This design comes from an exercise in tuning for small area, a short achievable clock period and few clock cycles per item on the open sky130 flow, not from production work.
Where RTL was checked, it was by simulation tests only, not by an equivalence proof against the original.
Not every run is shown, and edits may drop behaviour that the tests do not exercise.
No functional check of the RTL was part of run 4.

## flow/design.v in outline (module list and top-level ports)
// module fir_sop: 3765 lines
// module FA: 4 lines
// module HAN: 4 lines
// module fir_top: 54 lines
module fir_top (
    input         clk,
    input         rst,
    input         coef_we,
    input  [2:0]  coef_addr,
    input  [15:0] coef_data,
    input         x_valid,
    output        x_ready,
    input  [15:0] x_in,
    output        y_valid,
    output [31:0] y
);
  // ...
==> flow/run.sh <==
#!/bin/bash
# synth_recipe.tcl (not shown) runs the flow's synth.tcl, then flattens the netlist and writes it again
# the make line also repeats each setting of config.mk as NAME=value (left out here)
make -C /OpenROAD-flow-scripts/flow DESIGN_CONFIG=/design/flow/config.mk WORK_HOME=/design/flow/orfs CLKGATE_MAP_FILE= SYNTH_SCRIPT=/design/flow/synth_recipe.tcl finish
==> flow/config.mk <==
export PLATFORM = sky130hd
export DESIGN_NAME = fir_top
export DESIGN_NICKNAME = fir_top
export VERILOG_FILES = /design/flow/design.v
export SDC_FILE = /design/flow/constraint.sdc
export NUM_CORES = 4
export LEC_CHECK = 0
export CAP_MARGIN = 20
export CORE_MARGIN = 2
export CORE_UTILIZATION = 40
export SLEW_MARGIN = 20
export SYNTH_HIERARCHICAL = 1
export SYNTH_MINIMUM_KEEP_SIZE = 0
==> flow/constraint.sdc <==
create_clock -name core_clock -period 33.0 [get_ports {clk}]
set_input_delay 6.6000 -clock core_clock [delete_from_list [all_inputs] [get_ports {clk}]]
set_output_delay 6.6000 -clock core_clock [all_outputs]
set_load 0.01 [all_outputs]
Figure 1. The whole layout, all layers (run 1).
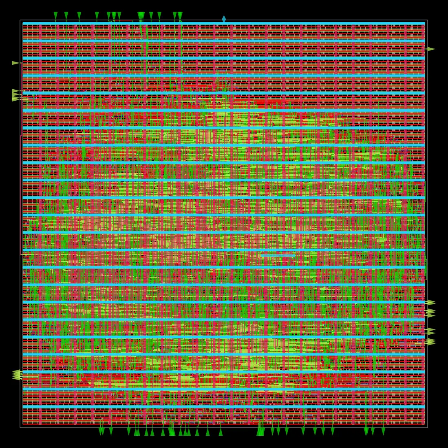
DIE AREA: 0.101 sq mm
row count: 115
die height: 318 um

Figure 2. Cells by drive strength (run 1).
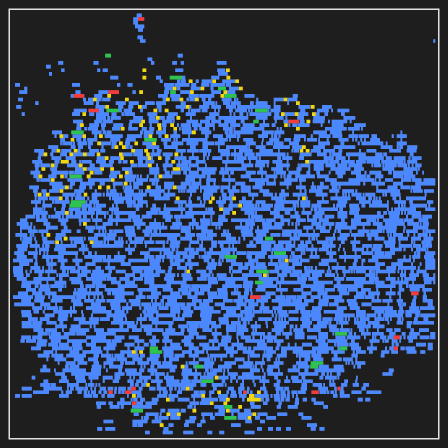
red -> x2  # cells 16, share 0.44%
green -> x6 and larger  # cells 29, share 0.79%
yellow -> x3 and x4  # cells 151, share 4.1%
blue -> x1 and smaller  # cells 3,478, share 95%

Figure 3. Metal 3 (run 1).
Cells faint in the background.
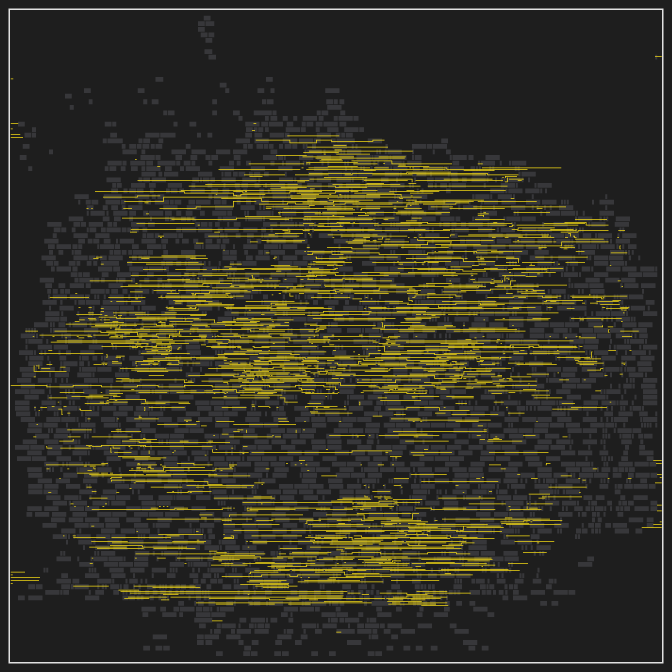
longest straight run = 115 um
nets with wire on the layer = 467
wire length on this layer = 20.1 mm
main direction = horizontal
share of all routed wire = 13%

==> impl_metrics.py, run 1 <==
metrics = {
    "sta": {
        "final_max_slew_viol_count": 0,
        "finalCritPeriodShare_pct": 26.1,
    },
    "finish": {
        "nFillCells": 9366,
        "diodes": 5,
        "fin_util_pct": 42.9,
        "seq_cells": 194,
        "multi_input_area_sq_mm": 0.0335,
    },
    "synth": {
        "synth_compound_area_share_pct": 1.53,
        "async_flop_share_pct": 0,
        "synth_mux_area_share_pct": 4.06,
        "synth_area_sq_mm": 0.0395,
        "yosysSeqAreaShare_pct": 9.84,
        "synth_xor_area_share_pct": 0.688,
    },
    "route": {
        "drt-initial-drc-count": 3643,
        "top_layer": "met5",
        "firstDrtPassIters": 6,
        "avgViaCountPerCell": 5.99,
        "ant_nets": 0,
    },
    "critical_path": {
        "critPathLaunchType": "flip-flop",
        "crit_path_max_incr_delay_ns": 1.21,
        "arrival_ns": 9.05,
        "crit_fanout": 18,
    },
    "flow_run": {
        "maxCapViolCount": 0,
    },
    "clocking": {
        "cts_setup_buffers": 0,
        "cts.sinks": 194,
    },
    "global_routing": {
        "grt_max_degree": 120,
        "grt_pass1_wl_um": 229000,
        "grt-busiest-layer": "met2",
    },
    "floorplanning": {
        "pin_count": 73,
        "initial_core_util_pct": 40.2,
    },
    "placement": {
        "pre_cts_slack_ns": 24.44,
    },
    "outcome": {
        "outcome": "no timing/DRC/antenna violations",
    },
}
Testbench counts for the RTL of run 1, summed over its fixed seeds: cycles 8,256, items 8,192.
==> run 2: changes to the inputs <==
--- a/flow/design.v
+++ b/flow/design.v
@@ -1335,4 +1335,4 @@
 FA f24 (.a(pp2_10_5), .b(pp2_11_4), .ci(pp2_12_3), .s(f24_s), .co(f24_c));
-wire g0_s, g0_c;
-HAN g0 (.a(pp2_13_2), .b(pp2_14_1), .s(g0_s), .co(g0_c));
+wire ha0_s, ha0_c;
+HAN ha0 (.a(pp2_13_2), .b(pp2_14_1), .s(ha0_s), .co(ha0_c));
 wire f25_s, f25_c;
@@ -1361,4 +1361,4 @@
 FA f36 (.a(pp2_13_3), .b(pp2_14_2), .ci(pp2_15_1), .s(f36_s), .co(f36_c));
-wire g1_s, g1_c;
-HAN g1 (.a(pp2_1_15), .b(pp2_2_14), .s(g1_s), .co(g1_c));
+wire ha1_s, ha1_c;
+HAN ha1 (.a(pp2_1_15), .b(pp2_2_14), .s(ha1_s), .co(ha1_c));
 wire f37_s, f37_c;
@@ -1397,8 +1397,8 @@
 FA f53 (.a(pp0_10_9), .b(pp0_11_8), .ci(pp0_12_7), .s(f53_s), .co(f53_c));
-wire g2_s, g2_c;
-HAN g2 (.a(pp0_13_6), .b(pp0_14_5), .s(g2_s), .co(g2_c));
+wire ha2_s, ha2_c;
+HAN ha2 (.a(pp0_13_6), .b(pp0_14_5), .s(ha2_s), .co(ha2_c));
 wire f54_s, f54_c;
 FA f54 (.a(pp0_0_8), .b(pp0_1_7), .ci(pp0_2_6), .s(f54_s), .co(f54_c));
-wire g3_s, g3_c;
-HAN g3 (.a(pp0_3_5), .b(pp0_4_4), .s(g3_s), .co(g3_c));
+wire ha3_s, ha3_c;
+HAN ha3 (.a(pp0_3_5), .b(pp0_4_4), .s(ha3_s), .co(ha3_c));
 wire f55_s, f55_c;
@@ -1457,4 +1457,4 @@
 FA f81 (.a(pp3_0_11), .b(pp3_10_1), .ci(pp3_11_0), .s(f81_s), .co(f81_c));
-wire g4_s, g4_c;
-HAN g4 (.a(pp3_1_10), .b(pp3_2_9), .s(g4_s), .co(g4_c));
+wire ha4_s, ha4_c;
+HAN ha4 (.a(pp3_1_10), .b(pp3_2_9), .s(ha4_s), .co(ha4_c));
 wire f82_s, f82_c;
@@ -1493,4 +1493,4 @@
 FA f98 (.a(pp3_9_3), .b(pp4_0_12), .ci(pp4_10_2), .s(f98_s), .co(f98_c));
-wire g5_s, g5_c;
-HAN g5 (.a(pp4_11_1), .b(pp4_12_0), .s(g5_s), .co(g5_c));
+wire ha5_s, ha5_c;
+HAN ha5 (.a(pp4_11_1), .b(pp4_12_0), .s(ha5_s), .co(ha5_c));
 wire f99_s, f99_c;
@@ -1533,4 +1533,4 @@
 FA f117 (.a(pp4_6_7), .b(pp4_7_6), .ci(pp4_8_5), .s(f117_s), .co(f117_c));
-wire g6_s, g6_c;
-HAN g6 (.a(pp4_9_4), .b(f0_c), .s(g6_s), .co(g6_c));
+wire ha6_s, ha6_c;
+HAN ha6 (.a(pp4_9_4), .b(f0_c), .s(ha6_s), .co(ha6_c));
 wire f118_s, f118_c;
@@ -1575,4 +1575,4 @@
 FA f137 (.a(f12_s), .b(f5_s), .ci(f6_s), .s(f137_s), .co(f137_c));
-wire g7_s, g7_c;
-HAN g7 (.a(f7_s), .b(f8_s), .s(g7_s), .co(g7_c));
+wire ha7_s, ha7_c;
+HAN ha7 (.a(f7_s), .b(f8_s), .s(ha7_s), .co(ha7_c));
 wire f138_s, f138_c;
@@ -1606,3 +1606,3 @@
 wire f152_s, f152_c;
-FA f152 (.a(g0_s), .b(f10_c), .ci(f11_c), .s(f152_s), .co(f152_c));
+FA f152 (.a(ha0_s), .b(f10_c), .ci(f11_c), .s(f152_s), .co(f152_c));
 wire f153_s, f153_c;
@@ -1644,3 +1644,3 @@
 wire f171_s, f171_c;
-FA f171 (.a(pp4_9_7), .b(g0_c), .ci(g1_s), .s(f171_s), .co(f171_c));
+FA f171 (.a(pp4_9_7), .b(ha0_c), .ci(ha1_s), .s(f171_s), .co(f171_c));
 wire f172_s, f172_c;
@@ -1688,3 +1688,3 @@
 wire f193_s, f193_c;
-FA f193 (.a(pp4_9_8), .b(g1_c), .ci(f25_c), .s(f193_s), .co(f193_c));
+FA f193 (.a(pp4_9_8), .b(ha1_c), .ci(f25_c), .s(f193_s), .co(f193_c));
 wire f194_s, f194_c;
@@ -1782,3 +1782,3 @@
 wire f240_s, f240_c;
-FA f240 (.a(pp4_9_10), .b(g2_s), .ci(f47_c), .s(f240_s), .co(f240_c));
+FA f240 (.a(pp4_9_10), .b(ha2_s), .ci(f47_c), .s(f240_s), .co(f240_c));
 wire f241_s, f241_c;
@@ -1942,5 +1942,5 @@
 wire f320_s, f320_c;
-FA f320 (.a(pp4_8_1), .b(pp4_9_0), .ci(g3_c), .s(f320_s), .co(f320_c));
-wire g8_s, g8_c;
-HAN g8 (.a(f54_c), .b(f55_s), .s(g8_s), .co(g8_c));
+FA f320 (.a(pp4_8_1), .b(pp4_9_0), .ci(ha3_c), .s(f320_s), .co(f320_c));
+wire ha8_s, ha8_c;
+HAN ha8 (.a(f54_c), .b(f55_s), .s(ha8_s), .co(ha8_c));
 wire f321_s, f321_c;
@@ -1971,4 +1971,4 @@
 FA f333 (.a(f63_s), .b(f64_s), .ci(f65_s), .s(f333_s), .co(f333_c));
-wire g9_s, g9_c;
-HAN g9 (.a(f66_s), .b(f67_s), .s(g9_s), .co(g9_c));
+wire ha9_s, ha9_c;
+HAN ha9 (.a(f66_s), .b(f67_s), .s(ha9_s), .co(ha9_c));
 wire f334_s, f334_c;
@@ -1986,3 +1986,3 @@
 wire f340_s, f340_c;
-FA f340 (.a(pp4_9_2), .b(g4_s), .ci(f60_c), .s(f340_s), .co(f340_c));
+FA f340 (.a(pp4_9_2), .b(ha4_s), .ci(f60_c), .s(f340_s), .co(f340_c));
 wire f341_s, f341_c;
@@ -2008,3 +2008,3 @@
 wire f351_s, f351_c;
-FA f351 (.a(g4_c), .b(g5_s), .ci(f69_c), .s(f351_s), .co(f351_c));
+FA f351 (.a(ha4_c), .b(ha5_s), .ci(f69_c), .s(f351_s), .co(f351_c));
 wire f352_s, f352_c;
@@ -2030,3 +2030,3 @@
 wire f362_s, f362_c;
-FA f362 (.a(g5_c), .b(f82_c), .ci(f83_c), .s(f362_s), .co(f362_c));
+FA f362 (.a(ha5_c), .b(f82_c), .ci(f83_c), .s(f362_s), .co(f362_c));
 wire f363_s, f363_c;
@@ -2056,3 +2056,3 @@
 wire f375_s, f375_c;
-FA f375 (.a(f4_s), .b(f99_s), .ci(g6_s), .s(f375_s), .co(f375_c));
+FA f375 (.a(f4_s), .b(f99_s), .ci(ha6_s), .s(f375_s), .co(f375_c));
 wire f376_s, f376_c;
@@ -2082,3 +2082,3 @@
 wire f388_s, f388_c;
-FA f388 (.a(f9_s), .b(g6_c), .ci(g7_s), .s(f388_s), .co(f388_c));
+FA f388 (.a(f9_s), .b(ha6_c), .ci(ha7_s), .s(f388_s), .co(f388_c));
 wire f389_s, f389_c;
@@ -2106,3 +2106,3 @@
 wire f400_s, f400_c;
-FA f400 (.a(f151_s), .b(g7_c), .ci(f135_c), .s(f400_s), .co(f400_c));
+FA f400 (.a(f151_s), .b(ha7_c), .ci(f135_c), .s(f400_s), .co(f400_c));
 wire f401_s, f401_c;
@@ -2226,3 +2226,3 @@
 wire f460_s, f460_c;
-FA f460 (.a(pp4_9_11), .b(g2_c), .ci(f222_c), .s(f460_s), .co(f460_c));
+FA f460 (.a(pp4_9_11), .b(ha2_c), .ci(f222_c), .s(f460_s), .co(f460_c));
 wire f461_s, f461_c;
@@ -2379,4 +2379,4 @@
 FA f536 (.a(pp0_14_12), .b(pp0_15_11), .ci(pp1_11_15), .s(f536_s), .co(f536_c));
-wire g10_s, g10_c;
-HAN g10 (.a(pp0_0_3), .b(pp0_1_2), .s(g10_s), .co(g10_c));
+wire ha10_s, ha10_c;
+HAN ha10 (.a(pp0_0_3), .b(pp0_1_2), .s(ha10_s), .co(ha10_c));
 wire f537_s, f537_c;
@@ -2387,4 +2387,4 @@
 FA f539 (.a(pp1_1_3), .b(pp1_2_2), .ci(pp1_3_1), .s(f539_s), .co(f539_c));
-wire g11_s, g11_c;
-HAN g11 (.a(pp1_4_0), .b(pp2_0_4), .s(g11_s), .co(g11_c));
+wire ha11_s, ha11_c;
+HAN ha11 (.a(pp1_4_0), .b(pp2_0_4), .s(ha11_s), .co(ha11_c));
 wire f540_s, f540_c;
@@ -2401,4 +2401,4 @@
 FA f545 (.a(pp3_0_5), .b(pp3_1_4), .ci(pp3_2_3), .s(f545_s), .co(f545_c));
-wire g12_s, g12_c;
-HAN g12 (.a(pp3_3_2), .b(pp3_4_1), .s(g12_s), .co(g12_c));
+wire ha12_s, ha12_c;
+HAN ha12 (.a(pp3_3_2), .b(pp3_4_1), .s(ha12_s), .co(ha12_c));
 wire f546_s, f546_c;
@@ -2435,4 +2435,4 @@
 FA f561 (.a(f291_s), .b(f292_s), .ci(f293_s), .s(f561_s), .co(f561_c));
-wire g13_s, g13_c;
-HAN g13 (.a(f294_s), .b(f295_s), .s(g13_s), .co(g13_c));
+wire ha13_s, ha13_c;
+HAN ha13 (.a(f294_s), .b(f295_s), .s(ha13_s), .co(ha13_c));
 wire f562_s, f562_c;
@@ -2442,3 +2442,3 @@
 wire f564_s, f564_c;
-FA f564 (.a(pp4_8_0), .b(g3_s), .ci(f290_c), .s(f564_s), .co(f564_c));
+FA f564 (.a(pp4_8_0), .b(ha3_s), .ci(f290_c), .s(f564_s), .co(f564_c));
 wire f565_s, f565_c;
@@ -2472,3 +2472,3 @@
 wire f579_s, f579_c;
-FA f579 (.a(f58_s), .b(f59_s), .ci(g8_s), .s(f579_s), .co(f579_c));
+FA f579 (.a(f58_s), .b(f59_s), .ci(ha8_s), .s(f579_s), .co(f579_c));
 wire f580_s, f580_c;
@@ -2488,3 +2488,3 @@
 wire f587_s, f587_c;
-FA f587 (.a(f320_c), .b(g8_c), .ci(g9_s), .s(f587_s), .co(f587_c));
+FA f587 (.a(f320_c), .b(ha8_c), .ci(ha9_s), .s(f587_s), .co(f587_c));
 wire f588_s, f588_c;
@@ -2502,3 +2502,3 @@
 wire f594_s, f594_c;
-FA f594 (.a(g9_c), .b(f330_c), .ci(f331_c), .s(f594_s), .co(f594_c));
+FA f594 (.a(ha9_c), .b(f330_c), .ci(f331_c), .s(f594_s), .co(f594_c));
 wire f595_s, f595_c;
@@ -2801,4 +2801,4 @@
 FA f743 (.a(pp2_0_3), .b(pp2_1_2), .ci(pp2_2_1), .s(f743_s), .co(f743_c));
-wire g14_s, g14_c;
-HAN g14 (.a(pp2_3_0), .b(pp3_0_3), .s(g14_s), .co(g14_c));
+wire ha14_s, ha14_c;
+HAN ha14 (.a(pp2_3_0), .b(pp3_0_3), .s(ha14_s), .co(ha14_c));
 wire f744_s, f744_c;
@@ -2812,3 +2812,3 @@
 wire f748_s, f748_c;
-FA f748 (.a(pp4_3_1), .b(pp4_4_0), .ci(g10_c), .s(f748_s), .co(f748_c));
+FA f748 (.a(pp4_3_1), .b(pp4_4_0), .ci(ha10_c), .s(f748_s), .co(f748_c));
 wire f749_s, f749_c;
@@ -2818,3 +2818,3 @@
 wire f751_s, f751_c;
-FA f751 (.a(pp4_5_0), .b(g11_c), .ci(g12_s), .s(f751_s), .co(f751_c));
+FA f751 (.a(pp4_5_0), .b(ha11_c), .ci(ha12_s), .s(f751_s), .co(f751_c));
 wire f752_s, f752_c;
@@ -2823,6 +2823,6 @@
 FA f753 (.a(f285_s), .b(f540_s), .ci(f541_s), .s(f753_s), .co(f753_c));
-wire g15_s, g15_c;
-HAN g15 (.a(f542_s), .b(f543_s), .s(g15_s), .co(g15_c));
+wire ha15_s, ha15_c;
+HAN ha15 (.a(f542_s), .b(f543_s), .s(ha15_s), .co(ha15_c));
 wire f754_s, f754_c;
-FA f754 (.a(g12_c), .b(f540_c), .ci(f541_c), .s(f754_s), .co(f754_c));
+FA f754 (.a(ha12_c), .b(f540_c), .ci(f541_c), .s(f754_s), .co(f754_c));
 wire f755_s, f755_c;
@@ -2846,3 +2846,3 @@
 wire f764_s, f764_c;
-FA f764 (.a(f557_s), .b(f558_s), .ci(g13_s), .s(f764_s), .co(f764_c));
+FA f764 (.a(f557_s), .b(f558_s), .ci(ha13_s), .s(f764_s), .co(f764_c));
 wire f765_s, f765_c;
@@ -2854,3 +2854,3 @@
 wire f768_s, f768_c;
-FA f768 (.a(f562_s), .b(f563_s), .ci(g13_c), .s(f768_s), .co(f768_c));
+FA f768 (.a(f562_s), .b(f563_s), .ci(ha13_c), .s(f768_s), .co(f768_c));
 wire f769_s, f769_c;
@@ -3105,4 +3105,4 @@
 FA f893 (.a(pp1_15_14), .b(pp2_14_15), .ci(pp2_15_14), .s(f893_s), .co(f893_c));
-wire g16_s, g16_c;
-HAN g16 (.a(pp0_0_1), .b(pp0_1_0), .s(g16_s), .co(g16_c));
+wire ha16_s, ha16_c;
+HAN ha16 (.a(pp0_0_1), .b(pp0_1_0), .s(ha16_s), .co(ha16_c));
 wire f894_s, f894_c;
@@ -3111,4 +3111,4 @@
 FA f895 (.a(pp2_0_2), .b(pp2_1_1), .ci(pp2_2_0), .s(f895_s), .co(f895_c));
-wire g17_s, g17_c;
-HAN g17 (.a(pp3_0_2), .b(pp3_1_1), .s(g17_s), .co(g17_c));
+wire ha17_s, ha17_c;
+HAN ha17 (.a(pp3_0_2), .b(pp3_1_1), .s(ha17_s), .co(ha17_c));
 wire f896_s, f896_c;
@@ -3118,7 +3118,7 @@
 wire f898_s, f898_c;
-FA f898 (.a(pp4_3_0), .b(g10_s), .ci(g14_s), .s(f898_s), .co(f898_c));
-wire g18_s, g18_c;
-HAN g18 (.a(f740_c), .b(f741_s), .s(g18_s), .co(g18_c));
+FA f898 (.a(pp4_3_0), .b(ha10_s), .ci(ha14_s), .s(f898_s), .co(f898_c));
+wire ha18_s, ha18_c;
+HAN ha18 (.a(f740_c), .b(f741_s), .s(ha18_s), .co(ha18_c));
 wire f899_s, f899_c;
-FA f899 (.a(g11_s), .b(g14_c), .ci(f741_c), .s(f899_s), .co(f899_c));
+FA f899 (.a(ha11_s), .b(ha14_c), .ci(f741_c), .s(f899_s), .co(f899_c));
 wire f900_s, f900_c;
@@ -3136,3 +3136,3 @@
 wire f906_s, f906_c;
-FA f906 (.a(g15_s), .b(f751_s), .ci(f752_s), .s(f906_s), .co(f906_c));
+FA f906 (.a(ha15_s), .b(f751_s), .ci(f752_s), .s(f906_s), .co(f906_c));
 wire f907_s, f907_c;
@@ -3140,3 +3140,3 @@
 wire f908_s, f908_c;
-FA f908 (.a(g15_c), .b(f752_c), .ci(f553_s), .s(f908_s), .co(f908_c));
+FA f908 (.a(ha15_c), .b(f752_c), .ci(f553_s), .s(f908_s), .co(f908_c));
 wire f909_s, f909_c;
@@ -3333,4 +3333,4 @@
 FA f1004 (.a(pp1_0_1), .b(pp1_1_0), .ci(pp2_0_1), .s(f1004_s), .co(f1004_c));
-wire g19_s, g19_c;
-HAN g19 (.a(pp2_1_0), .b(pp3_0_1), .s(g19_s), .co(g19_c));
+wire ha19_s, ha19_c;
+HAN ha19 (.a(pp2_1_0), .b(pp3_0_1), .s(ha19_s), .co(ha19_c));
 wire f1005_s, f1005_c;
@@ -3338,7 +3338,7 @@
 wire f1006_s, f1006_c;
-FA f1006 (.a(pp4_2_0), .b(g16_c), .ci(g17_s), .s(f1006_s), .co(f1006_c));
-wire g20_s, g20_c;
-HAN g20 (.a(f740_s), .b(f894_s), .s(g20_s), .co(g20_c));
+FA f1006 (.a(pp4_2_0), .b(ha16_c), .ci(ha17_s), .s(f1006_s), .co(f1006_c));
+wire ha20_s, ha20_c;
+HAN ha20 (.a(f740_s), .b(f894_s), .s(ha20_s), .co(ha20_c));
 wire f1007_s, f1007_c;
-FA f1007 (.a(g17_c), .b(f894_c), .ci(f895_c), .s(f1007_s), .co(f1007_c));
+FA f1007 (.a(ha17_c), .b(f894_c), .ci(f895_c), .s(f1007_s), .co(f1007_c));
 wire f1008_s, f1008_c;
@@ -3346,3 +3346,3 @@
 wire f1009_s, f1009_c;
-FA f1009 (.a(f897_s), .b(g18_s), .ci(f898_s), .s(f1009_s), .co(f1009_c));
+FA f1009 (.a(f897_s), .b(ha18_s), .ci(f898_s), .s(f1009_s), .co(f1009_c));
 wire f1010_s, f1010_c;
@@ -3350,3 +3350,3 @@
 wire f1011_s, f1011_c;
-FA f1011 (.a(g18_c), .b(f748_s), .ci(f899_s), .s(f1011_s), .co(f1011_c));
+FA f1011 (.a(ha18_c), .b(f748_s), .ci(f899_s), .s(f1011_s), .co(f1011_c));
 wire f1012_s, f1012_c;
@@ -3509,14 +3509,14 @@
 FA f1090 (.a(f1000_c), .b(f1001_c), .ci(f1002_c), .s(f1090_s), .co(f1090_c));
-wire g21_s, g21_c;
-HAN g21 (.a(pp0_0_0), .b(pp1_0_0), .s(g21_s), .co(g21_c));
+wire ha21_s, ha21_c;
+HAN ha21 (.a(pp0_0_0), .b(pp1_0_0), .s(ha21_s), .co(ha21_c));
 wire f1091_s, f1091_c;
 FA f1091 (.a(pp3_1_0), .b(pp4_0_1), .ci(pp4_1_0), .s(f1091_s), .co(f1091_c));
-wire g22_s, g22_c;
-HAN g22 (.a(g16_s), .b(g19_s), .s(g22_s), .co(g22_c));
+wire ha22_s, ha22_c;
+HAN ha22 (.a(ha16_s), .b(ha19_s), .s(ha22_s), .co(ha22_c));
 wire f1092_s, f1092_c;
-FA f1092 (.a(g19_c), .b(f1004_c), .ci(f1005_s), .s(f1092_s), .co(f1092_c));
+FA f1092 (.a(ha19_c), .b(f1004_c), .ci(f1005_s), .s(f1092_s), .co(f1092_c));
 wire f1093_s, f1093_c;
-FA f1093 (.a(f895_s), .b(g20_s), .ci(f1006_s), .s(f1093_s), .co(f1093_c));
+FA f1093 (.a(f895_s), .b(ha20_s), .ci(f1006_s), .s(f1093_s), .co(f1093_c));
 wire f1094_s, f1094_c;
-FA f1094 (.a(f1005_c), .b(f1006_c), .ci(g20_c), .s(f1094_s), .co(f1094_c));
+FA f1094 (.a(f1005_c), .b(f1006_c), .ci(ha20_c), .s(f1094_s), .co(f1094_c));
 wire f1095_s, f1095_c;
@@ -3633,8 +3633,8 @@
 FA f1150 (.a(f1003_c), .b(f1088_c), .ci(f1089_c), .s(f1150_s), .co(f1150_c));
-wire g23_s, g23_c;
-HAN g23 (.a(pp2_0_0), .b(pp3_0_0), .s(g23_s), .co(g23_c));
+wire ha23_s, ha23_c;
+HAN ha23 (.a(pp2_0_0), .b(pp3_0_0), .s(ha23_s), .co(ha23_c));
 wire f1151_s, f1151_c;
-FA f1151 (.a(g21_c), .b(f1004_s), .ci(f1091_s), .s(f1151_s), .co(f1151_c));
+FA f1151 (.a(ha21_c), .b(f1004_s), .ci(f1091_s), .s(f1151_s), .co(f1151_c));
 wire f1152_s, f1152_c;
-FA f1152 (.a(f1091_c), .b(g22_c), .ci(f1092_s), .s(f1152_s), .co(f1152_c));
+FA f1152 (.a(f1091_c), .b(ha22_c), .ci(f1092_s), .s(f1152_s), .co(f1152_c));
 wire f1153_s, f1153_c;
@@ -3697,6 +3697,6 @@
 FA f1181 (.a(f1150_s), .b(f1090_c), .ci(f1148_c), .s(f1181_s), .co(f1181_c));
-wire g24_s, g24_c;
-HAN g24 (.a(pp4_0_0), .b(g21_s), .s(g24_s), .co(g24_c));
+wire ha24_s, ha24_c;
+HAN ha24 (.a(pp4_0_0), .b(ha21_s), .s(ha24_s), .co(ha24_c));
 wire f1182_s, f1182_c;
-FA f1182 (.a(g23_c), .b(g22_s), .ci(f1151_s), .s(f1182_s), .co(f1182_c));
+FA f1182 (.a(ha23_c), .b(ha22_s), .ci(f1151_s), .s(f1182_s), .co(f1182_c));
 wire f1183_s, f1183_c;
@@ -3761,5 +3761,206 @@
 FA f1212 (.a(f1149_c), .b(f1181_s), .ci(f1180_c), .s(f1212_s), .co(f1212_c));
-wire [31:0] ra = {~f1211_c, ~f1210_c, ~f1209_c, ~f1208_c, ~f1207_c, ~f1206_c, ~f1205_c, ~f1204_c, ~f1203_c, ~f1202_c, ~f1201_c, ~f1200_c, ~f1199_c, ~f1198_c, ~f1197_c, ~f1196_c, ~f1195_c, ~f1194_c, ~f1193_c, ~f1192_c, ~f1191_c, ~f1190_c, ~f1189_c, ~f1188_c, ~f1187_c, ~f1186_c, ~f1185_c, ~f1184_c, ~f1183_c, ~f1182_c, ~g24_c, ~g24_s};
-wire [31:0] rb = {~f1212_s, ~f1211_s, ~f1210_s, ~f1209_s, ~f1208_s, ~f1207_s, ~f1206_s, ~f1205_s, ~f1204_s, ~f1203_s, ~f1202_s, ~f1201_s, ~f1200_s, ~f1199_s, ~f1198_s, ~f1197_s, ~f1196_s, ~f1195_s, ~f1194_s, ~f1193_s, ~f1192_s, ~f1191_s, ~f1190_s, ~f1189_s, ~f1188_s, ~f1187_s, ~f1186_s, ~f1185_s, ~f1184_s, ~f1183_s, ~f1182_s, ~g23_s};
-assign acc = ra + rb;
+wire r0_s, r0_c;
+FA r0 (.a(ha23_s), .b(ha24_s), .ci(1'b1), .s(r0_s), .co(r0_c));
+assign acc[0] = ~r0_s;
+wire r1_s, r1_c;
+FA r1 (.a(ha24_c), .b(f1182_s), .ci(r0_c), .s(r1_s), .co(r1_c));
+assign acc[1] = ~r1_s;
+wire r2_s, r2_c;
+FA r2 (.a(f1182_c), .b(f1183_s), .ci(r1_c), .s(r2_s), .co(r2_c));
+assign acc[2] = ~r2_s;
+wire r3_s, r3_c;
+FA r3 (.a(f1183_c), .b(f1184_s), .ci(r2_c), .s(r3_s), .co(r3_c));
+assign acc[3] = ~r3_s;
+wire r4_s, r4_c;
+FA r4 (.a(f1184_c), .b(f1185_s), .ci(r3_c), .s(r4_s), .co(r4_c));
+assign acc[4] = ~r4_s;
+wire r5_s, r5_c;
+FA r5 (.a(f1185_c), .b(f1186_s), .ci(r4_c), .s(r5_s), .co(r5_c));
+assign acc[5] = ~r5_s;
+wire r6_s, r6_c;
+FA r6 (.a(f1186_c), .b(f1187_s), .ci(r5_c), .s(r6_s), .co(r6_c));
+assign acc[6] = ~r6_s;
+wire r7_s, r7_c;
+FA r7 (.a(f1187_c), .b(f1188_s), .ci(r6_c), .s(r7_s), .co(r7_c));
+assign acc[7] = ~r7_s;
+wire g8, p8;
+PG pg8 (.a(f1188_c), .b(f1189_s), .g(g8), .p(p8));
+wire g9, p9;
+PG pg9 (.a(f1189_c), .b(f1190_s), .g(g9), .p(p9));
+wire g10, p10;
+PG pg10 (.a(f1190_c), .b(f1191_s), .g(g10), .p(p10));
+wire g11, p11;
+PG pg11 (.a(f1191_c), .b(f1192_s), .g(g11), .p(p11));
+wire g12, p12;
+PG pg12 (.a(f1192_c), .b(f1193_s), .g(g12), .p(p12));
+wire g13, p13;
+PG pg13 (.a(f1193_c), .b(f1194_s), .g(g13), .p(p13));
+wire g14, p14;
+PG pg14 (.a(f1194_c), .b(f1195_s), .g(g14), .p(p14));
+wire g15, p15;
+PG pg15 (.a(f1195_c), .b(f1196_s), .g(g15), .p(p15));
+wire g16, p16;
+PG pg16 (.a(f1196_c), .b(f1197_s), .g(g16), .p(p16));
+wire g17, p17;
+PG pg17 (.a(f1197_c), .b(f1198_s), .g(g17), .p(p17));
+wire g18, p18;
+PG pg18 (.a(f1198_c), .b(f1199_s), .g(g18), .p(p18));
+wire g19, p19;
+PG pg19 (.a(f1199_c), .b(f1200_s), .g(g19), .p(p19));
+wire g20, p20;
+PG pg20 (.a(f1200_c), .b(f1201_s), .g(g20), .p(p20));
+wire g21, p21;
+PG pg21 (.a(f1201_c), .b(f1202_s), .g(g21), .p(p21));
+wire g22, p22;
+PG pg22 (.a(f1202_c), .b(f1203_s), .g(g22), .p(p22));
+wire g23, p23;
+PG pg23 (.a(f1203_c), .b(f1204_s), .g(g23), .p(p23));
+wire g24, p24;
+PG pg24 (.a(f1205_s), .b(f1204_c), .g(g24), .p(p24));
+wire g25, p25;
+PG pg25 (.a(f1205_c), .b(f1206_s), .g(g25), .p(p25));
+wire g26, p26;
+PG pg26 (.a(f1206_c), .b(f1207_s), .g(g26), .p(p26));
+wire g27, p27;
+PG pg27 (.a(f1207_c), .b(f1208_s), .g(g27), .p(p27));
+wire g28, p28;
+PG pg28 (.a(f1208_c), .b(f1209_s), .g(g28), .p(p28));
+wire g29, p29;
+PG pg29 (.a(f1210_s), .b(f1209_c), .g(g29), .p(p29));
+wire g30, p30;
+PG pg30 (.a(f1210_c), .b(f1211_s), .g(g30), .p(p30));
+wire g31, p31;
+PG pg31 (.a(f1212_s), .b(f1211_c), .g(g31), .p(p31));
+wire k1_1_g;
+GRY k1_1 (.gh(g8), .ph(p8), .gl(r7_c), .g(k1_1_g));
+wire k1_3_g, k1_3_p;
+BLK k1_3 (.gh(g10), .ph(p10), .gl(g9), .pl(p9), .g(k1_3_g), .p(k1_3_p));
+wire k1_5_g, k1_5_p;
+BLK k1_5 (.gh(g12), .ph(p12), .gl(g11), .pl(p11), .g(k1_5_g), .p(k1_5_p));
+wire k1_7_g, k1_7_p;
+BLK k1_7 (.gh(g14), .ph(p14), .gl(g13), .pl(p13), .g(k1_7_g), .p(k1_7_p));
+wire k1_9_g, k1_9_p;
+BLK k1_9 (.gh(g16), .ph(p16), .gl(g15), .pl(p15), .g(k1_9_g), .p(k1_9_p));
+wire k1_11_g, k1_11_p;
+BLK k1_11 (.gh(g18), .ph(p18), .gl(g17), .pl(p17), .g(k1_11_g), .p(k1_11_p));
+wire k1_13_g, k1_13_p;
+BLK k1_13 (.gh(g20), .ph(p20), .gl(g19), .pl(p19), .g(k1_13_g), .p(k1_13_p));
+wire k1_15_g, k1_15_p;
+BLK k1_15 (.gh(g22), .ph(p22), .gl(g21), .pl(p21), .g(k1_15_g), .p(k1_15_p));
+wire k1_17_g, k1_17_p;
+BLK k1_17 (.gh(g24), .ph(p24), .gl(g23), .pl(p23), .g(k1_17_g), .p(k1_17_p));
+wire k1_19_g, k1_19_p;
+BLK k1_19 (.gh(g26), .ph(p26), .gl(g25), .pl(p25), .g(k1_19_g), .p(k1_19_p));
+wire k1_21_g, k1_21_p;
+BLK k1_21 (.gh(g28), .ph(p28), .gl(g27), .pl(p27), .g(k1_21_g), .p(k1_21_p));
+wire k1_23_g, k1_23_p;
+BLK k1_23 (.gh(g30), .ph(p30), .gl(g29), .pl(p29), .g(k1_23_g), .p(k1_23_p));
+wire k2_2_g;
+GRY k2_2 (.gh(g9), .ph(p9), .gl(k1_1_g), .g(k2_2_g));
+wire k2_3_g;
+GRY k2_3 (.gh(k1_3_g), .ph(k1_3_p), .gl(k1_1_g), .g(k2_3_g));
+wire k2_6_g, k2_6_p;
+BLK k2_6 (.gh(g13), .ph(p13), .gl(k1_5_g), .pl(k1_5_p), .g(k2_6_g), .p(k2_6_p));
+wire k2_7_g, k2_7_p;
+BLK k2_7 (.gh(k1_7_g), .ph(k1_7_p), .gl(k1_5_g), .pl(k1_5_p), .g(k2_7_g), .p(k2_7_p));
+wire k2_10_g, k2_10_p;
+BLK k2_10 (.gh(g17), .ph(p17), .gl(k1_9_g), .pl(k1_9_p), .g(k2_10_g), .p(k2_10_p));
+wire k2_11_g, k2_11_p;
+BLK k2_11 (.gh(k1_11_g), .ph(k1_11_p), .gl(k1_9_g), .pl(k1_9_p), .g(k2_11_g), .p(k2_11_p));
+wire k2_14_g, k2_14_p;
+BLK k2_14 (.gh(g21), .ph(p21), .gl(k1_13_g), .pl(k1_13_p), .g(k2_14_g), .p(k2_14_p));
+wire k2_15_g, k2_15_p;
+BLK k2_15 (.gh(k1_15_g), .ph(k1_15_p), .gl(k1_13_g), .pl(k1_13_p), .g(k2_15_g), .p(k2_15_p));
+wire k2_18_g, k2_18_p;
+BLK k2_18 (.gh(g25), .ph(p25), .gl(k1_17_g), .pl(k1_17_p), .g(k2_18_g), .p(k2_18_p));
+wire k2_19_g, k2_19_p;
+BLK k2_19 (.gh(k1_19_g), .ph(k1_19_p), .gl(k1_17_g), .pl(k1_17_p), .g(k2_19_g), .p(k2_19_p));
+wire k2_22_g, k2_22_p;
+BLK k2_22 (.gh(g29), .ph(p29), .gl(k1_21_g), .pl(k1_21_p), .g(k2_22_g), .p(k2_22_p));
+wire k2_23_g, k2_23_p;
+BLK k2_23 (.gh(k1_23_g), .ph(k1_23_p), .gl(k1_21_g), .pl(k1_21_p), .g(k2_23_g), .p(k2_23_p));
+wire k4_4_g;
+GRY k4_4 (.gh(g11), .ph(p11), .gl(k2_3_g), .g(k4_4_g));
+wire k4_5_g;
+GRY k4_5 (.gh(k1_5_g), .ph(k1_5_p), .gl(k2_3_g), .g(k4_5_g));
+wire k4_6_g;
+GRY k4_6 (.gh(k2_6_g), .ph(k2_6_p), .gl(k2_3_g), .g(k4_6_g));
+wire k4_7_g;
+GRY k4_7 (.gh(k2_7_g), .ph(k2_7_p), .gl(k2_3_g), .g(k4_7_g));
+wire k4_12_g, k4_12_p;
+BLK k4_12 (.gh(g19), .ph(p19), .gl(k2_11_g), .pl(k2_11_p), .g(k4_12_g), .p(k4_12_p));
+wire k4_13_g, k4_13_p;
+BLK k4_13 (.gh(k1_13_g), .ph(k1_13_p), .gl(k2_11_g), .pl(k2_11_p), .g(k4_13_g), .p(k4_13_p));
+wire k4_14_g, k4_14_p;
+BLK k4_14 (.gh(k2_14_g), .ph(k2_14_p), .gl(k2_11_g), .pl(k2_11_p), .g(k4_14_g), .p(k4_14_p));
+wire k4_15_g, k4_15_p;
+BLK k4_15 (.gh(k2_15_g), .ph(k2_15_p), .gl(k2_11_g), .pl(k2_11_p), .g(k4_15_g), .p(k4_15_p));
+wire k4_20_g, k4_20_p;
+BLK k4_20 (.gh(g27), .ph(p27), .gl(k2_19_g), .pl(k2_19_p), .g(k4_20_g), .p(k4_20_p));
+wire k4_21_g, k4_21_p;
+BLK k4_21 (.gh(k1_21_g), .ph(k1_21_p), .gl(k2_19_g), .pl(k2_19_p), .g(k4_21_g), .p(k4_21_p));
+wire k4_22_g, k4_22_p;
+BLK k4_22 (.gh(k2_22_g), .ph(k2_22_p), .gl(k2_19_g), .pl(k2_19_p), .g(k4_22_g), .p(k4_22_p));
+wire k4_23_g, k4_23_p;
+BLK k4_23 (.gh(k2_23_g), .ph(k2_23_p), .gl(k2_19_g), .pl(k2_19_p), .g(k4_23_g), .p(k4_23_p));
+wire k8_8_g;
+GRY k8_8 (.gh(g15), .ph(p15), .gl(k4_7_g), .g(k8_8_g));
+wire k8_9_g;
+GRY k8_9 (.gh(k1_9_g), .ph(k1_9_p), .gl(k4_7_g), .g(k8_9_g));
+wire k8_10_g;
+GRY k8_10 (.gh(k2_10_g), .ph(k2_10_p), .gl(k4_7_g), .g(k8_10_g));
+wire k8_11_g;
+GRY k8_11 (.gh(k2_11_g), .ph(k2_11_p), .gl(k4_7_g), .g(k8_11_g));
+wire k8_12_g;
+GRY k8_12 (.gh(k4_12_g), .ph(k4_12_p), .gl(k4_7_g), .g(k8_12_g));
+wire k8_13_g;
+GRY k8_13 (.gh(k4_13_g), .ph(k4_13_p), .gl(k4_7_g), .g(k8_13_g));
+wire k8_14_g;
+GRY k8_14 (.gh(k4_14_g), .ph(k4_14_p), .gl(k4_7_g), .g(k8_14_g));
+wire k8_15_g;
+GRY k8_15 (.gh(k4_15_g), .ph(k4_15_p), .gl(k4_7_g), .g(k8_15_g));
+wire k8_24_g, k8_24_p;
+BLK k8_24 (.gh(g31), .ph(p31), .gl(k4_23_g), .pl(k4_23_p), .g(k8_24_g), .p(k8_24_p));
+wire k16_16_g;
+GRY k16_16 (.gh(g23), .ph(p23), .gl(k8_15_g), .g(k16_16_g));
+wire k16_17_g;
+GRY k16_17 (.gh(k1_17_g), .ph(k1_17_p), .gl(k8_15_g), .g(k16_17_g));
+wire k16_18_g;
+GRY k16_18 (.gh(k2_18_g), .ph(k2_18_p), .gl(k8_15_g), .g(k16_18_g));
+wire k16_19_g;
+GRY k16_19 (.gh(k2_19_g), .ph(k2_19_p), .gl(k8_15_g), .g(k16_19_g));
+wire k16_20_g;
+GRY k16_20 (.gh(k4_20_g), .ph(k4_20_p), .gl(k8_15_g), .g(k16_20_g));
+wire k16_21_g;
+GRY k16_21 (.gh(k4_21_g), .ph(k4_21_p), .gl(k8_15_g), .g(k16_21_g));
+wire k16_22_g;
+GRY k16_22 (.gh(k4_22_g), .ph(k4_22_p), .gl(k8_15_g), .g(k16_22_g));
+wire k16_23_g;
+GRY k16_23 (.gh(k4_23_g), .ph(k4_23_p), .gl(k8_15_g), .g(k16_23_g));
+wire k16_24_g;
+GRY k16_24 (.gh(k8_24_g), .ph(k8_24_p), .gl(k8_15_g), .g(k16_24_g));
+assign acc[8] = ~(p8 ^ r7_c);
+assign acc[9] = ~(p9 ^ k1_1_g);
+assign acc[10] = ~(p10 ^ k2_2_g);
+assign acc[11] = ~(p11 ^ k2_3_g);
+assign acc[12] = ~(p12 ^ k4_4_g);
+assign acc[13] = ~(p13 ^ k4_5_g);
+assign acc[14] = ~(p14 ^ k4_6_g);
+assign acc[15] = ~(p15 ^ k4_7_g);
+assign acc[16] = ~(p16 ^ k8_8_g);
+assign acc[17] = ~(p17 ^ k8_9_g);
+assign acc[18] = ~(p18 ^ k8_10_g);
+assign acc[19] = ~(p19 ^ k8_11_g);
+assign acc[20] = ~(p20 ^ k8_12_g);
+assign acc[21] = ~(p21 ^ k8_13_g);
+assign acc[22] = ~(p22 ^ k8_14_g);
+assign acc[23] = ~(p23 ^ k8_15_g);
+assign acc[24] = ~(p24 ^ k16_16_g);
+assign acc[25] = ~(p25 ^ k16_17_g);
+assign acc[26] = ~(p26 ^ k16_18_g);
+assign acc[27] = ~(p27 ^ k16_19_g);
+assign acc[28] = ~(p28 ^ k16_20_g);
+assign acc[29] = ~(p29 ^ k16_21_g);
+assign acc[30] = ~(p30 ^ k16_22_g);
+assign acc[31] = ~(p31 ^ k16_23_g);
 endmodule
@@ -3773,2 +3974,13 @@
 endmodule
+module PG (input a, b, output g, p);
+assign g = a & b;
+assign p = a ^ b;
+endmodule
+module BLK (input gh, ph, gl, pl, output g, p);
+assign g = gh | (ph & gl);
+assign p = ph & pl;
+endmodule
+module GRY (input gh, ph, gl, output g);
+assign g = gh | (ph & gl);
+endmodule
 `timescale 1ns / 1ps
@@ -3786,3 +3998,2 @@
 );
-wire take = x_valid & ~rst;
 assign x_ready = 1'b1;
@@ -3790,32 +4001,23 @@
 reg [15:0] x0, x1, x2, x3, x4;
-reg        v1, v2;
+reg        rst_q, v1, v2;
 reg [31:0] y_r;
+wire we = coef_we & ~rst;
 always @(posedge clk) begin
-    if (rst) begin
-        h0 <= 16'd0; h1 <= 16'd0; h2 <= 16'd0; h3 <= 16'd0; h4 <= 16'd0;
-    end else if (coef_we) begin
-        case (coef_addr)
-            3'd0: h0 <= coef_data;
-            3'd1: h1 <= coef_data;
-            3'd2: h2 <= coef_data;
-            3'd3: h3 <= coef_data;
-            3'd4: h4 <= coef_data;
-            default: ;
-        endcase
-    end
+    rst_q <= rst;
+    v1 <= x_valid & ~rst;
+    v2 <= v1 & ~rst;
 end
 always @(posedge clk) begin
-    if (rst) begin
-        x0 <= 16'd0; x1 <= 16'd0; x2 <= 16'd0; x3 <= 16'd0; x4 <= 16'd0;
-    end else if (x_valid) begin
-        x0 <= x_in; x1 <= x0; x2 <= x1; x3 <= x2; x4 <= x3;
-    end
+    if (we && coef_addr == 3'd0) h0 <= coef_data; else if (rst_q) h0 <= 16'd0;
+    if (we && coef_addr == 3'd1) h1 <= coef_data; else if (rst_q) h1 <= 16'd0;
+    if (we && coef_addr == 3'd2) h2 <= coef_data; else if (rst_q) h2 <= 16'd0;
+    if (we && coef_addr == 3'd3) h3 <= coef_data; else if (rst_q) h3 <= 16'd0;
+    if (we && coef_addr == 3'd4) h4 <= coef_data; else if (rst_q) h4 <= 16'd0;
 end
 always @(posedge clk) begin
-    if (rst) begin
-        v1 <= 1'b0;
-        v2 <= 1'b0;
-    end else begin
-        v1 <= x_valid;
-        v2 <= v1;
+    x0 <= x_in;
+    if (rst_q) begin
+        x1 <= 16'd0; x2 <= 16'd0; x3 <= 16'd0; x4 <= 16'd0;
+    end else if (v1) begin
+        x1 <= x0; x2 <= x1; x3 <= x2; x4 <= x3;
     end
@@ -3823,3 +4025,4 @@
 wire [31:0] acc;
-fir_sop SOP (.h0(h0), .h1(h1), .h2(h2), .h3(h3), .h4(h4), .x0(x0), .x1(x1), .x2(x2), .x3(x3), .x4(x4), .acc(acc));
+fir_sop SOP (.h0(h0), .h1(h1), .h2(h2), .h3(h3), .h4(h4),
+             .x0(x0), .x1(x1), .x2(x2), .x3(x3), .x4(x4), .acc(acc));
 always @(posedge clk) y_r <= acc;
==> impl_metrics.py, run 2 <==
metrics = {
    "critical_path": {
        "crit_path_max_incr_delay_ns": 0.91,
        "end_kind": "flip-flop",
        "criticalPathCategory": "input pin to flip-flop",
        "arrival_ns": 8.60,
        "crit_fanout": 18,
        "crit_required_ns": 33.16,
        "critPathLaunchType": "input pin",
    },
    "placement": {
        "dp.final_hpwl_um": 107000,
        "pre_cts_slack_ns": 24.04,
    },
    "global_routing": {
        "grt-busiest-layer": "met2",
        "grt_pass1_wl_um": 212000,
        "grt_max_degree": 49,
    },
    "finish": {
        "multi_input_area_sq_mm": 0.0323,
        "seq_cells": 195,
        "nFillCells": 9543,
        "fin_util_pct": 41.3,
    },
    "sta": {
        "finalCritPeriodShare_pct": 25.6,
        "worst_slew_pin_slew_ns": 1.31,
    },
    "floorplanning": {
        "rows": 116,
        "dieArea_sq_mm": 0.104,
        "initial_core_util_pct": 40.5,
    },
    "synth": {
        "synth_xor_area_share_pct": 0.518,
        "yosysSeqAreaShare_pct": 11.6,
        "synth_most_common_cell": "nand2_1",
        "synth_area_sq_mm": 0.0406,
        "synth_cell_types": 29,
        "ys_warn_count": 7,
        "synth_compound_area_share_pct": 1.07,
    },
    "clocking": {
        "cts.sinks": 195,
        "cts_setup_buffers": 0,
        "cts-resized-gates": 0,
        "clk_pin_slew_ns": 0.09,
    },
    "route": {
        "drt-initial-drc-count": 2821,
        "top_layer": "met5",
        "avgViaCountPerCell": 5.78,
        "ant_nets": 0,
        "firstDrtPassIters": 8,
    },
    "flow_run": {
        "maxCapViolCount": 0,
    },
    "outcome": {
        "outcome": "no timing/DRC/antenna violations",
    },
}
Testbench counts for the RTL of run 2, summed over its fixed seeds: cycles 8,256, items 8,192.
Figure 4. Metal 3 (run 2).
Cells faint in the background.
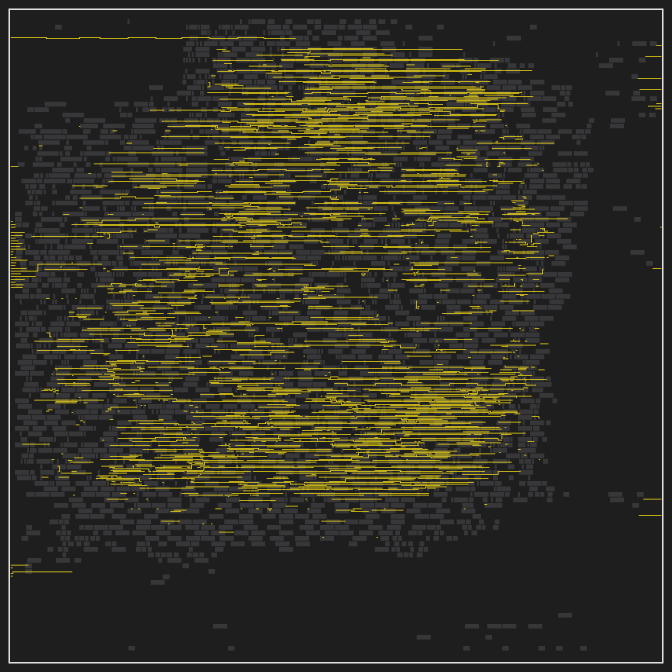
share of all routed wire = 14%
wire length on this layer = 19,800 um
main direction = horizontal
nets with wire on the layer = 414

Figure 5. The whole layout, all layers (run 2).
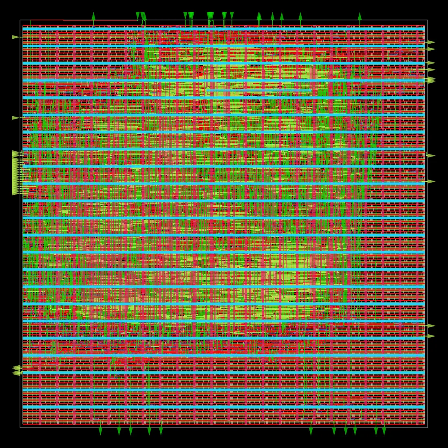
I/O Pins: 73
post-route cell area: 0.0414 sq mm
Die W: 323 um

Figure 6. Cells by drive strength (run 2).
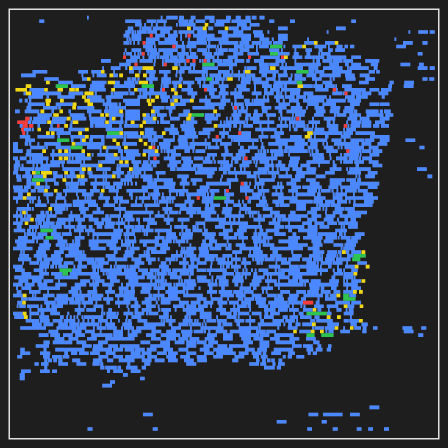
green -> x6 and larger  # cells 27, share 0.79%
red -> x2  # cells 38, share 1.1%
blue -> x1 and smaller  # cells 3,215, share 93%
yellow -> x3 and x4  # cells 159, share 4.6%

Figure 7. Local utilization (run 2).
The die is cut into 32 by 32 equal tiles; black is low, pale yellow is high, 0 to 100% covered.
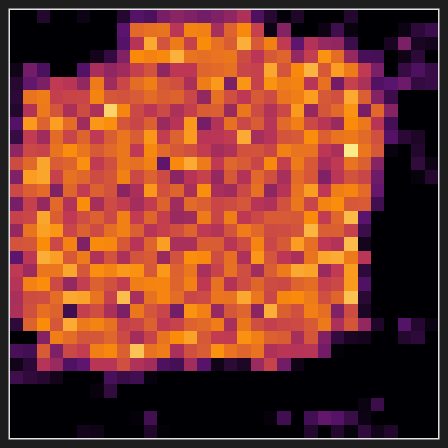
emptiest ninth of the die = lower right
fullest tile = 96%
nearly empty tiles = 27%

==> run 3: changes to the inputs <==
==> flow/flow/run.sh (new file) <==
#!/bin/bash
set -euo pipefail
MARGIN=${REPAIR_MARGIN:-25}
bash standard.sh \
  "BUFFER_PORTS_ARGS=-buffer_cell sky130_fd_sc_hd__buf_2" \
  "SETUP_SLACK_MARGIN=$MARGIN" \
  finish > standard_flow.log 2>&1
==> flow/standard.sh (new file) <==
#!/bin/bash
# synth_recipe.tcl (not shown) runs the flow's synth.tcl, then flattens the netlist and writes it again
# the make line also repeats each setting of config.mk as NAME=value (left out here)
make -C /OpenROAD-flow-scripts/flow DESIGN_CONFIG=/design/flow/config.mk WORK_HOME=/design/flow/orfs CLKGATE_MAP_FILE= SYNTH_SCRIPT=/design/flow/synth_recipe.tcl "${@:-finish}"
removed: flow/run.sh
Figure 8. Metal layers overlaid (run 3).
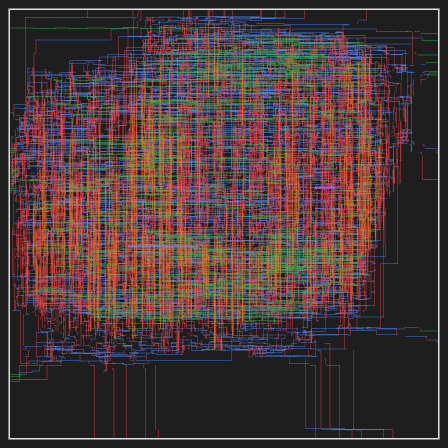
orange -> M4  # wire length 12,000 um
purple -> M5  # wire length 65.3 um
red -> M2  # wire length 63.4 mm
green -> M3  # wire length 19,500 um
blue -> M1  # wire length 51.0 mm

Figure 9. Local utilization (run 3).
The die is cut into 32 by 32 equal tiles; black is low, pale yellow is high, 0 to 100% covered.
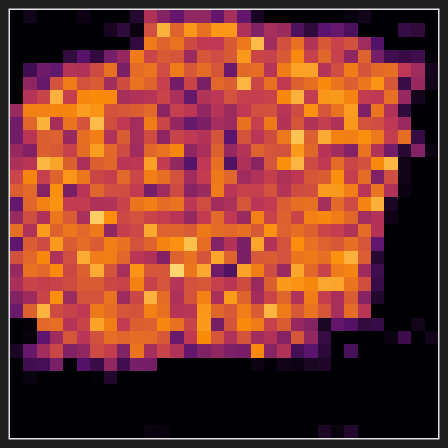
emptiest ninth of the die = lower right
nearly empty tiles = 28%
fullest tile = 91%
mean over tiles = 38%
tiles over 75% full = 6.9%

Figure 10. The whole layout, all layers (run 3).
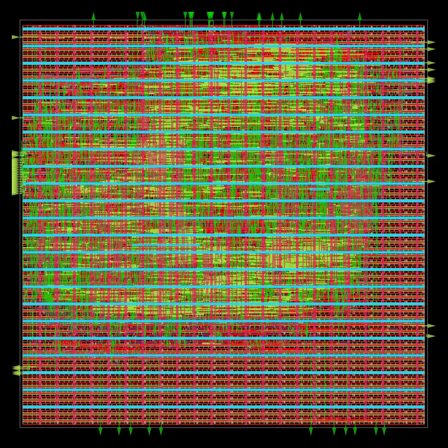
non-filler cells, final: 4,789
final design utilization: 40.9%
die height: 323 um
DIE AREA: 0.104 sq mm

Figure 11. Cells by drive strength (run 3).
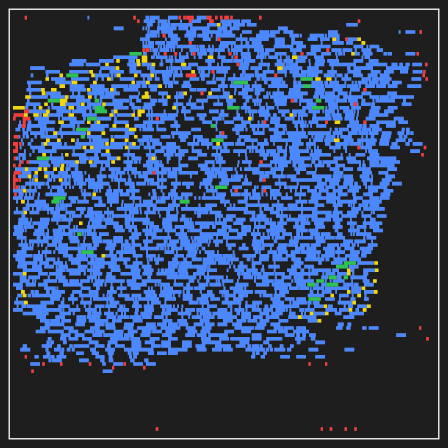
red -> x2  # cells 108, share 3.1%
blue -> x1 and smaller  # cells 3,146, share 92%
yellow -> x3 and x4  # cells 145, share 4.2%
green -> x6 and larger  # cells 32, share 0.93%

==> impl_metrics.py, run 3 <==
metrics = {
    "sta": {
        "setup_viol": 0,
        "hold_viol_final": 0,
    },
    "finish": {
        "multi_input_area_sq_mm": 0.0323,
        "nFillCells": 9593,
        "seq_cells": 195,
        "fin_area_sq_mm": 0.0411,
        "drive_gt1_share_pct": 8.31,
    },
    "flow_run": {
        "maxCapViolCount": 0,
    },
    "floorplanning": {
        "pin_count": 73,
        "dieWidth_um": 323,
        "initial_core_util_pct": 40.5,
    },
    "synth": {
        "synth_compound_area_share_pct": 1.07,
        "synth_area_sq_mm": 0.0406,
        "yosysSeqAreaShare_pct": 11.6,
        "synth_most_common_cell": "nand2_1",
        "synth_cell_types": 29,
        "synth_xor_area_share_pct": 0.518,
        "yosys-top-cells-count": "nand2_1, fa_1, buf_6",
    },
    "global_routing": {
        "grt_max_degree": 70,
        "grt-busiest-layer": "met2",
        "grt_pass1_wl_um": 213000,
        "grt.overflow.total": 0,
    },
    "critical_path": {
        "criticalPathCategory": "flip-flop to flip-flop",
        "critPathLaunchType": "flip-flop",
        "crit_fanout": 16,
        "crit_required_ns": 33.43,
        "crit_path_max_incr_delay_ns": 1.08,
        "arrival_ns": 8.23,
        "end_kind": "flip-flop",
    },
    "route": {
        "drt-initial-drc-count": 3196,
        "top_layer": "met5",
        "firstDrtPassIters": 5,
        "ant_nets": 0,
        "avgViaCountPerCell": 5.80,
        "num_vias": 27800,
    },
    "clocking": {
        "cts.sinks": 195,
        "cts_setup_buffers": 0,
        "cts-root-buf": "clkbuf_16",
        "clk_pin_slew_ns": 0.10,
        "cts-resized-gates": 0,
    },
    "placement": {
        "dp.final_hpwl_um": 107000,
        "pre_cts_slack_ns": 24.77,
    },
    "hold_path": {
        "whs_path_depth": 2,
    },
    "outcome": {
        "outcome": "no timing/DRC/antenna violations",
    },
}
==> run 4: changes to the inputs <==
--- a/flow/design.v
+++ b/flow/design.v
@@ -1336,3 +1336,3 @@
 wire ha0_s, ha0_c;
-HAN ha0 (.a(pp2_13_2), .b(pp2_14_1), .s(ha0_s), .co(ha0_c));
+FA ha0 (.a(pp2_13_2), .b(pp2_14_1), .ci(1'b1), .s(ha0_s), .co(ha0_c));
 wire f25_s, f25_c;
@@ -1362,3 +1362,3 @@
 wire ha1_s, ha1_c;
-HAN ha1 (.a(pp2_1_15), .b(pp2_2_14), .s(ha1_s), .co(ha1_c));
+FA ha1 (.a(pp2_1_15), .b(pp2_2_14), .ci(1'b1), .s(ha1_s), .co(ha1_c));
 wire f37_s, f37_c;
@@ -1398,3 +1398,3 @@
 wire ha2_s, ha2_c;
-HAN ha2 (.a(pp0_13_6), .b(pp0_14_5), .s(ha2_s), .co(ha2_c));
+FA ha2 (.a(pp0_13_6), .b(pp0_14_5), .ci(1'b1), .s(ha2_s), .co(ha2_c));
 wire f54_s, f54_c;
@@ -1402,3 +1402,3 @@
 wire ha3_s, ha3_c;
-HAN ha3 (.a(pp0_3_5), .b(pp0_4_4), .s(ha3_s), .co(ha3_c));
+FA ha3 (.a(pp0_3_5), .b(pp0_4_4), .ci(1'b1), .s(ha3_s), .co(ha3_c));
 wire f55_s, f55_c;
@@ -1458,3 +1458,3 @@
 wire ha4_s, ha4_c;
-HAN ha4 (.a(pp3_1_10), .b(pp3_2_9), .s(ha4_s), .co(ha4_c));
+FA ha4 (.a(pp3_1_10), .b(pp3_2_9), .ci(1'b1), .s(ha4_s), .co(ha4_c));
 wire f82_s, f82_c;
@@ -1494,3 +1494,3 @@
 wire ha5_s, ha5_c;
-HAN ha5 (.a(pp4_11_1), .b(pp4_12_0), .s(ha5_s), .co(ha5_c));
+FA ha5 (.a(pp4_11_1), .b(pp4_12_0), .ci(1'b1), .s(ha5_s), .co(ha5_c));
 wire f99_s, f99_c;
@@ -1534,3 +1534,3 @@
 wire ha6_s, ha6_c;
-HAN ha6 (.a(pp4_9_4), .b(f0_c), .s(ha6_s), .co(ha6_c));
+FA ha6 (.a(pp4_9_4), .b(f0_c), .ci(1'b1), .s(ha6_s), .co(ha6_c));
 wire f118_s, f118_c;
@@ -1576,3 +1576,3 @@
 wire ha7_s, ha7_c;
-HAN ha7 (.a(f7_s), .b(f8_s), .s(ha7_s), .co(ha7_c));
+FA ha7 (.a(f7_s), .b(f8_s), .ci(1'b1), .s(ha7_s), .co(ha7_c));
 wire f138_s, f138_c;
@@ -1944,3 +1944,3 @@
 wire ha8_s, ha8_c;
-HAN ha8 (.a(f54_c), .b(f55_s), .s(ha8_s), .co(ha8_c));
+FA ha8 (.a(f54_c), .b(f55_s), .ci(1'b1), .s(ha8_s), .co(ha8_c));
 wire f321_s, f321_c;
@@ -1972,3 +1972,3 @@
 wire ha9_s, ha9_c;
-HAN ha9 (.a(f66_s), .b(f67_s), .s(ha9_s), .co(ha9_c));
+FA ha9 (.a(f66_s), .b(f67_s), .ci(1'b1), .s(ha9_s), .co(ha9_c));
 wire f334_s, f334_c;
@@ -2380,3 +2380,3 @@
 wire ha10_s, ha10_c;
-HAN ha10 (.a(pp0_0_3), .b(pp0_1_2), .s(ha10_s), .co(ha10_c));
+FA ha10 (.a(pp0_0_3), .b(pp0_1_2), .ci(1'b1), .s(ha10_s), .co(ha10_c));
 wire f537_s, f537_c;
@@ -2388,3 +2388,3 @@
 wire ha11_s, ha11_c;
-HAN ha11 (.a(pp1_4_0), .b(pp2_0_4), .s(ha11_s), .co(ha11_c));
+FA ha11 (.a(pp1_4_0), .b(pp2_0_4), .ci(1'b1), .s(ha11_s), .co(ha11_c));
 wire f540_s, f540_c;
@@ -2402,3 +2402,3 @@
 wire ha12_s, ha12_c;
-HAN ha12 (.a(pp3_3_2), .b(pp3_4_1), .s(ha12_s), .co(ha12_c));
+FA ha12 (.a(pp3_3_2), .b(pp3_4_1), .ci(1'b1), .s(ha12_s), .co(ha12_c));
 wire f546_s, f546_c;
@@ -2436,3 +2436,3 @@
 wire ha13_s, ha13_c;
-HAN ha13 (.a(f294_s), .b(f295_s), .s(ha13_s), .co(ha13_c));
+FA ha13 (.a(f294_s), .b(f295_s), .ci(1'b1), .s(ha13_s), .co(ha13_c));
 wire f562_s, f562_c;
@@ -2802,3 +2802,3 @@
 wire ha14_s, ha14_c;
-HAN ha14 (.a(pp2_3_0), .b(pp3_0_3), .s(ha14_s), .co(ha14_c));
+FA ha14 (.a(pp2_3_0), .b(pp3_0_3), .ci(1'b1), .s(ha14_s), .co(ha14_c));
 wire f744_s, f744_c;
@@ -2824,3 +2824,3 @@
 wire ha15_s, ha15_c;
-HAN ha15 (.a(f542_s), .b(f543_s), .s(ha15_s), .co(ha15_c));
+FA ha15 (.a(f542_s), .b(f543_s), .ci(1'b1), .s(ha15_s), .co(ha15_c));
 wire f754_s, f754_c;
@@ -3106,3 +3106,3 @@
 wire ha16_s, ha16_c;
-HAN ha16 (.a(pp0_0_1), .b(pp0_1_0), .s(ha16_s), .co(ha16_c));
+FA ha16 (.a(pp0_0_1), .b(pp0_1_0), .ci(1'b1), .s(ha16_s), .co(ha16_c));
 wire f894_s, f894_c;
@@ -3112,3 +3112,3 @@
 wire ha17_s, ha17_c;
-HAN ha17 (.a(pp3_0_2), .b(pp3_1_1), .s(ha17_s), .co(ha17_c));
+FA ha17 (.a(pp3_0_2), .b(pp3_1_1), .ci(1'b1), .s(ha17_s), .co(ha17_c));
 wire f896_s, f896_c;
@@ -3120,3 +3120,3 @@
 wire ha18_s, ha18_c;
-HAN ha18 (.a(f740_c), .b(f741_s), .s(ha18_s), .co(ha18_c));
+FA ha18 (.a(f740_c), .b(f741_s), .ci(1'b1), .s(ha18_s), .co(ha18_c));
 wire f899_s, f899_c;
@@ -3334,3 +3334,3 @@
 wire ha19_s, ha19_c;
-HAN ha19 (.a(pp2_1_0), .b(pp3_0_1), .s(ha19_s), .co(ha19_c));
+FA ha19 (.a(pp2_1_0), .b(pp3_0_1), .ci(1'b1), .s(ha19_s), .co(ha19_c));
 wire f1005_s, f1005_c;
@@ -3340,3 +3340,3 @@
 wire ha20_s, ha20_c;
-HAN ha20 (.a(f740_s), .b(f894_s), .s(ha20_s), .co(ha20_c));
+FA ha20 (.a(f740_s), .b(f894_s), .ci(1'b1), .s(ha20_s), .co(ha20_c));
 wire f1007_s, f1007_c;
@@ -3510,3 +3510,3 @@
 wire ha21_s, ha21_c;
-HAN ha21 (.a(pp0_0_0), .b(pp1_0_0), .s(ha21_s), .co(ha21_c));
+FA ha21 (.a(pp0_0_0), .b(pp1_0_0), .ci(1'b1), .s(ha21_s), .co(ha21_c));
 wire f1091_s, f1091_c;
@@ -3514,3 +3514,3 @@
 wire ha22_s, ha22_c;
-HAN ha22 (.a(ha16_s), .b(ha19_s), .s(ha22_s), .co(ha22_c));
+FA ha22 (.a(ha16_s), .b(ha19_s), .ci(1'b1), .s(ha22_s), .co(ha22_c));
 wire f1092_s, f1092_c;
@@ -3634,3 +3634,3 @@
 wire ha23_s, ha23_c;
-HAN ha23 (.a(pp2_0_0), .b(pp3_0_0), .s(ha23_s), .co(ha23_c));
+FA ha23 (.a(pp2_0_0), .b(pp3_0_0), .ci(1'b1), .s(ha23_s), .co(ha23_c));
 wire f1151_s, f1151_c;
@@ -3698,3 +3698,3 @@
 wire ha24_s, ha24_c;
-HAN ha24 (.a(pp4_0_0), .b(ha21_s), .s(ha24_s), .co(ha24_c));
+FA ha24 (.a(pp4_0_0), .b(ha21_s), .ci(1'b1), .s(ha24_s), .co(ha24_c));
 wire f1182_s, f1182_c;
@@ -3970,6 +3970,2 @@
 endmodule
-module HAN (input a, b, output s, co);
-assign s = ~(a ^ b);
-assign co = a | b;
-endmodule
 module PG (input a, b, output g, p);
@@ -4003,3 +3999,2 @@
 reg [31:0] y_r;
-wire we = coef_we & ~rst;
 always @(posedge clk) begin
@@ -4009,8 +4004,15 @@
 end
+wire [15:0] hd = coef_data & {16{~rst}};
+wire [4:0]  hen;
+assign hen[0] = rst | (coef_we && coef_addr == 3'd0);
+assign hen[1] = rst | (coef_we && coef_addr == 3'd1);
+assign hen[2] = rst | (coef_we && coef_addr == 3'd2);
+assign hen[3] = rst | (coef_we && coef_addr == 3'd3);
+assign hen[4] = rst | (coef_we && coef_addr == 3'd4);
 always @(posedge clk) begin
-    if (we && coef_addr == 3'd0) h0 <= coef_data; else if (rst_q) h0 <= 16'd0;
-    if (we && coef_addr == 3'd1) h1 <= coef_data; else if (rst_q) h1 <= 16'd0;
-    if (we && coef_addr == 3'd2) h2 <= coef_data; else if (rst_q) h2 <= 16'd0;
-    if (we && coef_addr == 3'd3) h3 <= coef_data; else if (rst_q) h3 <= 16'd0;
-    if (we && coef_addr == 3'd4) h4 <= coef_data; else if (rst_q) h4 <= 16'd0;
+    if (hen[0]) h0 <= hd;
+    if (hen[1]) h1 <= hd;
+    if (hen[2]) h2 <= hd;
+    if (hen[3]) h3 <= hd;
+    if (hen[4]) h4 <= hd;
 end
--- a/flow/flow/run.sh
+++ b/flow/flow/run.sh
@@ -2,3 +2,3 @@
 set -euo pipefail
-MARGIN=${REPAIR_MARGIN:-25}
+MARGIN=25.6
 bash standard.sh \
==> impl_metrics.py, run 4 <==
metrics = {
    "route": {
        "firstDrtPassIters": 6,
        "drt-initial-drc-count": 3079,
        "top_layer": "met4",
        "avgViaCountPerCell": 5.82,
        "num_vias": 27000,
        "ant_nets": 0,
    },
    "flow_run": {
        "maxCapViolCount": 0,
    },
    "critical_path": {
        "crit_fanout": 1,
        "crit_required_ns": 26.40,
        "critPathLaunchType": "flip-flop",
        "crit_path_max_incr_delay_ns": 0.35,
        "end_kind": "output pin",
    },
    "synth": {
        "yosys-top-cells-count": "fa_1, nand2_1, buf_6",
        "yosysSeqAreaShare_pct": 11.8,
        "synth_most_common_cell": "fa_1",
        "synth_cell_types": 22,
        "synth_xor_area_share_pct": 0.526,
        "synth_compound_area_share_pct": 1.08,
    },
    "finish": {
        "seq_cells": 195,
        "multi_input_area_sq_mm": 0.0322,
        "drive_gt1_share_pct": 12.4,
        "final_cells": 4636,
        "nFillCells": 9335,
    },
    "outcome": {
        "outcome": "no timing/DRC/antenna violations",
    },
    "clocking": {
        "cts-resized-gates": 76,
        "cts-root-buf": "clkbuf_16",
    },
    "floorplanning": {
        "pin_count": 73,
    },
    "global_routing": {
        "grt-busiest-layer": "met2",
        "grt_pass1_wl_um": 211000,
    },
    "sta": {
        "setup_viol": 0,
    },
    "placement": {
        "dp.final_hpwl_um": 107000,
    },
    "hold_path": {
        "whs_path_depth": 2,
    },
}
Figure 12. The whole layout, all layers (run 4).
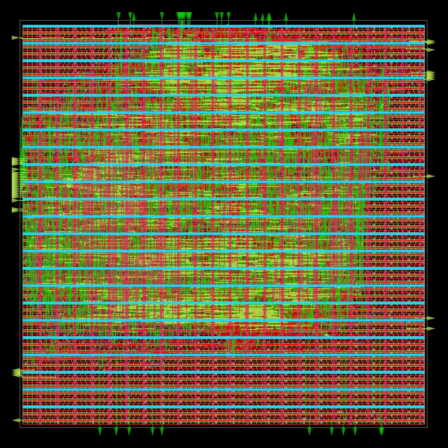
die height: 320 um
DIE AREA: 0.102 sq mm

Figure 13. Metal layers overlaid (run 4).
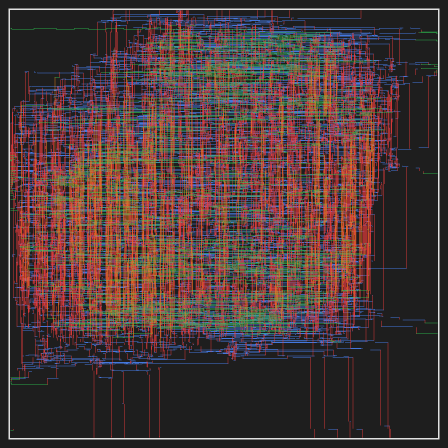
blue -> M1  # wire length 49.4 mm
red -> M2  # wire length 64.5 mm
green -> M3  # wire length 19,600 um
orange -> M4  # wire length 11,600 um

Figure 14. Metal 3 (run 4).
Cells faint in the background.
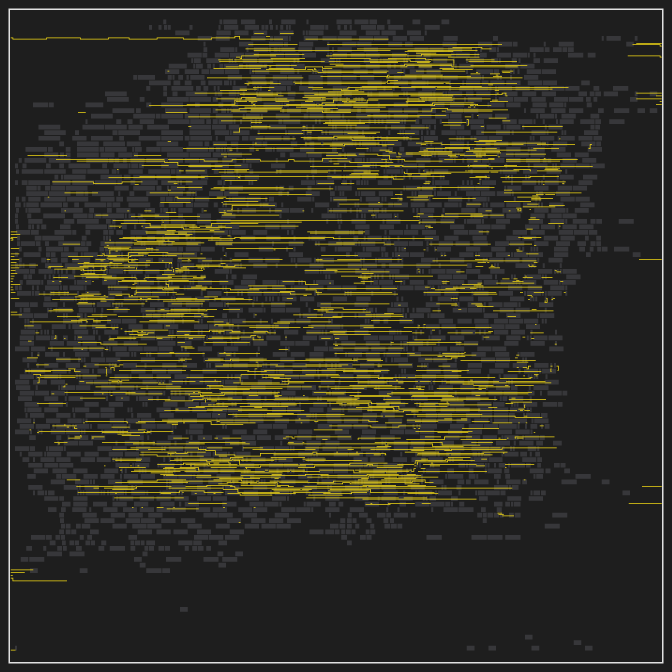
main direction = horizontal
wire length on this layer = 19,600 um
longest straight run = 150 um
nets with wire on the layer = 427

Figure 15. Local utilization (run 4).
The die is cut into 32 by 32 equal tiles; black is low, pale yellow is high, 0 to 100% covered.
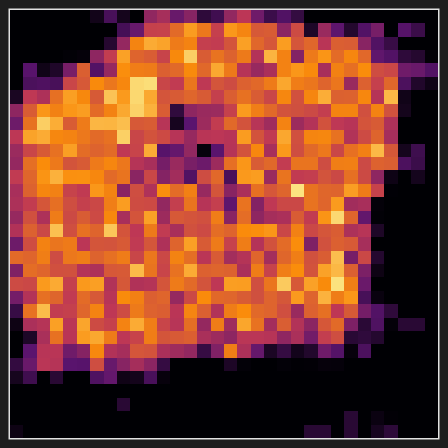
tiles over 75% full = 9.1%
fullest tile = 94%
nearly empty tiles = 27%
emptiest ninth of the die = lower right

--- run 5: outline of the changes from run 4 ---
flow/design.v: 4033 -> 3092 lines; modules unchanged: 4
  fir_sop: edited, 3966 -> 3005 lines
  DEC: new, 5 lines
  SEL3: new, 3 lines
  SEL2: new, 3 lines
  fir_top: edited, 51 -> 60 lines
==> module SEL2 as of run 5 <==
module SEL2 (input s2, b, s3, c, output y);
assign y = ~((s2 & b) | (s3 & c));
endmodule
==> module SEL3 as of run 5 <==
module SEL3 (input s1, a, s2, b, s3, c, output y);
assign y = ~((s1 & a) | (s2 & b) | (s3 & c));
endmodule
==> module fir_top as of run 5 <==
module fir_top (
    input         clk,
    input         rst,
    input         coef_we,
    input  [2:0]  coef_addr,
    input  [15:0] coef_data,
    input         x_valid,
    output        x_ready,
    input  [15:0] x_in,
    output        y_valid,
    output [31:0] y
);
assign x_ready = 1'b1;
reg [15:0] h0, h1, h2, h3, h4;
reg [17:1] t0, t1, t2, t3, t4;
reg [15:0] x0, x1, x2, x3, x4;
reg [15:0] data_q;
reg [2:0]  addr_q;
reg        we_q, rst_q, v1, v2;
reg [31:0] y_r;
always @(posedge clk) begin
    data_q <= coef_data;
    addr_q <= coef_addr;
    we_q   <= coef_we & ~rst;
    rst_q  <= rst;
    v1     <= x_valid & ~rst;
    v2     <= v1 & ~rst;
end
wire [17:0] m3 = {2'b00, data_q} + {1'b0, data_q, 1'b0};
wire [15:0] hd = data_q & {16{~rst_q}};
wire [17:1] td = m3[17:1] & {17{~rst_q}};
wire [4:0]  hen;
assign hen[0] = rst_q | (we_q && addr_q == 3'd0);
assign hen[1] = rst_q | (we_q && addr_q == 3'd1);
assign hen[2] = rst_q | (we_q && addr_q == 3'd2);
assign hen[3] = rst_q | (we_q && addr_q == 3'd3);
assign hen[4] = rst_q | (we_q && addr_q == 3'd4);
always @(posedge clk) begin
    if (hen[0]) begin h0 <= hd; t0 <= td; end
    if (hen[1]) begin h1 <= hd; t1 <= td; end
    if (hen[2]) begin h2 <= hd; t2 <= td; end
    if (hen[3]) begin h3 <= hd; t3 <= td; end
    if (hen[4]) begin h4 <= hd; t4 <= td; end
end
always @(posedge clk) begin
    x0 <= x_in;
    if (rst_q) begin
        x1 <= 16'd0; x2 <= 16'd0; x3 <= 16'd0; x4 <= 16'd0;
    end else if (v1) begin
        x1 <= x0; x2 <= x1; x3 <= x2; x4 <= x3;
    end
end
wire [31:0] acc;
fir_sop SOP (.h0(h0), .h1(h1), .h2(h2), .h3(h3), .h4(h4),
             .t0(t0), .t1(t1), .t2(t2), .t3(t3), .t4(t4),
             .x0(x0), .x1(x1), .x2(x2), .x3(x3), .x4(x4), .acc(acc));
always @(posedge clk) y_r <= acc;
assign y_valid = v2;
assign y = y_r;
endmodule
==> module DEC as of run 5 <==
module DEC (input x0, x1, output s1, s2, s3);
assign s1 = x0 & ~x1;
assign s2 = ~x0 & x1;
assign s3 = x0 & x1;
endmodule
==> flow/flow/run.sh (replaced) <==
#!/bin/bash
# Standard layout (standard.sh, unchanged synthesis), with two
# changes to how it is made:
#  - ports are buffered with buf_2 instead of the default port buffer cell;
set -euo pipefail
MARGIN=25.4
bash standard.sh \
  "BUFFER_PORTS_ARGS=-buffer_cell sky130_fd_sc_hd__buf_2" \
  "SETUP_SLACK_MARGIN=$MARGIN" \
  "SKIP_GATE_CLONING=1" \
  finish > standard_flow.log 2>&1
--- a/flow/config.mk
+++ b/flow/config.mk
@@ -7,6 +7,9 @@
 export LEC_CHECK = 0
 export CAP_MARGIN = 20
+export CELL_PAD_IN_SITES_DETAIL_PLACEMENT = 1
+export CELL_PAD_IN_SITES_GLOBAL_PLACEMENT = 1
 export CORE_MARGIN = 2
 export CORE_UTILIZATION = 40
+export PLACE_DENSITY = 0.45
 export SLEW_MARGIN = 20
 export SYNTH_HIERARCHICAL = 1
==> impl_metrics.py, run 5 <==
metrics = {
    "sta": {
        "finalCritPeriodShare_pct": 23.1,
        "worst_hold_slack_ns": 0.544,
        "setup_viol": 0,
        "fin_crit_ns": 7.63,
    },
    "finish": {
        "drive_gt1_share_pct": 15.4,
        "final_common_cell": "fa_1",
        "multi_input_area_sq_mm": 0.0246,
        "seq_cells": 300,
        "nFillCells": 8104,
        "regArea_sq_mm": 0.00768,
        "area_growth_pct": 12.2,
    },
    "hold_path": {
        "whs_path_depth": 2,
        "min-delay-path-class": "flip-flop to flip-flop",
    },
    "route": {
        "avgViaCountPerCell": 7.87,
        "wl_per_cell_um": 46.5,
        "num_vias": 28100,
        "ant_nets": 0,
        "top_layer": "met5",
        "drt-initial-drc-count": 7956,
        "firstDrtPassIters": 14,
    },
    "global_routing": {
        "grt_pass1_wl_um": 231000,
        "grt-busiest-layer": "met2",
    },
    "synth": {
        "synth_mux_area_share_pct": 2.09,
        "synth_compound_area_share_pct": 22.5,
        "synth_xor_area_share_pct": 0.760,
        "synth_most_common_cell": "fa_1",
        "synth_cell_types": 56,
        "yosys-top-cells-count": "fa_1, a222oi_1, edfxtp_1",
        "async_flop_share_pct": 0,
    },
    "floorplanning": {
        "pin_count": 73,
        "initial_core_util_pct": 40.3,
        "dieArea_sq_mm": 0.0830,
    },
    "critical_path": {
        "crit_required_ns": 26.40,
        "crit_fanout": 1,
        "crit_path_max_incr_delay_ns": 0.31,
        "regToRegSetupSlack_ns": 25.51,
        "criticalPathCategory": "flip-flop to output pin",
        "critPathLaunchType": "flip-flop",
        "end_kind": "output pin",
    },
    "placement": {
        "io_buffer_count": 71,
        "dp.final_hpwl_um": 127000,
        "post_dp_cell_area_sq_mm": 0.0346,
    },
    "clocking": {
        "cts_buffers": 41,
        "cts-root-buf": "clkbuf_16",
        "cts.sinks": 300,
        "cts_setup_buffers": 0,
        "cts-resized-gates": 12,
    },
    "outcome": {
        "outcome": "no timing/DRC/antenna violations",
    },
    "flow_run": {
        "maxCapViolCount": 0,
    },
}
Testbench counts for the RTL of run 5, summed over its fixed seeds: cycles 8,256, items 8,192.
Figure 16. Metal 3 (run 5).
Cells faint in the background.
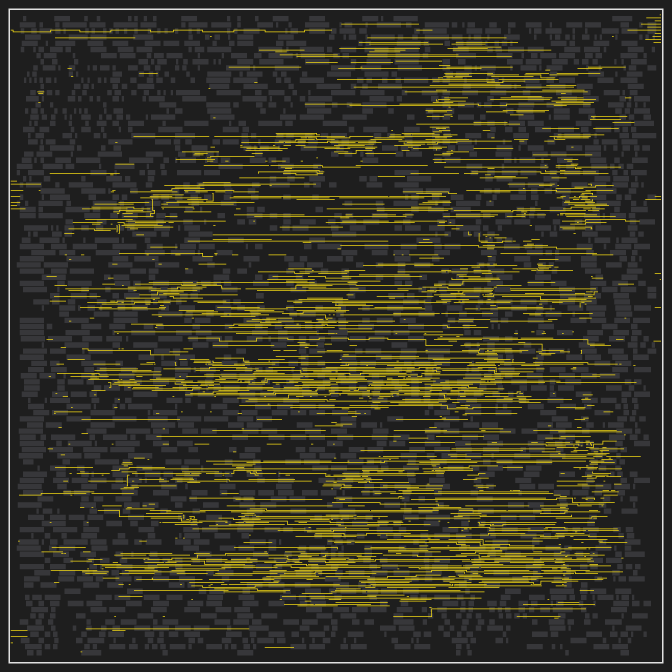
longest straight run = 122 um
main direction = horizontal
wire length on this layer = 22.3 mm
nets with wire on the layer = 576
share of all routed wire = 13%

Figure 17. The whole layout, all layers (run 5).
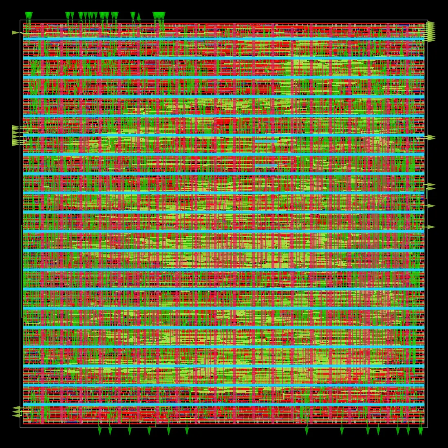
drt total wl: 166,000 um
post-route cell area: 0.0362 sq mm
non-filler cells, final: 3,573
Die W: 288 um

Figure 18. Cells by drive strength (run 5).
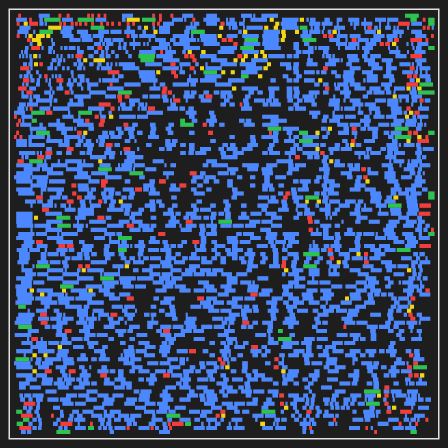
red -> x2  # cells 224, share 8.9%
yellow -> x3 and x4  # cells 93, share 3.7%
green -> x6 and larger  # cells 70, share 2.8%
blue -> x1 and smaller  # cells 2,122, share 85%

Figure 19. Local utilization (run 5).
The die is cut into 29 by 29 equal tiles; black is low, pale yellow is high, 0 to 100% covered.
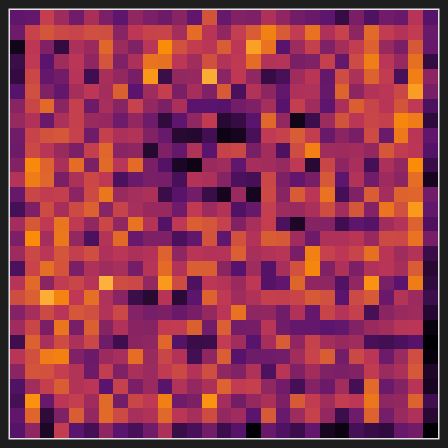
fullest tile = 83%
mean over tiles = 42%
nearly empty tiles = 0.50%
tiles over 75% full = 1.3%

Figure 20. Metal layers overlaid (run 5).
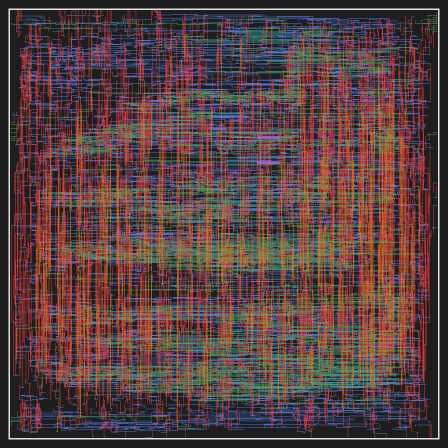

==> run 6: changes to the inputs <==
--- a/flow/config.mk
+++ b/flow/config.mk
@@ -8,7 +8,4 @@
 export CAP_MARGIN = 20
-export CELL_PAD_IN_SITES_DETAIL_PLACEMENT = 1
-export CELL_PAD_IN_SITES_GLOBAL_PLACEMENT = 1
 export CORE_MARGIN = 2
 export CORE_UTILIZATION = 40
-export PLACE_DENSITY = 0.45
 export SLEW_MARGIN = 20
Figure 21. Metal layers overlaid (run 6).
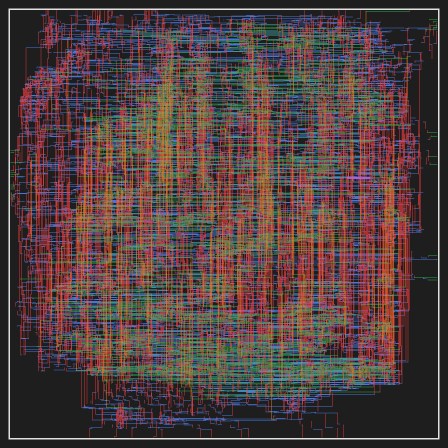
red -> M2  # wire length 66.7 mm
blue -> M1  # wire length 56.4 mm
orange -> M4  # wire length 9,460 um
purple -> M5  # wire length 13.8 um
green -> M3  # wire length 25.6 mm

Figure 22. Metal 3 (run 6).
Cells faint in the background.
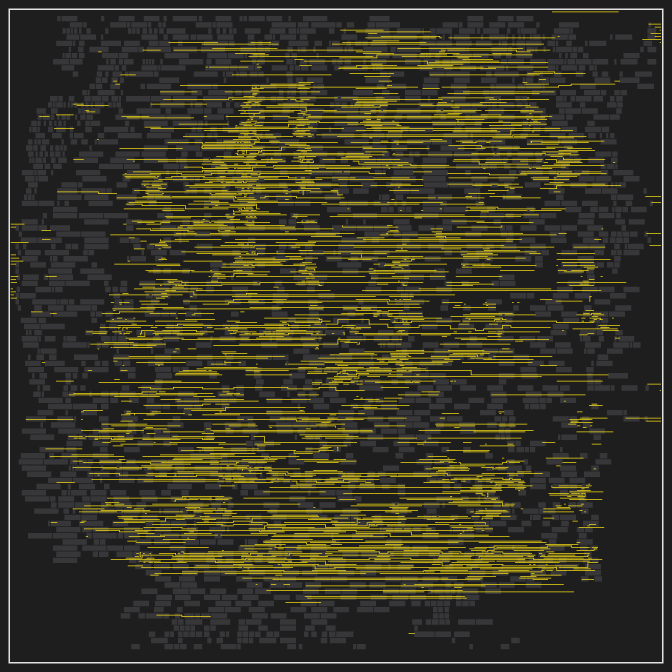
share of all routed wire = 16%
nets with wire on the layer = 704
main direction = horizontal
longest straight run = 113 um

Figure 23. Local utilization (run 6).
The die is cut into 29 by 29 equal tiles; black is low, pale yellow is high, 0 to 100% covered.
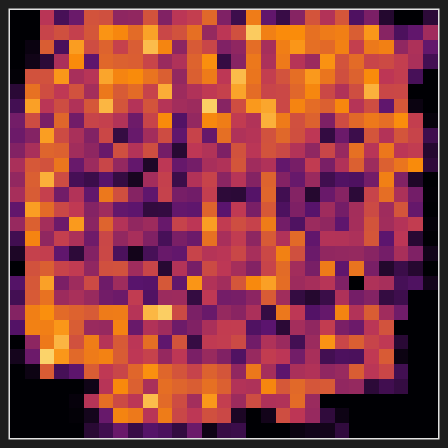
emptiest ninth of the die = lower right
tiles over 75% full = 5.0%
densest ninth of the die = top center
nearly empty tiles = 9.9%
fullest tile = 90%

Figure 24. Cells by drive strength (run 6).
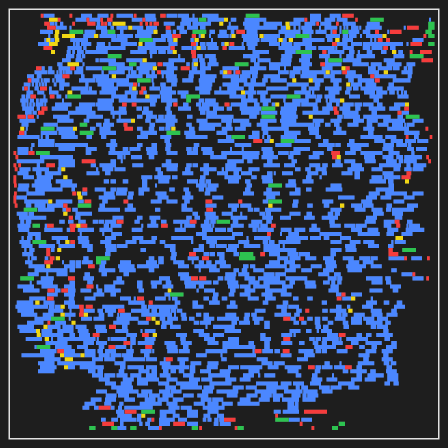
red -> x2  # cells 215, share 8.6%
blue -> x1 and smaller  # cells 2,130, share 85%
green -> x6 and larger  # cells 61, share 2.4%
yellow -> x3 and x4  # cells 92, share 3.7%

==> impl_metrics.py, run 6 <==
metrics = {
    "synth": {
        "async_flop_share_pct": 0,
        "synth.area.top_cells": "fa_1, a222oi_1, edfxtp_1",
        "synth_mux_area_share_pct": 2.09,
        "syn_inst": 2280,
        "synth_most_common_cell": "fa_1",
        "synth_cell_types": 56,
        "yosys-top-cells-count": "fa_1, a222oi_1, edfxtp_1",
    },
    "clocking": {
        "cts-root-buf": "clkbuf_16",
        "cts.sinks": 300,
        "cts_setup_buffers": 0,
        "cts_buffers": 37,
    },
    "finish": {
        "final_cell_mix": "fa_1, a222oi_1, edfxtp_1",
        "fin_area_sq_mm": 0.0359,
        "multi_input_area_sq_mm": 0.0246,
        "nFillCells": 7311,
        "regArea_sq_mm": 0.00768,
        "area_growth_pct": 11.4,
        "final_common_cell": "fa_1",
        "seq_cells": 300,
        "final_cells": 3558,
    },
    "placement": {
        "post_dp_cell_area_sq_mm": 0.0346,
        "io_buffer_count": 71,
        "pre_cts_slack_ns": 25.72,
        "dp.final_hpwl_um": 121000,
    },
    "flow_run": {
        "maxCapViolCount": 0,
    },
    "critical_path": {
        "crit_fanout": 1,
        "path_depth": 1,
        "critPathTopFamily": "flip-flops",
        "reg2regPathDepth": 17,
        "crit_path_max_incr_delay_ns": 0.32,
        "end_kind": "output pin",
        "criticalPathCategory": "flip-flop to output pin",
        "critPathLaunchType": "flip-flop",
        "crit_required_ns": 26.40,
        "cp_slowest_cell": "dfxtp_2",
        "regToRegSetupSlack_ns": 25.62,
    },
    "route": {
        "wl_um": 158000,
        "top_layer": "met5",
        "drt-initial-drc-count": 9288,
        "ant_nets": 0,
        "wl_met1_um": 56400,
        "num_vias": 28100,
        "drc_errors": 0,
    },
    "floorplanning": {
        "initial_core_util_pct": 40.3,
        "pin_count": 73,
        "dieArea_sq_mm": 0.0830,
    },
    "sta": {
        "finalCritPeriodShare_pct": 23.1,
        "setup_viol": 0,
        "fin_crit_ns": 7.61,
        "worst_hold_slack_ns": 0.552,
    },
    "hold_path": {
        "whs_path_depth": 2,
        "min-delay-path-class": "flip-flop to flip-flop",
    },
    "global_routing": {
        "grt_pass1_wl_um": 222000,
        "grt_pass1_vias": 28100,
    },
    "outcome": {
        "outcome": "no timing/DRC/antenna violations",
    },
}
==> run 7: changes to the inputs <==
==> flow/flow/run.sh (replaced) <==
#!/bin/bash
# Standard layout (standard.sh, unchanged synthesis), with these
# changes to how it is made:
#  - ports are buffered with buf_2 instead of the default port buffer cell;
#  - global routing leaves more of met1 free (flow/fastroute.tcl).
# Each tool's output is in orfs/logs/; make's own output is in
# standard_flow.log.
set -euo pipefail
MARGIN=25.4
bash standard.sh \
  "BUFFER_PORTS_ARGS=-buffer_cell sky130_fd_sc_hd__buf_2" \
  "SETUP_SLACK_MARGIN=$MARGIN" \
  "SKIP_GATE_CLONING=1" \
  "FASTROUTE_TCL=$PWD/flow/fastroute.tcl" \
  finish > standard_flow.log 2>&1
==> flow/flow/fastroute.tcl (new file) <==
# Global routing setup: as the platform's fastroute.tcl, but met1 keeps
# more of its capacity free (the cell pins crowd it), so global routes
# move up to met2/met3 and the detailed router has fewer met1 conflicts.
set_global_routing_layer_adjustment met1 0.5
set_global_routing_layer_adjustment met2-met5 0.2

set_routing_layers -clock met3-met5
set_routing_layers -signal met1-met5
--- a/flow/config.mk
+++ b/flow/config.mk
@@ -8,4 +8,9 @@
 export CAP_MARGIN = 20
+export CELL_PAD_IN_SITES_DETAIL_PLACEMENT = 1
+export CELL_PAD_IN_SITES_GLOBAL_PLACEMENT = 1
 export CORE_MARGIN = 2
 export CORE_UTILIZATION = 40
+export CTS_CLUSTER_DIAMETER = 80
+export CTS_CLUSTER_SIZE = 25
+export PLACE_DENSITY = 0.45
 export SLEW_MARGIN = 20
Figure 25. Local utilization (run 7).
The die is cut into 29 by 29 equal tiles; black is low, pale yellow is high, 0 to 100% covered.
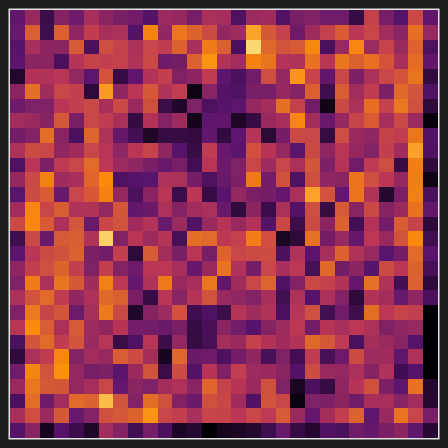
fullest tile = 91%
nearly empty tiles = 0.80%
mean over tiles = 42%
tiles over 75% full = 1.3%

Figure 26. The whole layout, all layers (run 7).
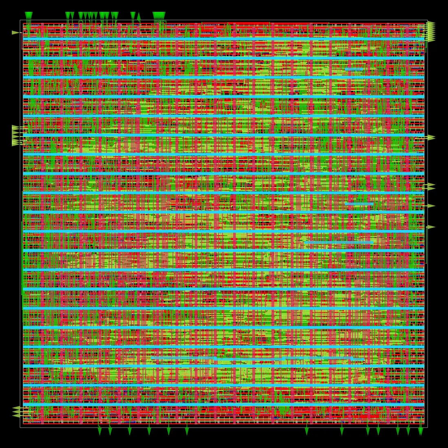
drt total wl: 169,000 um
post-route cell area: 0.0359 sq mm

==> impl_metrics.py, run 7 <==
metrics = {
    "placement": {
        "post_dp_cell_area_sq_mm": 0.0346,
        "dp.final_hpwl_um": 128000,
        "io_buffer_count": 71,
        "pre_cts_slack_ns": 25.21,
    },
    "critical_path": {
        "cp_slowest_cell": "dfxtp_1",
        "critPathTopFamily": "flip-flops",
        "criticalPathCategory": "flip-flop to output pin",
        "crit_fanout": 1,
        "regToRegSetupSlack_ns": 25.41,
        "path_depth": 1,
        "crit_required_ns": 26.40,
        "crit_path_max_incr_delay_ns": 0.31,
        "reg2regPathDepth": 17,
        "end_kind": "output pin",
    },
    "synth": {
        "synth.area.top_cells": "fa_1, a222oi_1, edfxtp_1",
        "synth_mux_area_share_pct": 2.09,
        "synth_cell_types": 56,
        "syn_inst": 2280,
    },
    "clocking": {
        "cts-root-buf": "clkbuf_16",
        "cts_setup_buffers": 0,
        "cts.sinks": 300,
        "cts_buffers": 27,
    },
    "outcome": {
        "outcome": "no timing/DRC/antenna violations",
    },
    "hold_path": {
        "whs_path_depth": 2,
        "min-delay-path-class": "flip-flop to flip-flop",
    },
    "floorplanning": {
        "dieArea_sq_mm": 0.0830,
        "pin_count": 73,
    },
    "finish": {
        "final_cells": 3548,
        "final_common_cell": "fa_1",
        "multi_input_area_sq_mm": 0.0246,
        "nFillCells": 8092,
        "regArea_sq_mm": 0.00769,
        "seq_cells": 300,
        "area_growth_pct": 11.1,
    },
    "global_routing": {
        "grt_pass1_vias": 31800,
        "grt_pass1_wl_um": 236000,
    },
    "route": {
        "num_vias": 27900,
        "wl_met1_um": 55100,
        "drc_errors": 0,
        "ant_nets": 0,
        "drt-initial-drc-count": 5291,
    },
    "sta": {
        "finalCritPeriodShare_pct": 23.3,
        "worst_hold_slack_ns": 0.564,
        "fin_crit_ns": 7.68,
    },
    "flow_run": {
        "maxCapViolCount": 0,
    },
}
Figure 27. Metal layers overlaid (run 7).
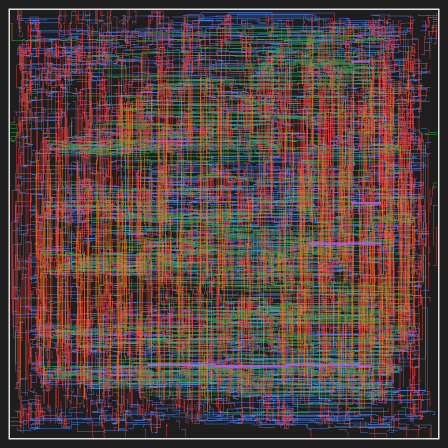
orange -> M4  # wire length 15,600 um
red -> M2  # wire length 71.2 mm
green -> M3  # wire length 26.6 mm
blue -> M1  # wire length 55.1 mm
purple -> M5  # wire length 228 um

Figure 28. Metal 3 (run 7).
Cells faint in the background.
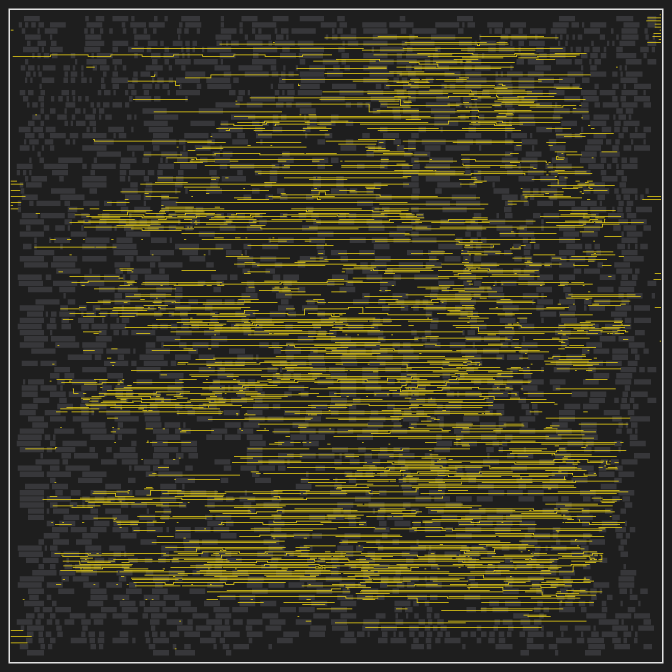
longest straight run = 127 um
wire length on this layer = 26.6 mm

Figure 29. Cells by drive strength (run 7).
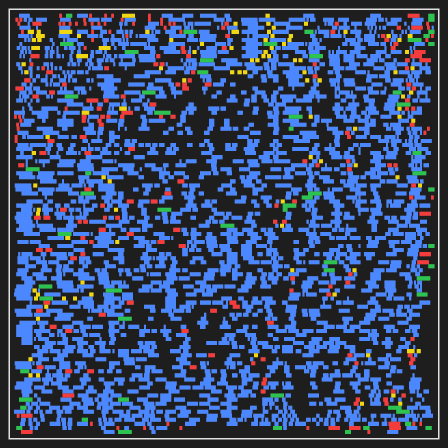

==> run 8: changes to the inputs <==
--- a/flow/flow/run.sh
+++ b/flow/flow/run.sh
@@ -4,3 +4,4 @@
 #  - ports are buffered with buf_2 instead of the default port buffer cell;
-#  - global routing leaves more of met1 free (flow/fastroute.tcl).
+#  - global routing leaves more of met1 free (flow/fastroute.tcl);
+#  - clock tree synthesis as ORFS runs it, but without dummy loads.
 # Each tool's output is in orfs/logs/; make's own output is in
@@ -14,2 +15,3 @@
   "FASTROUTE_TCL=$PWD/flow/fastroute.tcl" \
+  "CTS_ARGS=-sink_clustering_enable -repair_clock_nets -dont_use_dummy_load" \
   finish > standard_flow.log 2>&1
--- a/flow/config.mk
+++ b/flow/config.mk
@@ -8,9 +8,4 @@
 export CAP_MARGIN = 20
-export CELL_PAD_IN_SITES_DETAIL_PLACEMENT = 1
-export CELL_PAD_IN_SITES_GLOBAL_PLACEMENT = 1
 export CORE_MARGIN = 2
 export CORE_UTILIZATION = 40
-export CTS_CLUSTER_DIAMETER = 80
-export CTS_CLUSTER_SIZE = 25
-export PLACE_DENSITY = 0.45
 export SLEW_MARGIN = 20
Figure 30. Cells by drive strength (run 8).
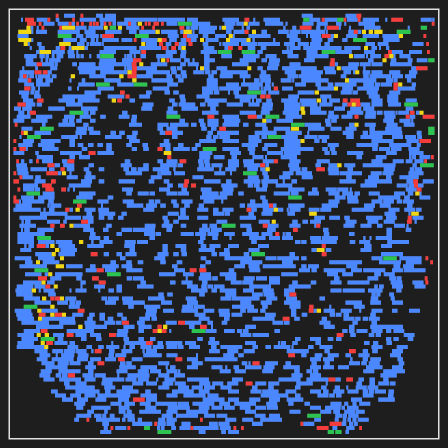
yellow -> x3 and x4  # cells 101, share 4.1%
red -> x2  # cells 218, share 8.8%
blue -> x1 and smaller  # cells 2,111, share 85%
green -> x6 and larger  # cells 47, share 1.9%

Figure 31. Metal 3 (run 8).
Cells faint in the background.
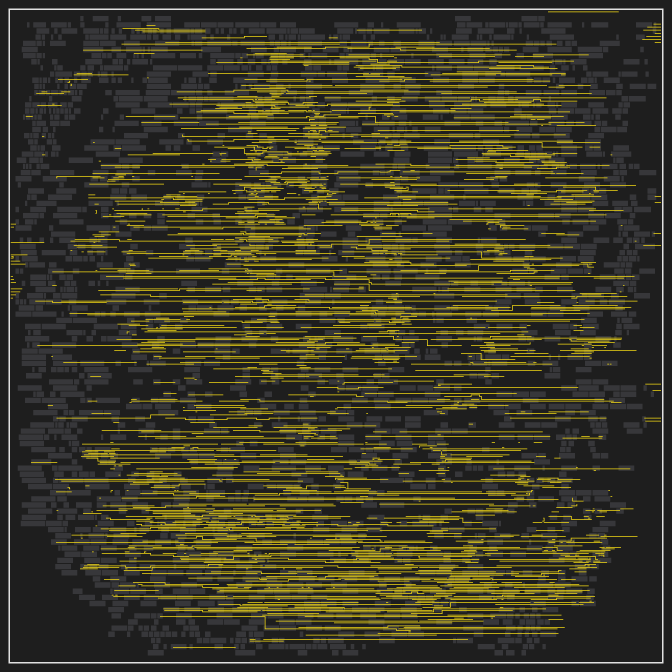
main direction = horizontal
longest straight run = 163 um
wire length on this layer = 29.3 mm

Figure 32. Metal layers overlaid (run 8).
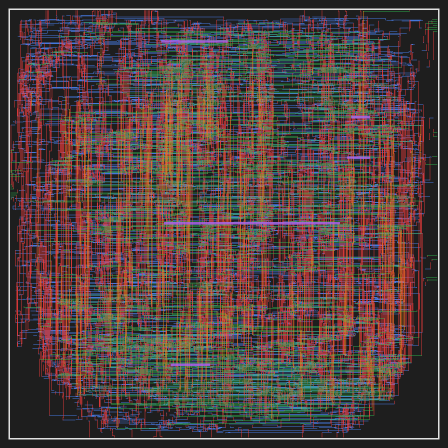
orange -> M4  # wire length 9,880 um
red -> M2  # wire length 69.1 mm
blue -> M1  # wire length 53.7 mm
purple -> M5  # wire length 210 um
green -> M3  # wire length 29.3 mm

Figure 33. The whole layout, all layers (run 8).
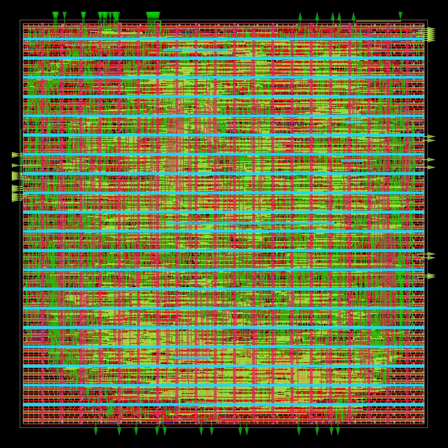
DIE AREA: 0.0830 sq mm
final design utilization: 44.6%
non-filler cells, final: 3,538
row count: 104

==> impl_metrics.py, run 8 <==
metrics = {
    "outcome": {
        "outcome": "no timing/DRC/antenna violations",
    },
    "finish": {
        "inv_count": 18,
        "regArea_sq_mm": 0.00768,
        "n_clock_buffer": 37,
        "largest_reg_flops": 32,
        "nFillCells": 7349,
        "seq_cells": 300,
        "area_growth_pct": 10.8,
        "multi_input_area_sq_mm": 0.0246,
        "final_common_cell": "fa_1",
        "fin_area_sq_mm": 0.0358,
    },
    "route": {
        "wl_um": 162000,
        "drc_errors": 0,
        "ant_nets": 0,
        "top_layer": "met5",
        "num_vias": 27200,
        "firstDrtPassIters": 17,
        "wl_met1_um": 53700,
        "drt-initial-drc-count": 5738,
    },
    "floorplanning": {
        "pin_count": 73,
    },
    "sta": {
        "fin_crit_ns": 7.61,
        "finalCritPeriodShare_pct": 23.1,
        "worst_hold_slack_ns": 0.544,
    },
    "global_routing": {
        "grt_pass1_vias": 29500,
        "antenna_found_initial": 3,
        "grt_pass1_wl_um": 227000,
    },
    "clocking": {
        "cts_buffers": 37,
        "cts-root-buf": "clkbuf_16",
        "cts_setup_buffers": 0,
        "cts.sinks": 300,
    },
    "synth": {
        "synth_mux_area_share_pct": 2.09,
        "synth_top_area_cell": "fa_1",
        "synthFlopType": "edfxtp_1",
        "synth.area.top_cells": "fa_1, a222oi_1, edfxtp_1",
        "ys_warn_count": 7,
        "synth_cell_types": 56,
        "syn_inst": 2280,
    },
    "flow_run": {
        "maxCapViolCount": 0,
    },
    "critical_path": {
        "crit_fanout": 1,
        "end_kind": "output pin",
        "cp_slowest_cell": "dfxtp_2",
        "reg2regPathDepth": 17,
        "regToRegSetupSlack_ns": 25.46,
        "crit_required_ns": 26.40,
        "critPathTopFamily": "flip-flops",
        "criticalPathCategory": "flip-flop to output pin",
        "crit_path_max_incr_delay_ns": 0.32,
        "path_depth": 1,
    },
    "hold_path": {
        "whs_path_depth": 2,
        "min-delay-path-class": "flip-flop to flip-flop",
    },
    "placement": {
        "post_dp_cell_area_sq_mm": 0.0347,
        "pre_cts_slack_ns": 25.29,
        "io_buffer_count": 71,
        "dp.final_hpwl_um": 125000,
    },
}
==> run 9: too many edits to list; what changed since run 8 <==
flow/design.v: 3092 -> 3088 lines; modules unchanged: 8
  fir_sop: edited, 3005 -> 3001 lines
==> flow/flow/run.sh (replaced) <==
#!/bin/bash
# Standard layout (standard.sh, unchanged synthesis), with these
# changes to how it is made:
#  - ports are buffered with buf_2 instead of the default port buffer cell;
#  - global routing leaves more of met1 free (flow/fastroute.tcl).
# Each tool's output is in orfs/logs/; make's own output is in
# standard_flow.log.
set -euo pipefail
MARGIN=25.4
bash standard.sh \
  "BUFFER_PORTS_ARGS=-buffer_cell sky130_fd_sc_hd__buf_2" \
  "SETUP_SLACK_MARGIN=$MARGIN" \
  "SKIP_GATE_CLONING=1" \
  "FASTROUTE_TCL=$PWD/flow/fastroute.tcl" \
  finish > standard_flow.log 2>&1
==> impl_metrics.py, run 9 <==
metrics = {
    "finish": {
        "regArea_sq_mm": 0.00768,
        "multi_input_area_sq_mm": 0.0245,
        "fin_util_pct": 45.6,
        "nFillCells": 7066,
        "fin_area_sq_mm": 0.0361,
        "inv_count": 16,
        "final_common_cell": "fa_1",
        "n_clock_buffer": 52,
        "seq_cells": 300,
    },
    "synth": {
        "synth.area.top_cells": "fa_1, a222oi_1, edfxtp_1",
        "ys_warn_count": 7,
        "synth_mux_area_share_pct": 2.10,
        "synthFlopType": "edfxtp_1",
        "synth_cell_types": 56,
        "synth_top_area_cell": "fa_1",
    },
    "placement": {
        "dp.final_hpwl_um": 130000,
        "post_dp_cell_area_sq_mm": 0.0347,
        "pre_cts_slack_ns": 25.33,
        "io_buffer_count": 71,
    },
    "global_routing": {
        "grt_pass1_vias": 29700,
        "grt_pass1_wl_um": 231000,
    },
    "route": {
        "firstDrtPassIters": 15,
        "drc_errors": 0,
        "wl_um": 167000,
        "drt-initial-drc-count": 5956,
        "top_layer": "met5",
        "ant_nets": 0,
    },
    "sta": {
        "fin_crit_ns": 7.66,
        "worst_hold_slack_ns": 0.563,
        "finalCritPeriodShare_pct": 23.2,
    },
    "outcome": {
        "outcome": "no timing/DRC/antenna violations",
    },
    "critical_path": {
        "crit_path_max_incr_delay_ns": 0.35,
        "regToRegSetupSlack_ns": 25.57,
        "critPathTopFamily": "flip-flops",
        "reg2regPathDepth": 17,
        "crit_required_ns": 26.40,
    },
    "clocking": {
        "cts.sinks": 300,
        "cts_setup_buffers": 0,
        "cts-root-buf": "clkbuf_16",
        "cts_buffers": 38,
    },
    "floorplanning": {
        "pin_count": 73,
    },
    "hold_path": {
        "whs_path_depth": 2,
        "min-delay-path-class": "flip-flop to flip-flop",
    },
}
Testbench counts for the RTL of run 9, summed over its fixed seeds: cycles 8,256, items 8,192.
Figure 34. The whole layout, all layers (run 9).
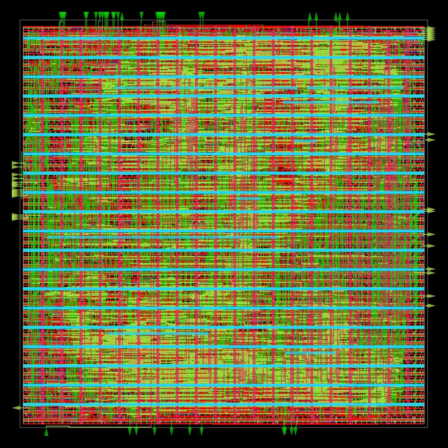
row count: 103
DIE AREA: 0.0827 sq mm
Die W: 288 um
non-filler cells, final: 3,569

Figure 35. Local utilization (run 9).
The die is cut into 29 by 29 equal tiles; black is low, pale yellow is high, 0 to 100% covered.
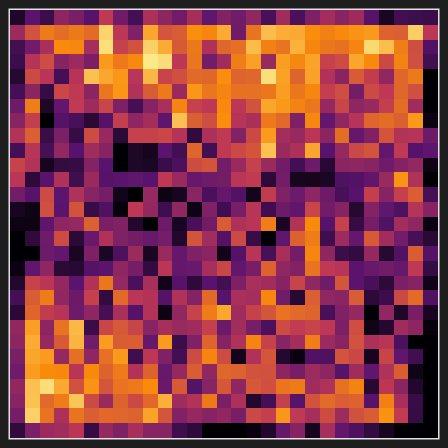
nearly empty tiles = 3.4%
tiles over 75% full = 8.0%
densest ninth of the die = top center
emptiest ninth of the die = middle left
mean over tiles = 42%
fullest tile = 95%

Figure 36. Metal 3 (run 9).
Cells faint in the background.
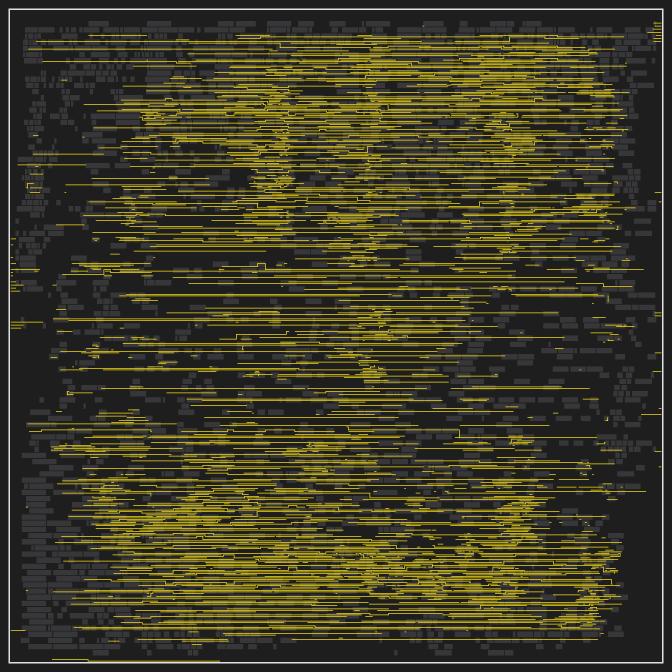
nets with wire on the layer = 717
longest straight run = 175 um
share of all routed wire = 20%
main direction = horizontal

Figure 37. Cells by drive strength (run 9).
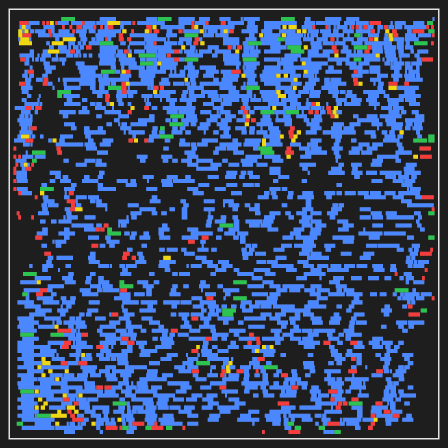
green -> x6 and larger  # cells 69, share 2.7%
yellow -> x3 and x4  # cells 117, share 4.7%
red -> x2  # cells 227, share 9.0%
blue -> x1 and smaller  # cells 2,102, share 84%

==> run 10: changes to the inputs <==
--- a/flow/flow/run.sh
+++ b/flow/flow/run.sh
@@ -4,3 +4,4 @@
 #  - ports are buffered with buf_2 instead of the default port buffer cell;
-#  - global routing leaves more of met1 free (flow/fastroute.tcl).
+#  - global routing leaves more of met1 free (flow/fastroute.tcl);
+#  - clock tree synthesis as ORFS runs it, but without dummy loads.
 # Each tool's output is in orfs/logs/; make's own output is in
@@ -14,2 +15,3 @@
   "FASTROUTE_TCL=$PWD/flow/fastroute.tcl" \
+  "CTS_ARGS=-sink_clustering_enable -repair_clock_nets -dont_use_dummy_load" \
   finish > standard_flow.log 2>&1
Figure 38. Metal 3 (run 10).
Cells faint in the background.
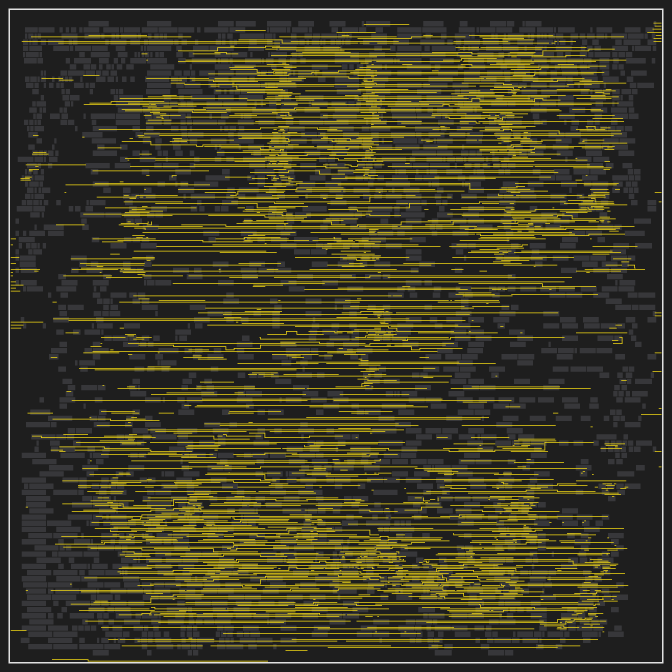
share of all routed wire = 20%
wire length on this layer = 33.4 mm
main direction = horizontal
longest straight run = 175 um
nets with wire on the layer = 708

Figure 39. Cells by drive strength (run 10).
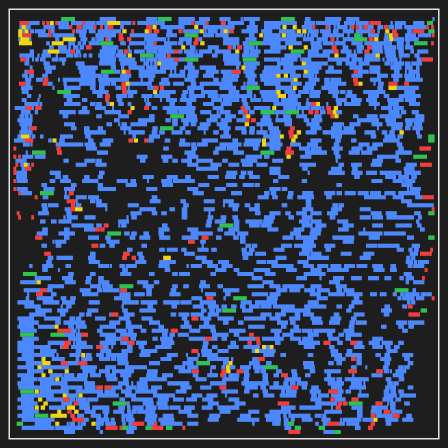
blue -> x1 and smaller  # cells 2,094, share 84%
red -> x2  # cells 222, share 8.9%
yellow -> x3 and x4  # cells 112, share 4.5%
green -> x6 and larger  # cells 54, share 2.2%

Figure 40. Metal layers overlaid (run 10).
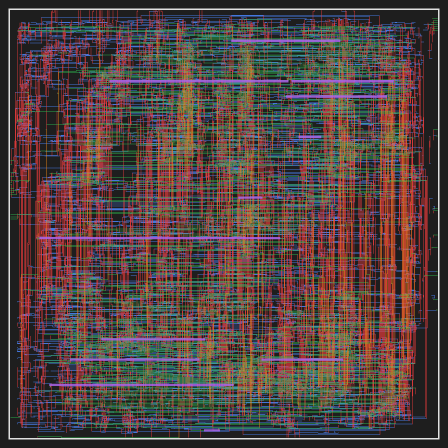
blue -> M1  # wire length 52.6 mm
purple -> M5  # wire length 851 um
red -> M2  # wire length 70.6 mm
green -> M3  # wire length 33.4 mm
orange -> M4  # wire length 9,100 um

Figure 41. The whole layout, all layers (run 10).
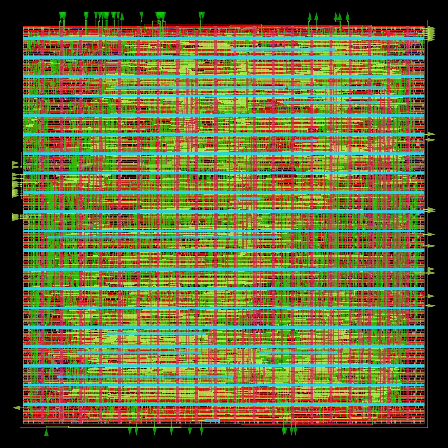
die height: 288 um
post-route cell area: 0.0358 sq mm
non-filler cells, final: 3,535
final design utilization: 45.1%
drt total wl: 167,000 um

==> impl_metrics.py, run 10 <==
metrics = {
    "outcome": {
        "outcome": "no timing/DRC/antenna violations",
    },
    "critical_path": {
        "arrival_ns": 1.03,
        "regToRegSetupSlack_ns": 25.60,
        "critPathTopFamily": "flip-flops",
        "crit_path_max_incr_delay_ns": 0.35,
        "reg2regPathDepth": 17,
    },
    "synth": {
        "synth_top_area_share_pct": 42.1,
        "synth_top_area_cell": "fa_1",
        "ys_warn_count": 7,
        "synthFlopType": "edfxtp_1",
        "synth-edff-count": 165,
        "synth.area.top_cells": "fa_1, a222oi_1, edfxtp_1",
        "synth_adder_area_share_pct": 43.7,
        "synth_mux_area_share_pct": 2.10,
    },
    "finish": {
        "regArea_sq_mm": 0.00768,
        "inv_count": 16,
        "final_common_cell": "fa_1",
        "nFillCells": 7085,
        "largest_reg_flops": 32,
        "multi_input_gates": 1953,
        "seq_cells": 300,
    },
    "route": {
        "firstDrtPassIters": 14,
        "drt-initial-drc-count": 5858,
        "wl_met2_um": 70600,
        "ant_nets": 0,
        "top_layer": "met5",
        "drc_errors": 0,
    },
    "floorplanning": {
        "dieArea_sq_mm": 0.0827,
        "rows": 103,
        "pin_count": 73,
        "dieWidth_um": 288,
    },
    "placement": {
        "pre_cts_slack_ns": 25.33,
        "io_buffer_count": 71,
        "dp.final_hpwl_um": 130000,
        "post_dp_cell_area_sq_mm": 0.0347,
    },
    "global_routing": {
        "grt_pass1_wl_um": 230000,
        "grt_pass1_vias": 29600,
        "grt_util_met1_pct": 61.6,
    },
    "hold_path": {
        "whs_path_depth": 2,
    },
    "clocking": {
        "holdBufCountCts": 0,
        "cts-root-buf": "clkbuf_16",
        "cts.sinks": 300,
        "cts_setup_buffers": 0,
    },
    "sta": {
        "worst_hold_slack_ns": 0.558,
        "fin_crit_ns": 7.63,
        "finalCritPeriodShare_pct": 23.1,
    },
}
Figure 42. Local utilization (run 10).
The die is cut into 29 by 29 equal tiles; black is low, pale yellow is high, 0 to 100% covered.
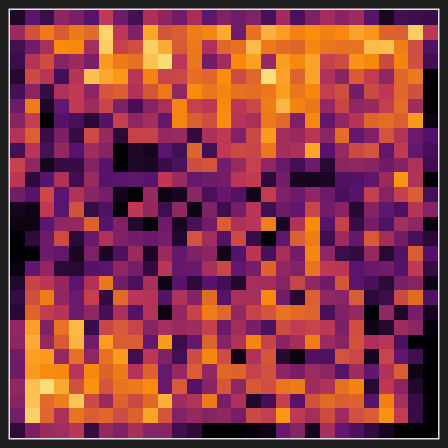

==> run 11: changes to the inputs <==
--- a/flow/config.mk
+++ b/flow/config.mk
@@ -7,6 +7,6 @@
 export LEC_CHECK = 0
-export CAP_MARGIN = 20
+export CAP_MARGIN = 10
 export CORE_MARGIN = 2
 export CORE_UTILIZATION = 40
-export SLEW_MARGIN = 20
+export SLEW_MARGIN = 10
 export SYNTH_HIERARCHICAL = 1
Figure 43. Local utilization (run 11).
The die is cut into 29 by 29 equal tiles; black is low, pale yellow is high, 0 to 100% covered.
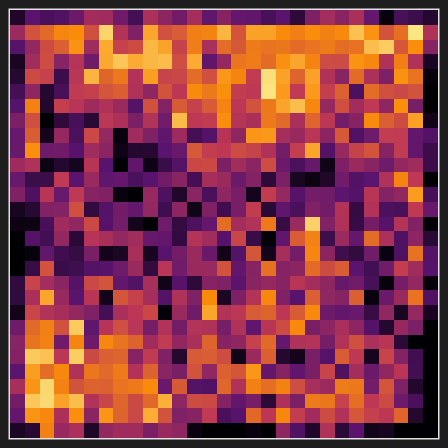
fullest tile = 95%
emptiest ninth of the die = middle left
mean over tiles = 42%
tiles over 75% full = 8.0%
nearly empty tiles = 3.8%

Figure 44. Cells by drive strength (run 11).
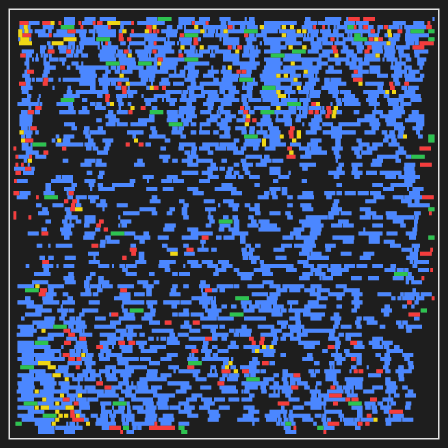
blue -> x1 and smaller  # cells 2,095, share 84%
yellow -> x3 and x4  # cells 111, share 4.5%
red -> x2  # cells 223, share 9.0%
green -> x6 and larger  # cells 54, share 2.2%

==> impl_metrics.py, run 11 <==
metrics = {
    "synth": {
        "synthFlopType": "edfxtp_1",
        "synth.area.top_cells": "fa_1, a222oi_1, edfxtp_1",
        "synth_most_common_cell": "fa_1",
        "synth_top_area_share_pct": 42.1,
        "synth-edff-count": 165,
        "synth_top_family_by_area": "adder cells",
        "synth_adder_area_share_pct": 43.7,
        "synth_mux_area_share_pct": 2.10,
        "ys_warn_count": 7,
        "synth_top_area_cell": "fa_1",
    },
    "clocking": {
        "cts_buffers": 39,
        "cts-root-buf": "clkbuf_16",
        "cts-resized-gates": 14,
        "cts_setup_buffers": 0,
        "cts.sinks": 300,
        "holdBufCountCts": 0,
    },
    "placement": {
        "io_buffer_count": 71,
        "dp.final_hpwl_um": 130000,
        "post_dp_cell_area_sq_mm": 0.0347,
        "pre_cts_slack_ns": 25.32,
    },
    "finish": {
        "multi_input_gates": 1953,
        "seq_cells": 300,
        "inv_count": 16,
        "regArea_sq_mm": 0.00768,
        "final_common_cell": "fa_1",
        "largest_reg_flops": 32,
        "final_cells": 3535,
        "nFillCells": 7099,
        "drive_gt1_share_pct": 15.6,
    },
    "route": {
        "top_layer": "met5",
        "firstDrtPassIters": 17,
        "ant_nets": 0,
        "drt-initial-drc-count": 5838,
        "wl_met2_um": 71700,
        "drc_errors": 0,
    },
    "critical_path": {
        "critPathTopFamily": "flip-flops",
        "reg2regPathDepth": 17,
        "regToRegSetupSlack_ns": 25.56,
        "crit_fanout": 1,
        "arrival_ns": 1.03,
        "path_depth": 1,
    },
    "hold_path": {
        "whs_path_depth": 2,
    },
    "global_routing": {
        "grt_pass1_wl_um": 230000,
        "grt_pass1_vias": 29500,
        "grt_util_met1_pct": 62.1,
    },
    "flow_run": {
        "maxCapViolCount": 0,
    },
    "sta": {
        "finalCritPeriodShare_pct": 23.1,
        "fin_crit_ns": 7.63,
        "fmax_mhz": 131,
        "worst_hold_slack_ns": 0.558,
        "worst_slew_pin_slew_ns": 1.29,
    },
    "floorplanning": {
        "n_tap_cell": 1050,
        "pin_count": 73,
        "dieWidth_um": 288,
        "rows": 103,
        "dieArea_sq_mm": 0.0827,
    },
    "outcome": {
        "outcome": "no timing/DRC/antenna violations",
    },
}
Figure 45. The whole layout, all layers (run 11).
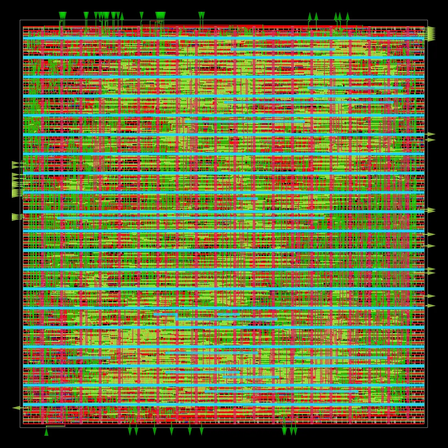
post-route cell area: 0.0358 sq mm
final design utilization: 45.1%
drt total wl: 167,000 um

Figure 46. Metal 3 (run 11).
Cells faint in the background.
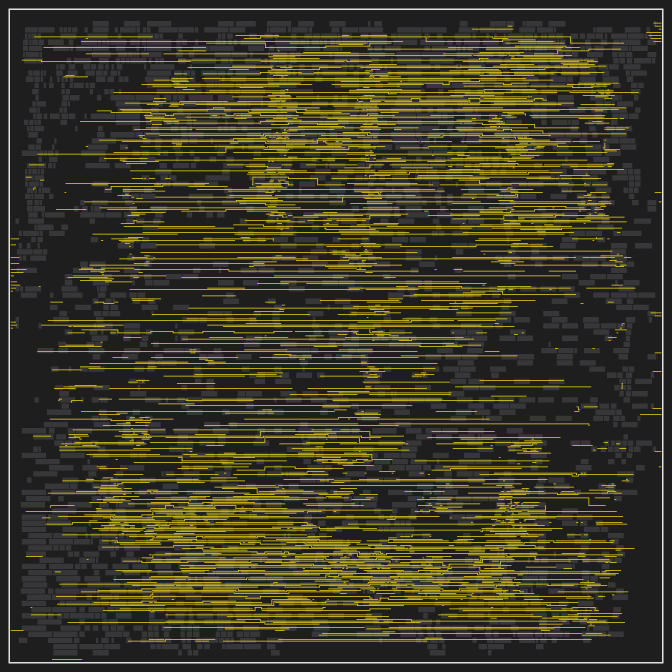
main direction = horizontal
nets with wire on the layer = 713
longest straight run = 167 um
share of all routed wire = 20%

==> port drivers added, routing unchanged <==
In the flow no input, the clock included, has a driving cell. The finished layouts below were timed again as built, in two steps. Step 1, drivers: a clkbuf_16 drives clk and a buf_2 each remaining input, both assumed. Step 2 adds t to the input delays and takes it off the output delays; t is the mean of the earliest and latest rising clock arrival at the registers after step 1. Input paths then give back, and output paths get back, about the clock's delay inside the block. Three values: ideal, step 1, step 2; two values: the first two.
run	t (ns)	slack for setup (ns)	worst hold slack (ns)
run 1	0.600	24.375 / 24.375 / 24.375	0.452 / 0.452 / 0.452
run 2	0.593	24.553 / 24.601 / 24.008	0.515 / 0.515 / 0.515
run 3	0.587	25.207 / 25.207 / 24.764	0.500 / 0.500 / 0.500
run 4	0.592	25.395 / 25.327 / 25.125	0.500 / 0.500 / 0.500
run 5	0.659	25.372 / 25.302 / 25.512	0.544 / 0.544 / 0.544
run 6	0.657	25.390 / 25.315 / 25.618	0.552 / 0.552 / 0.552
run 7	0.701	25.325 / 25.252 / 25.405	0.564 / 0.564 / 0.564
run 8	0.641	25.386 / 25.310 / 25.462	0.544 / 0.544 / 0.544
run 9	0.657	25.340 / 25.275 / 25.572	0.563 / 0.563 / 0.563
run 10	0.637	25.366 / 25.301 / 25.601	0.558 / 0.558 / 0.558
run 11	0.640	25.370 / 25.296 / 25.562	0.558 / 0.558 / 0.558
After both steps setup and hold are still met in every run listed. The setup slack of run 2, which loses most, moves by +0.048 ns with the drivers and by -0.545 ns with both steps.
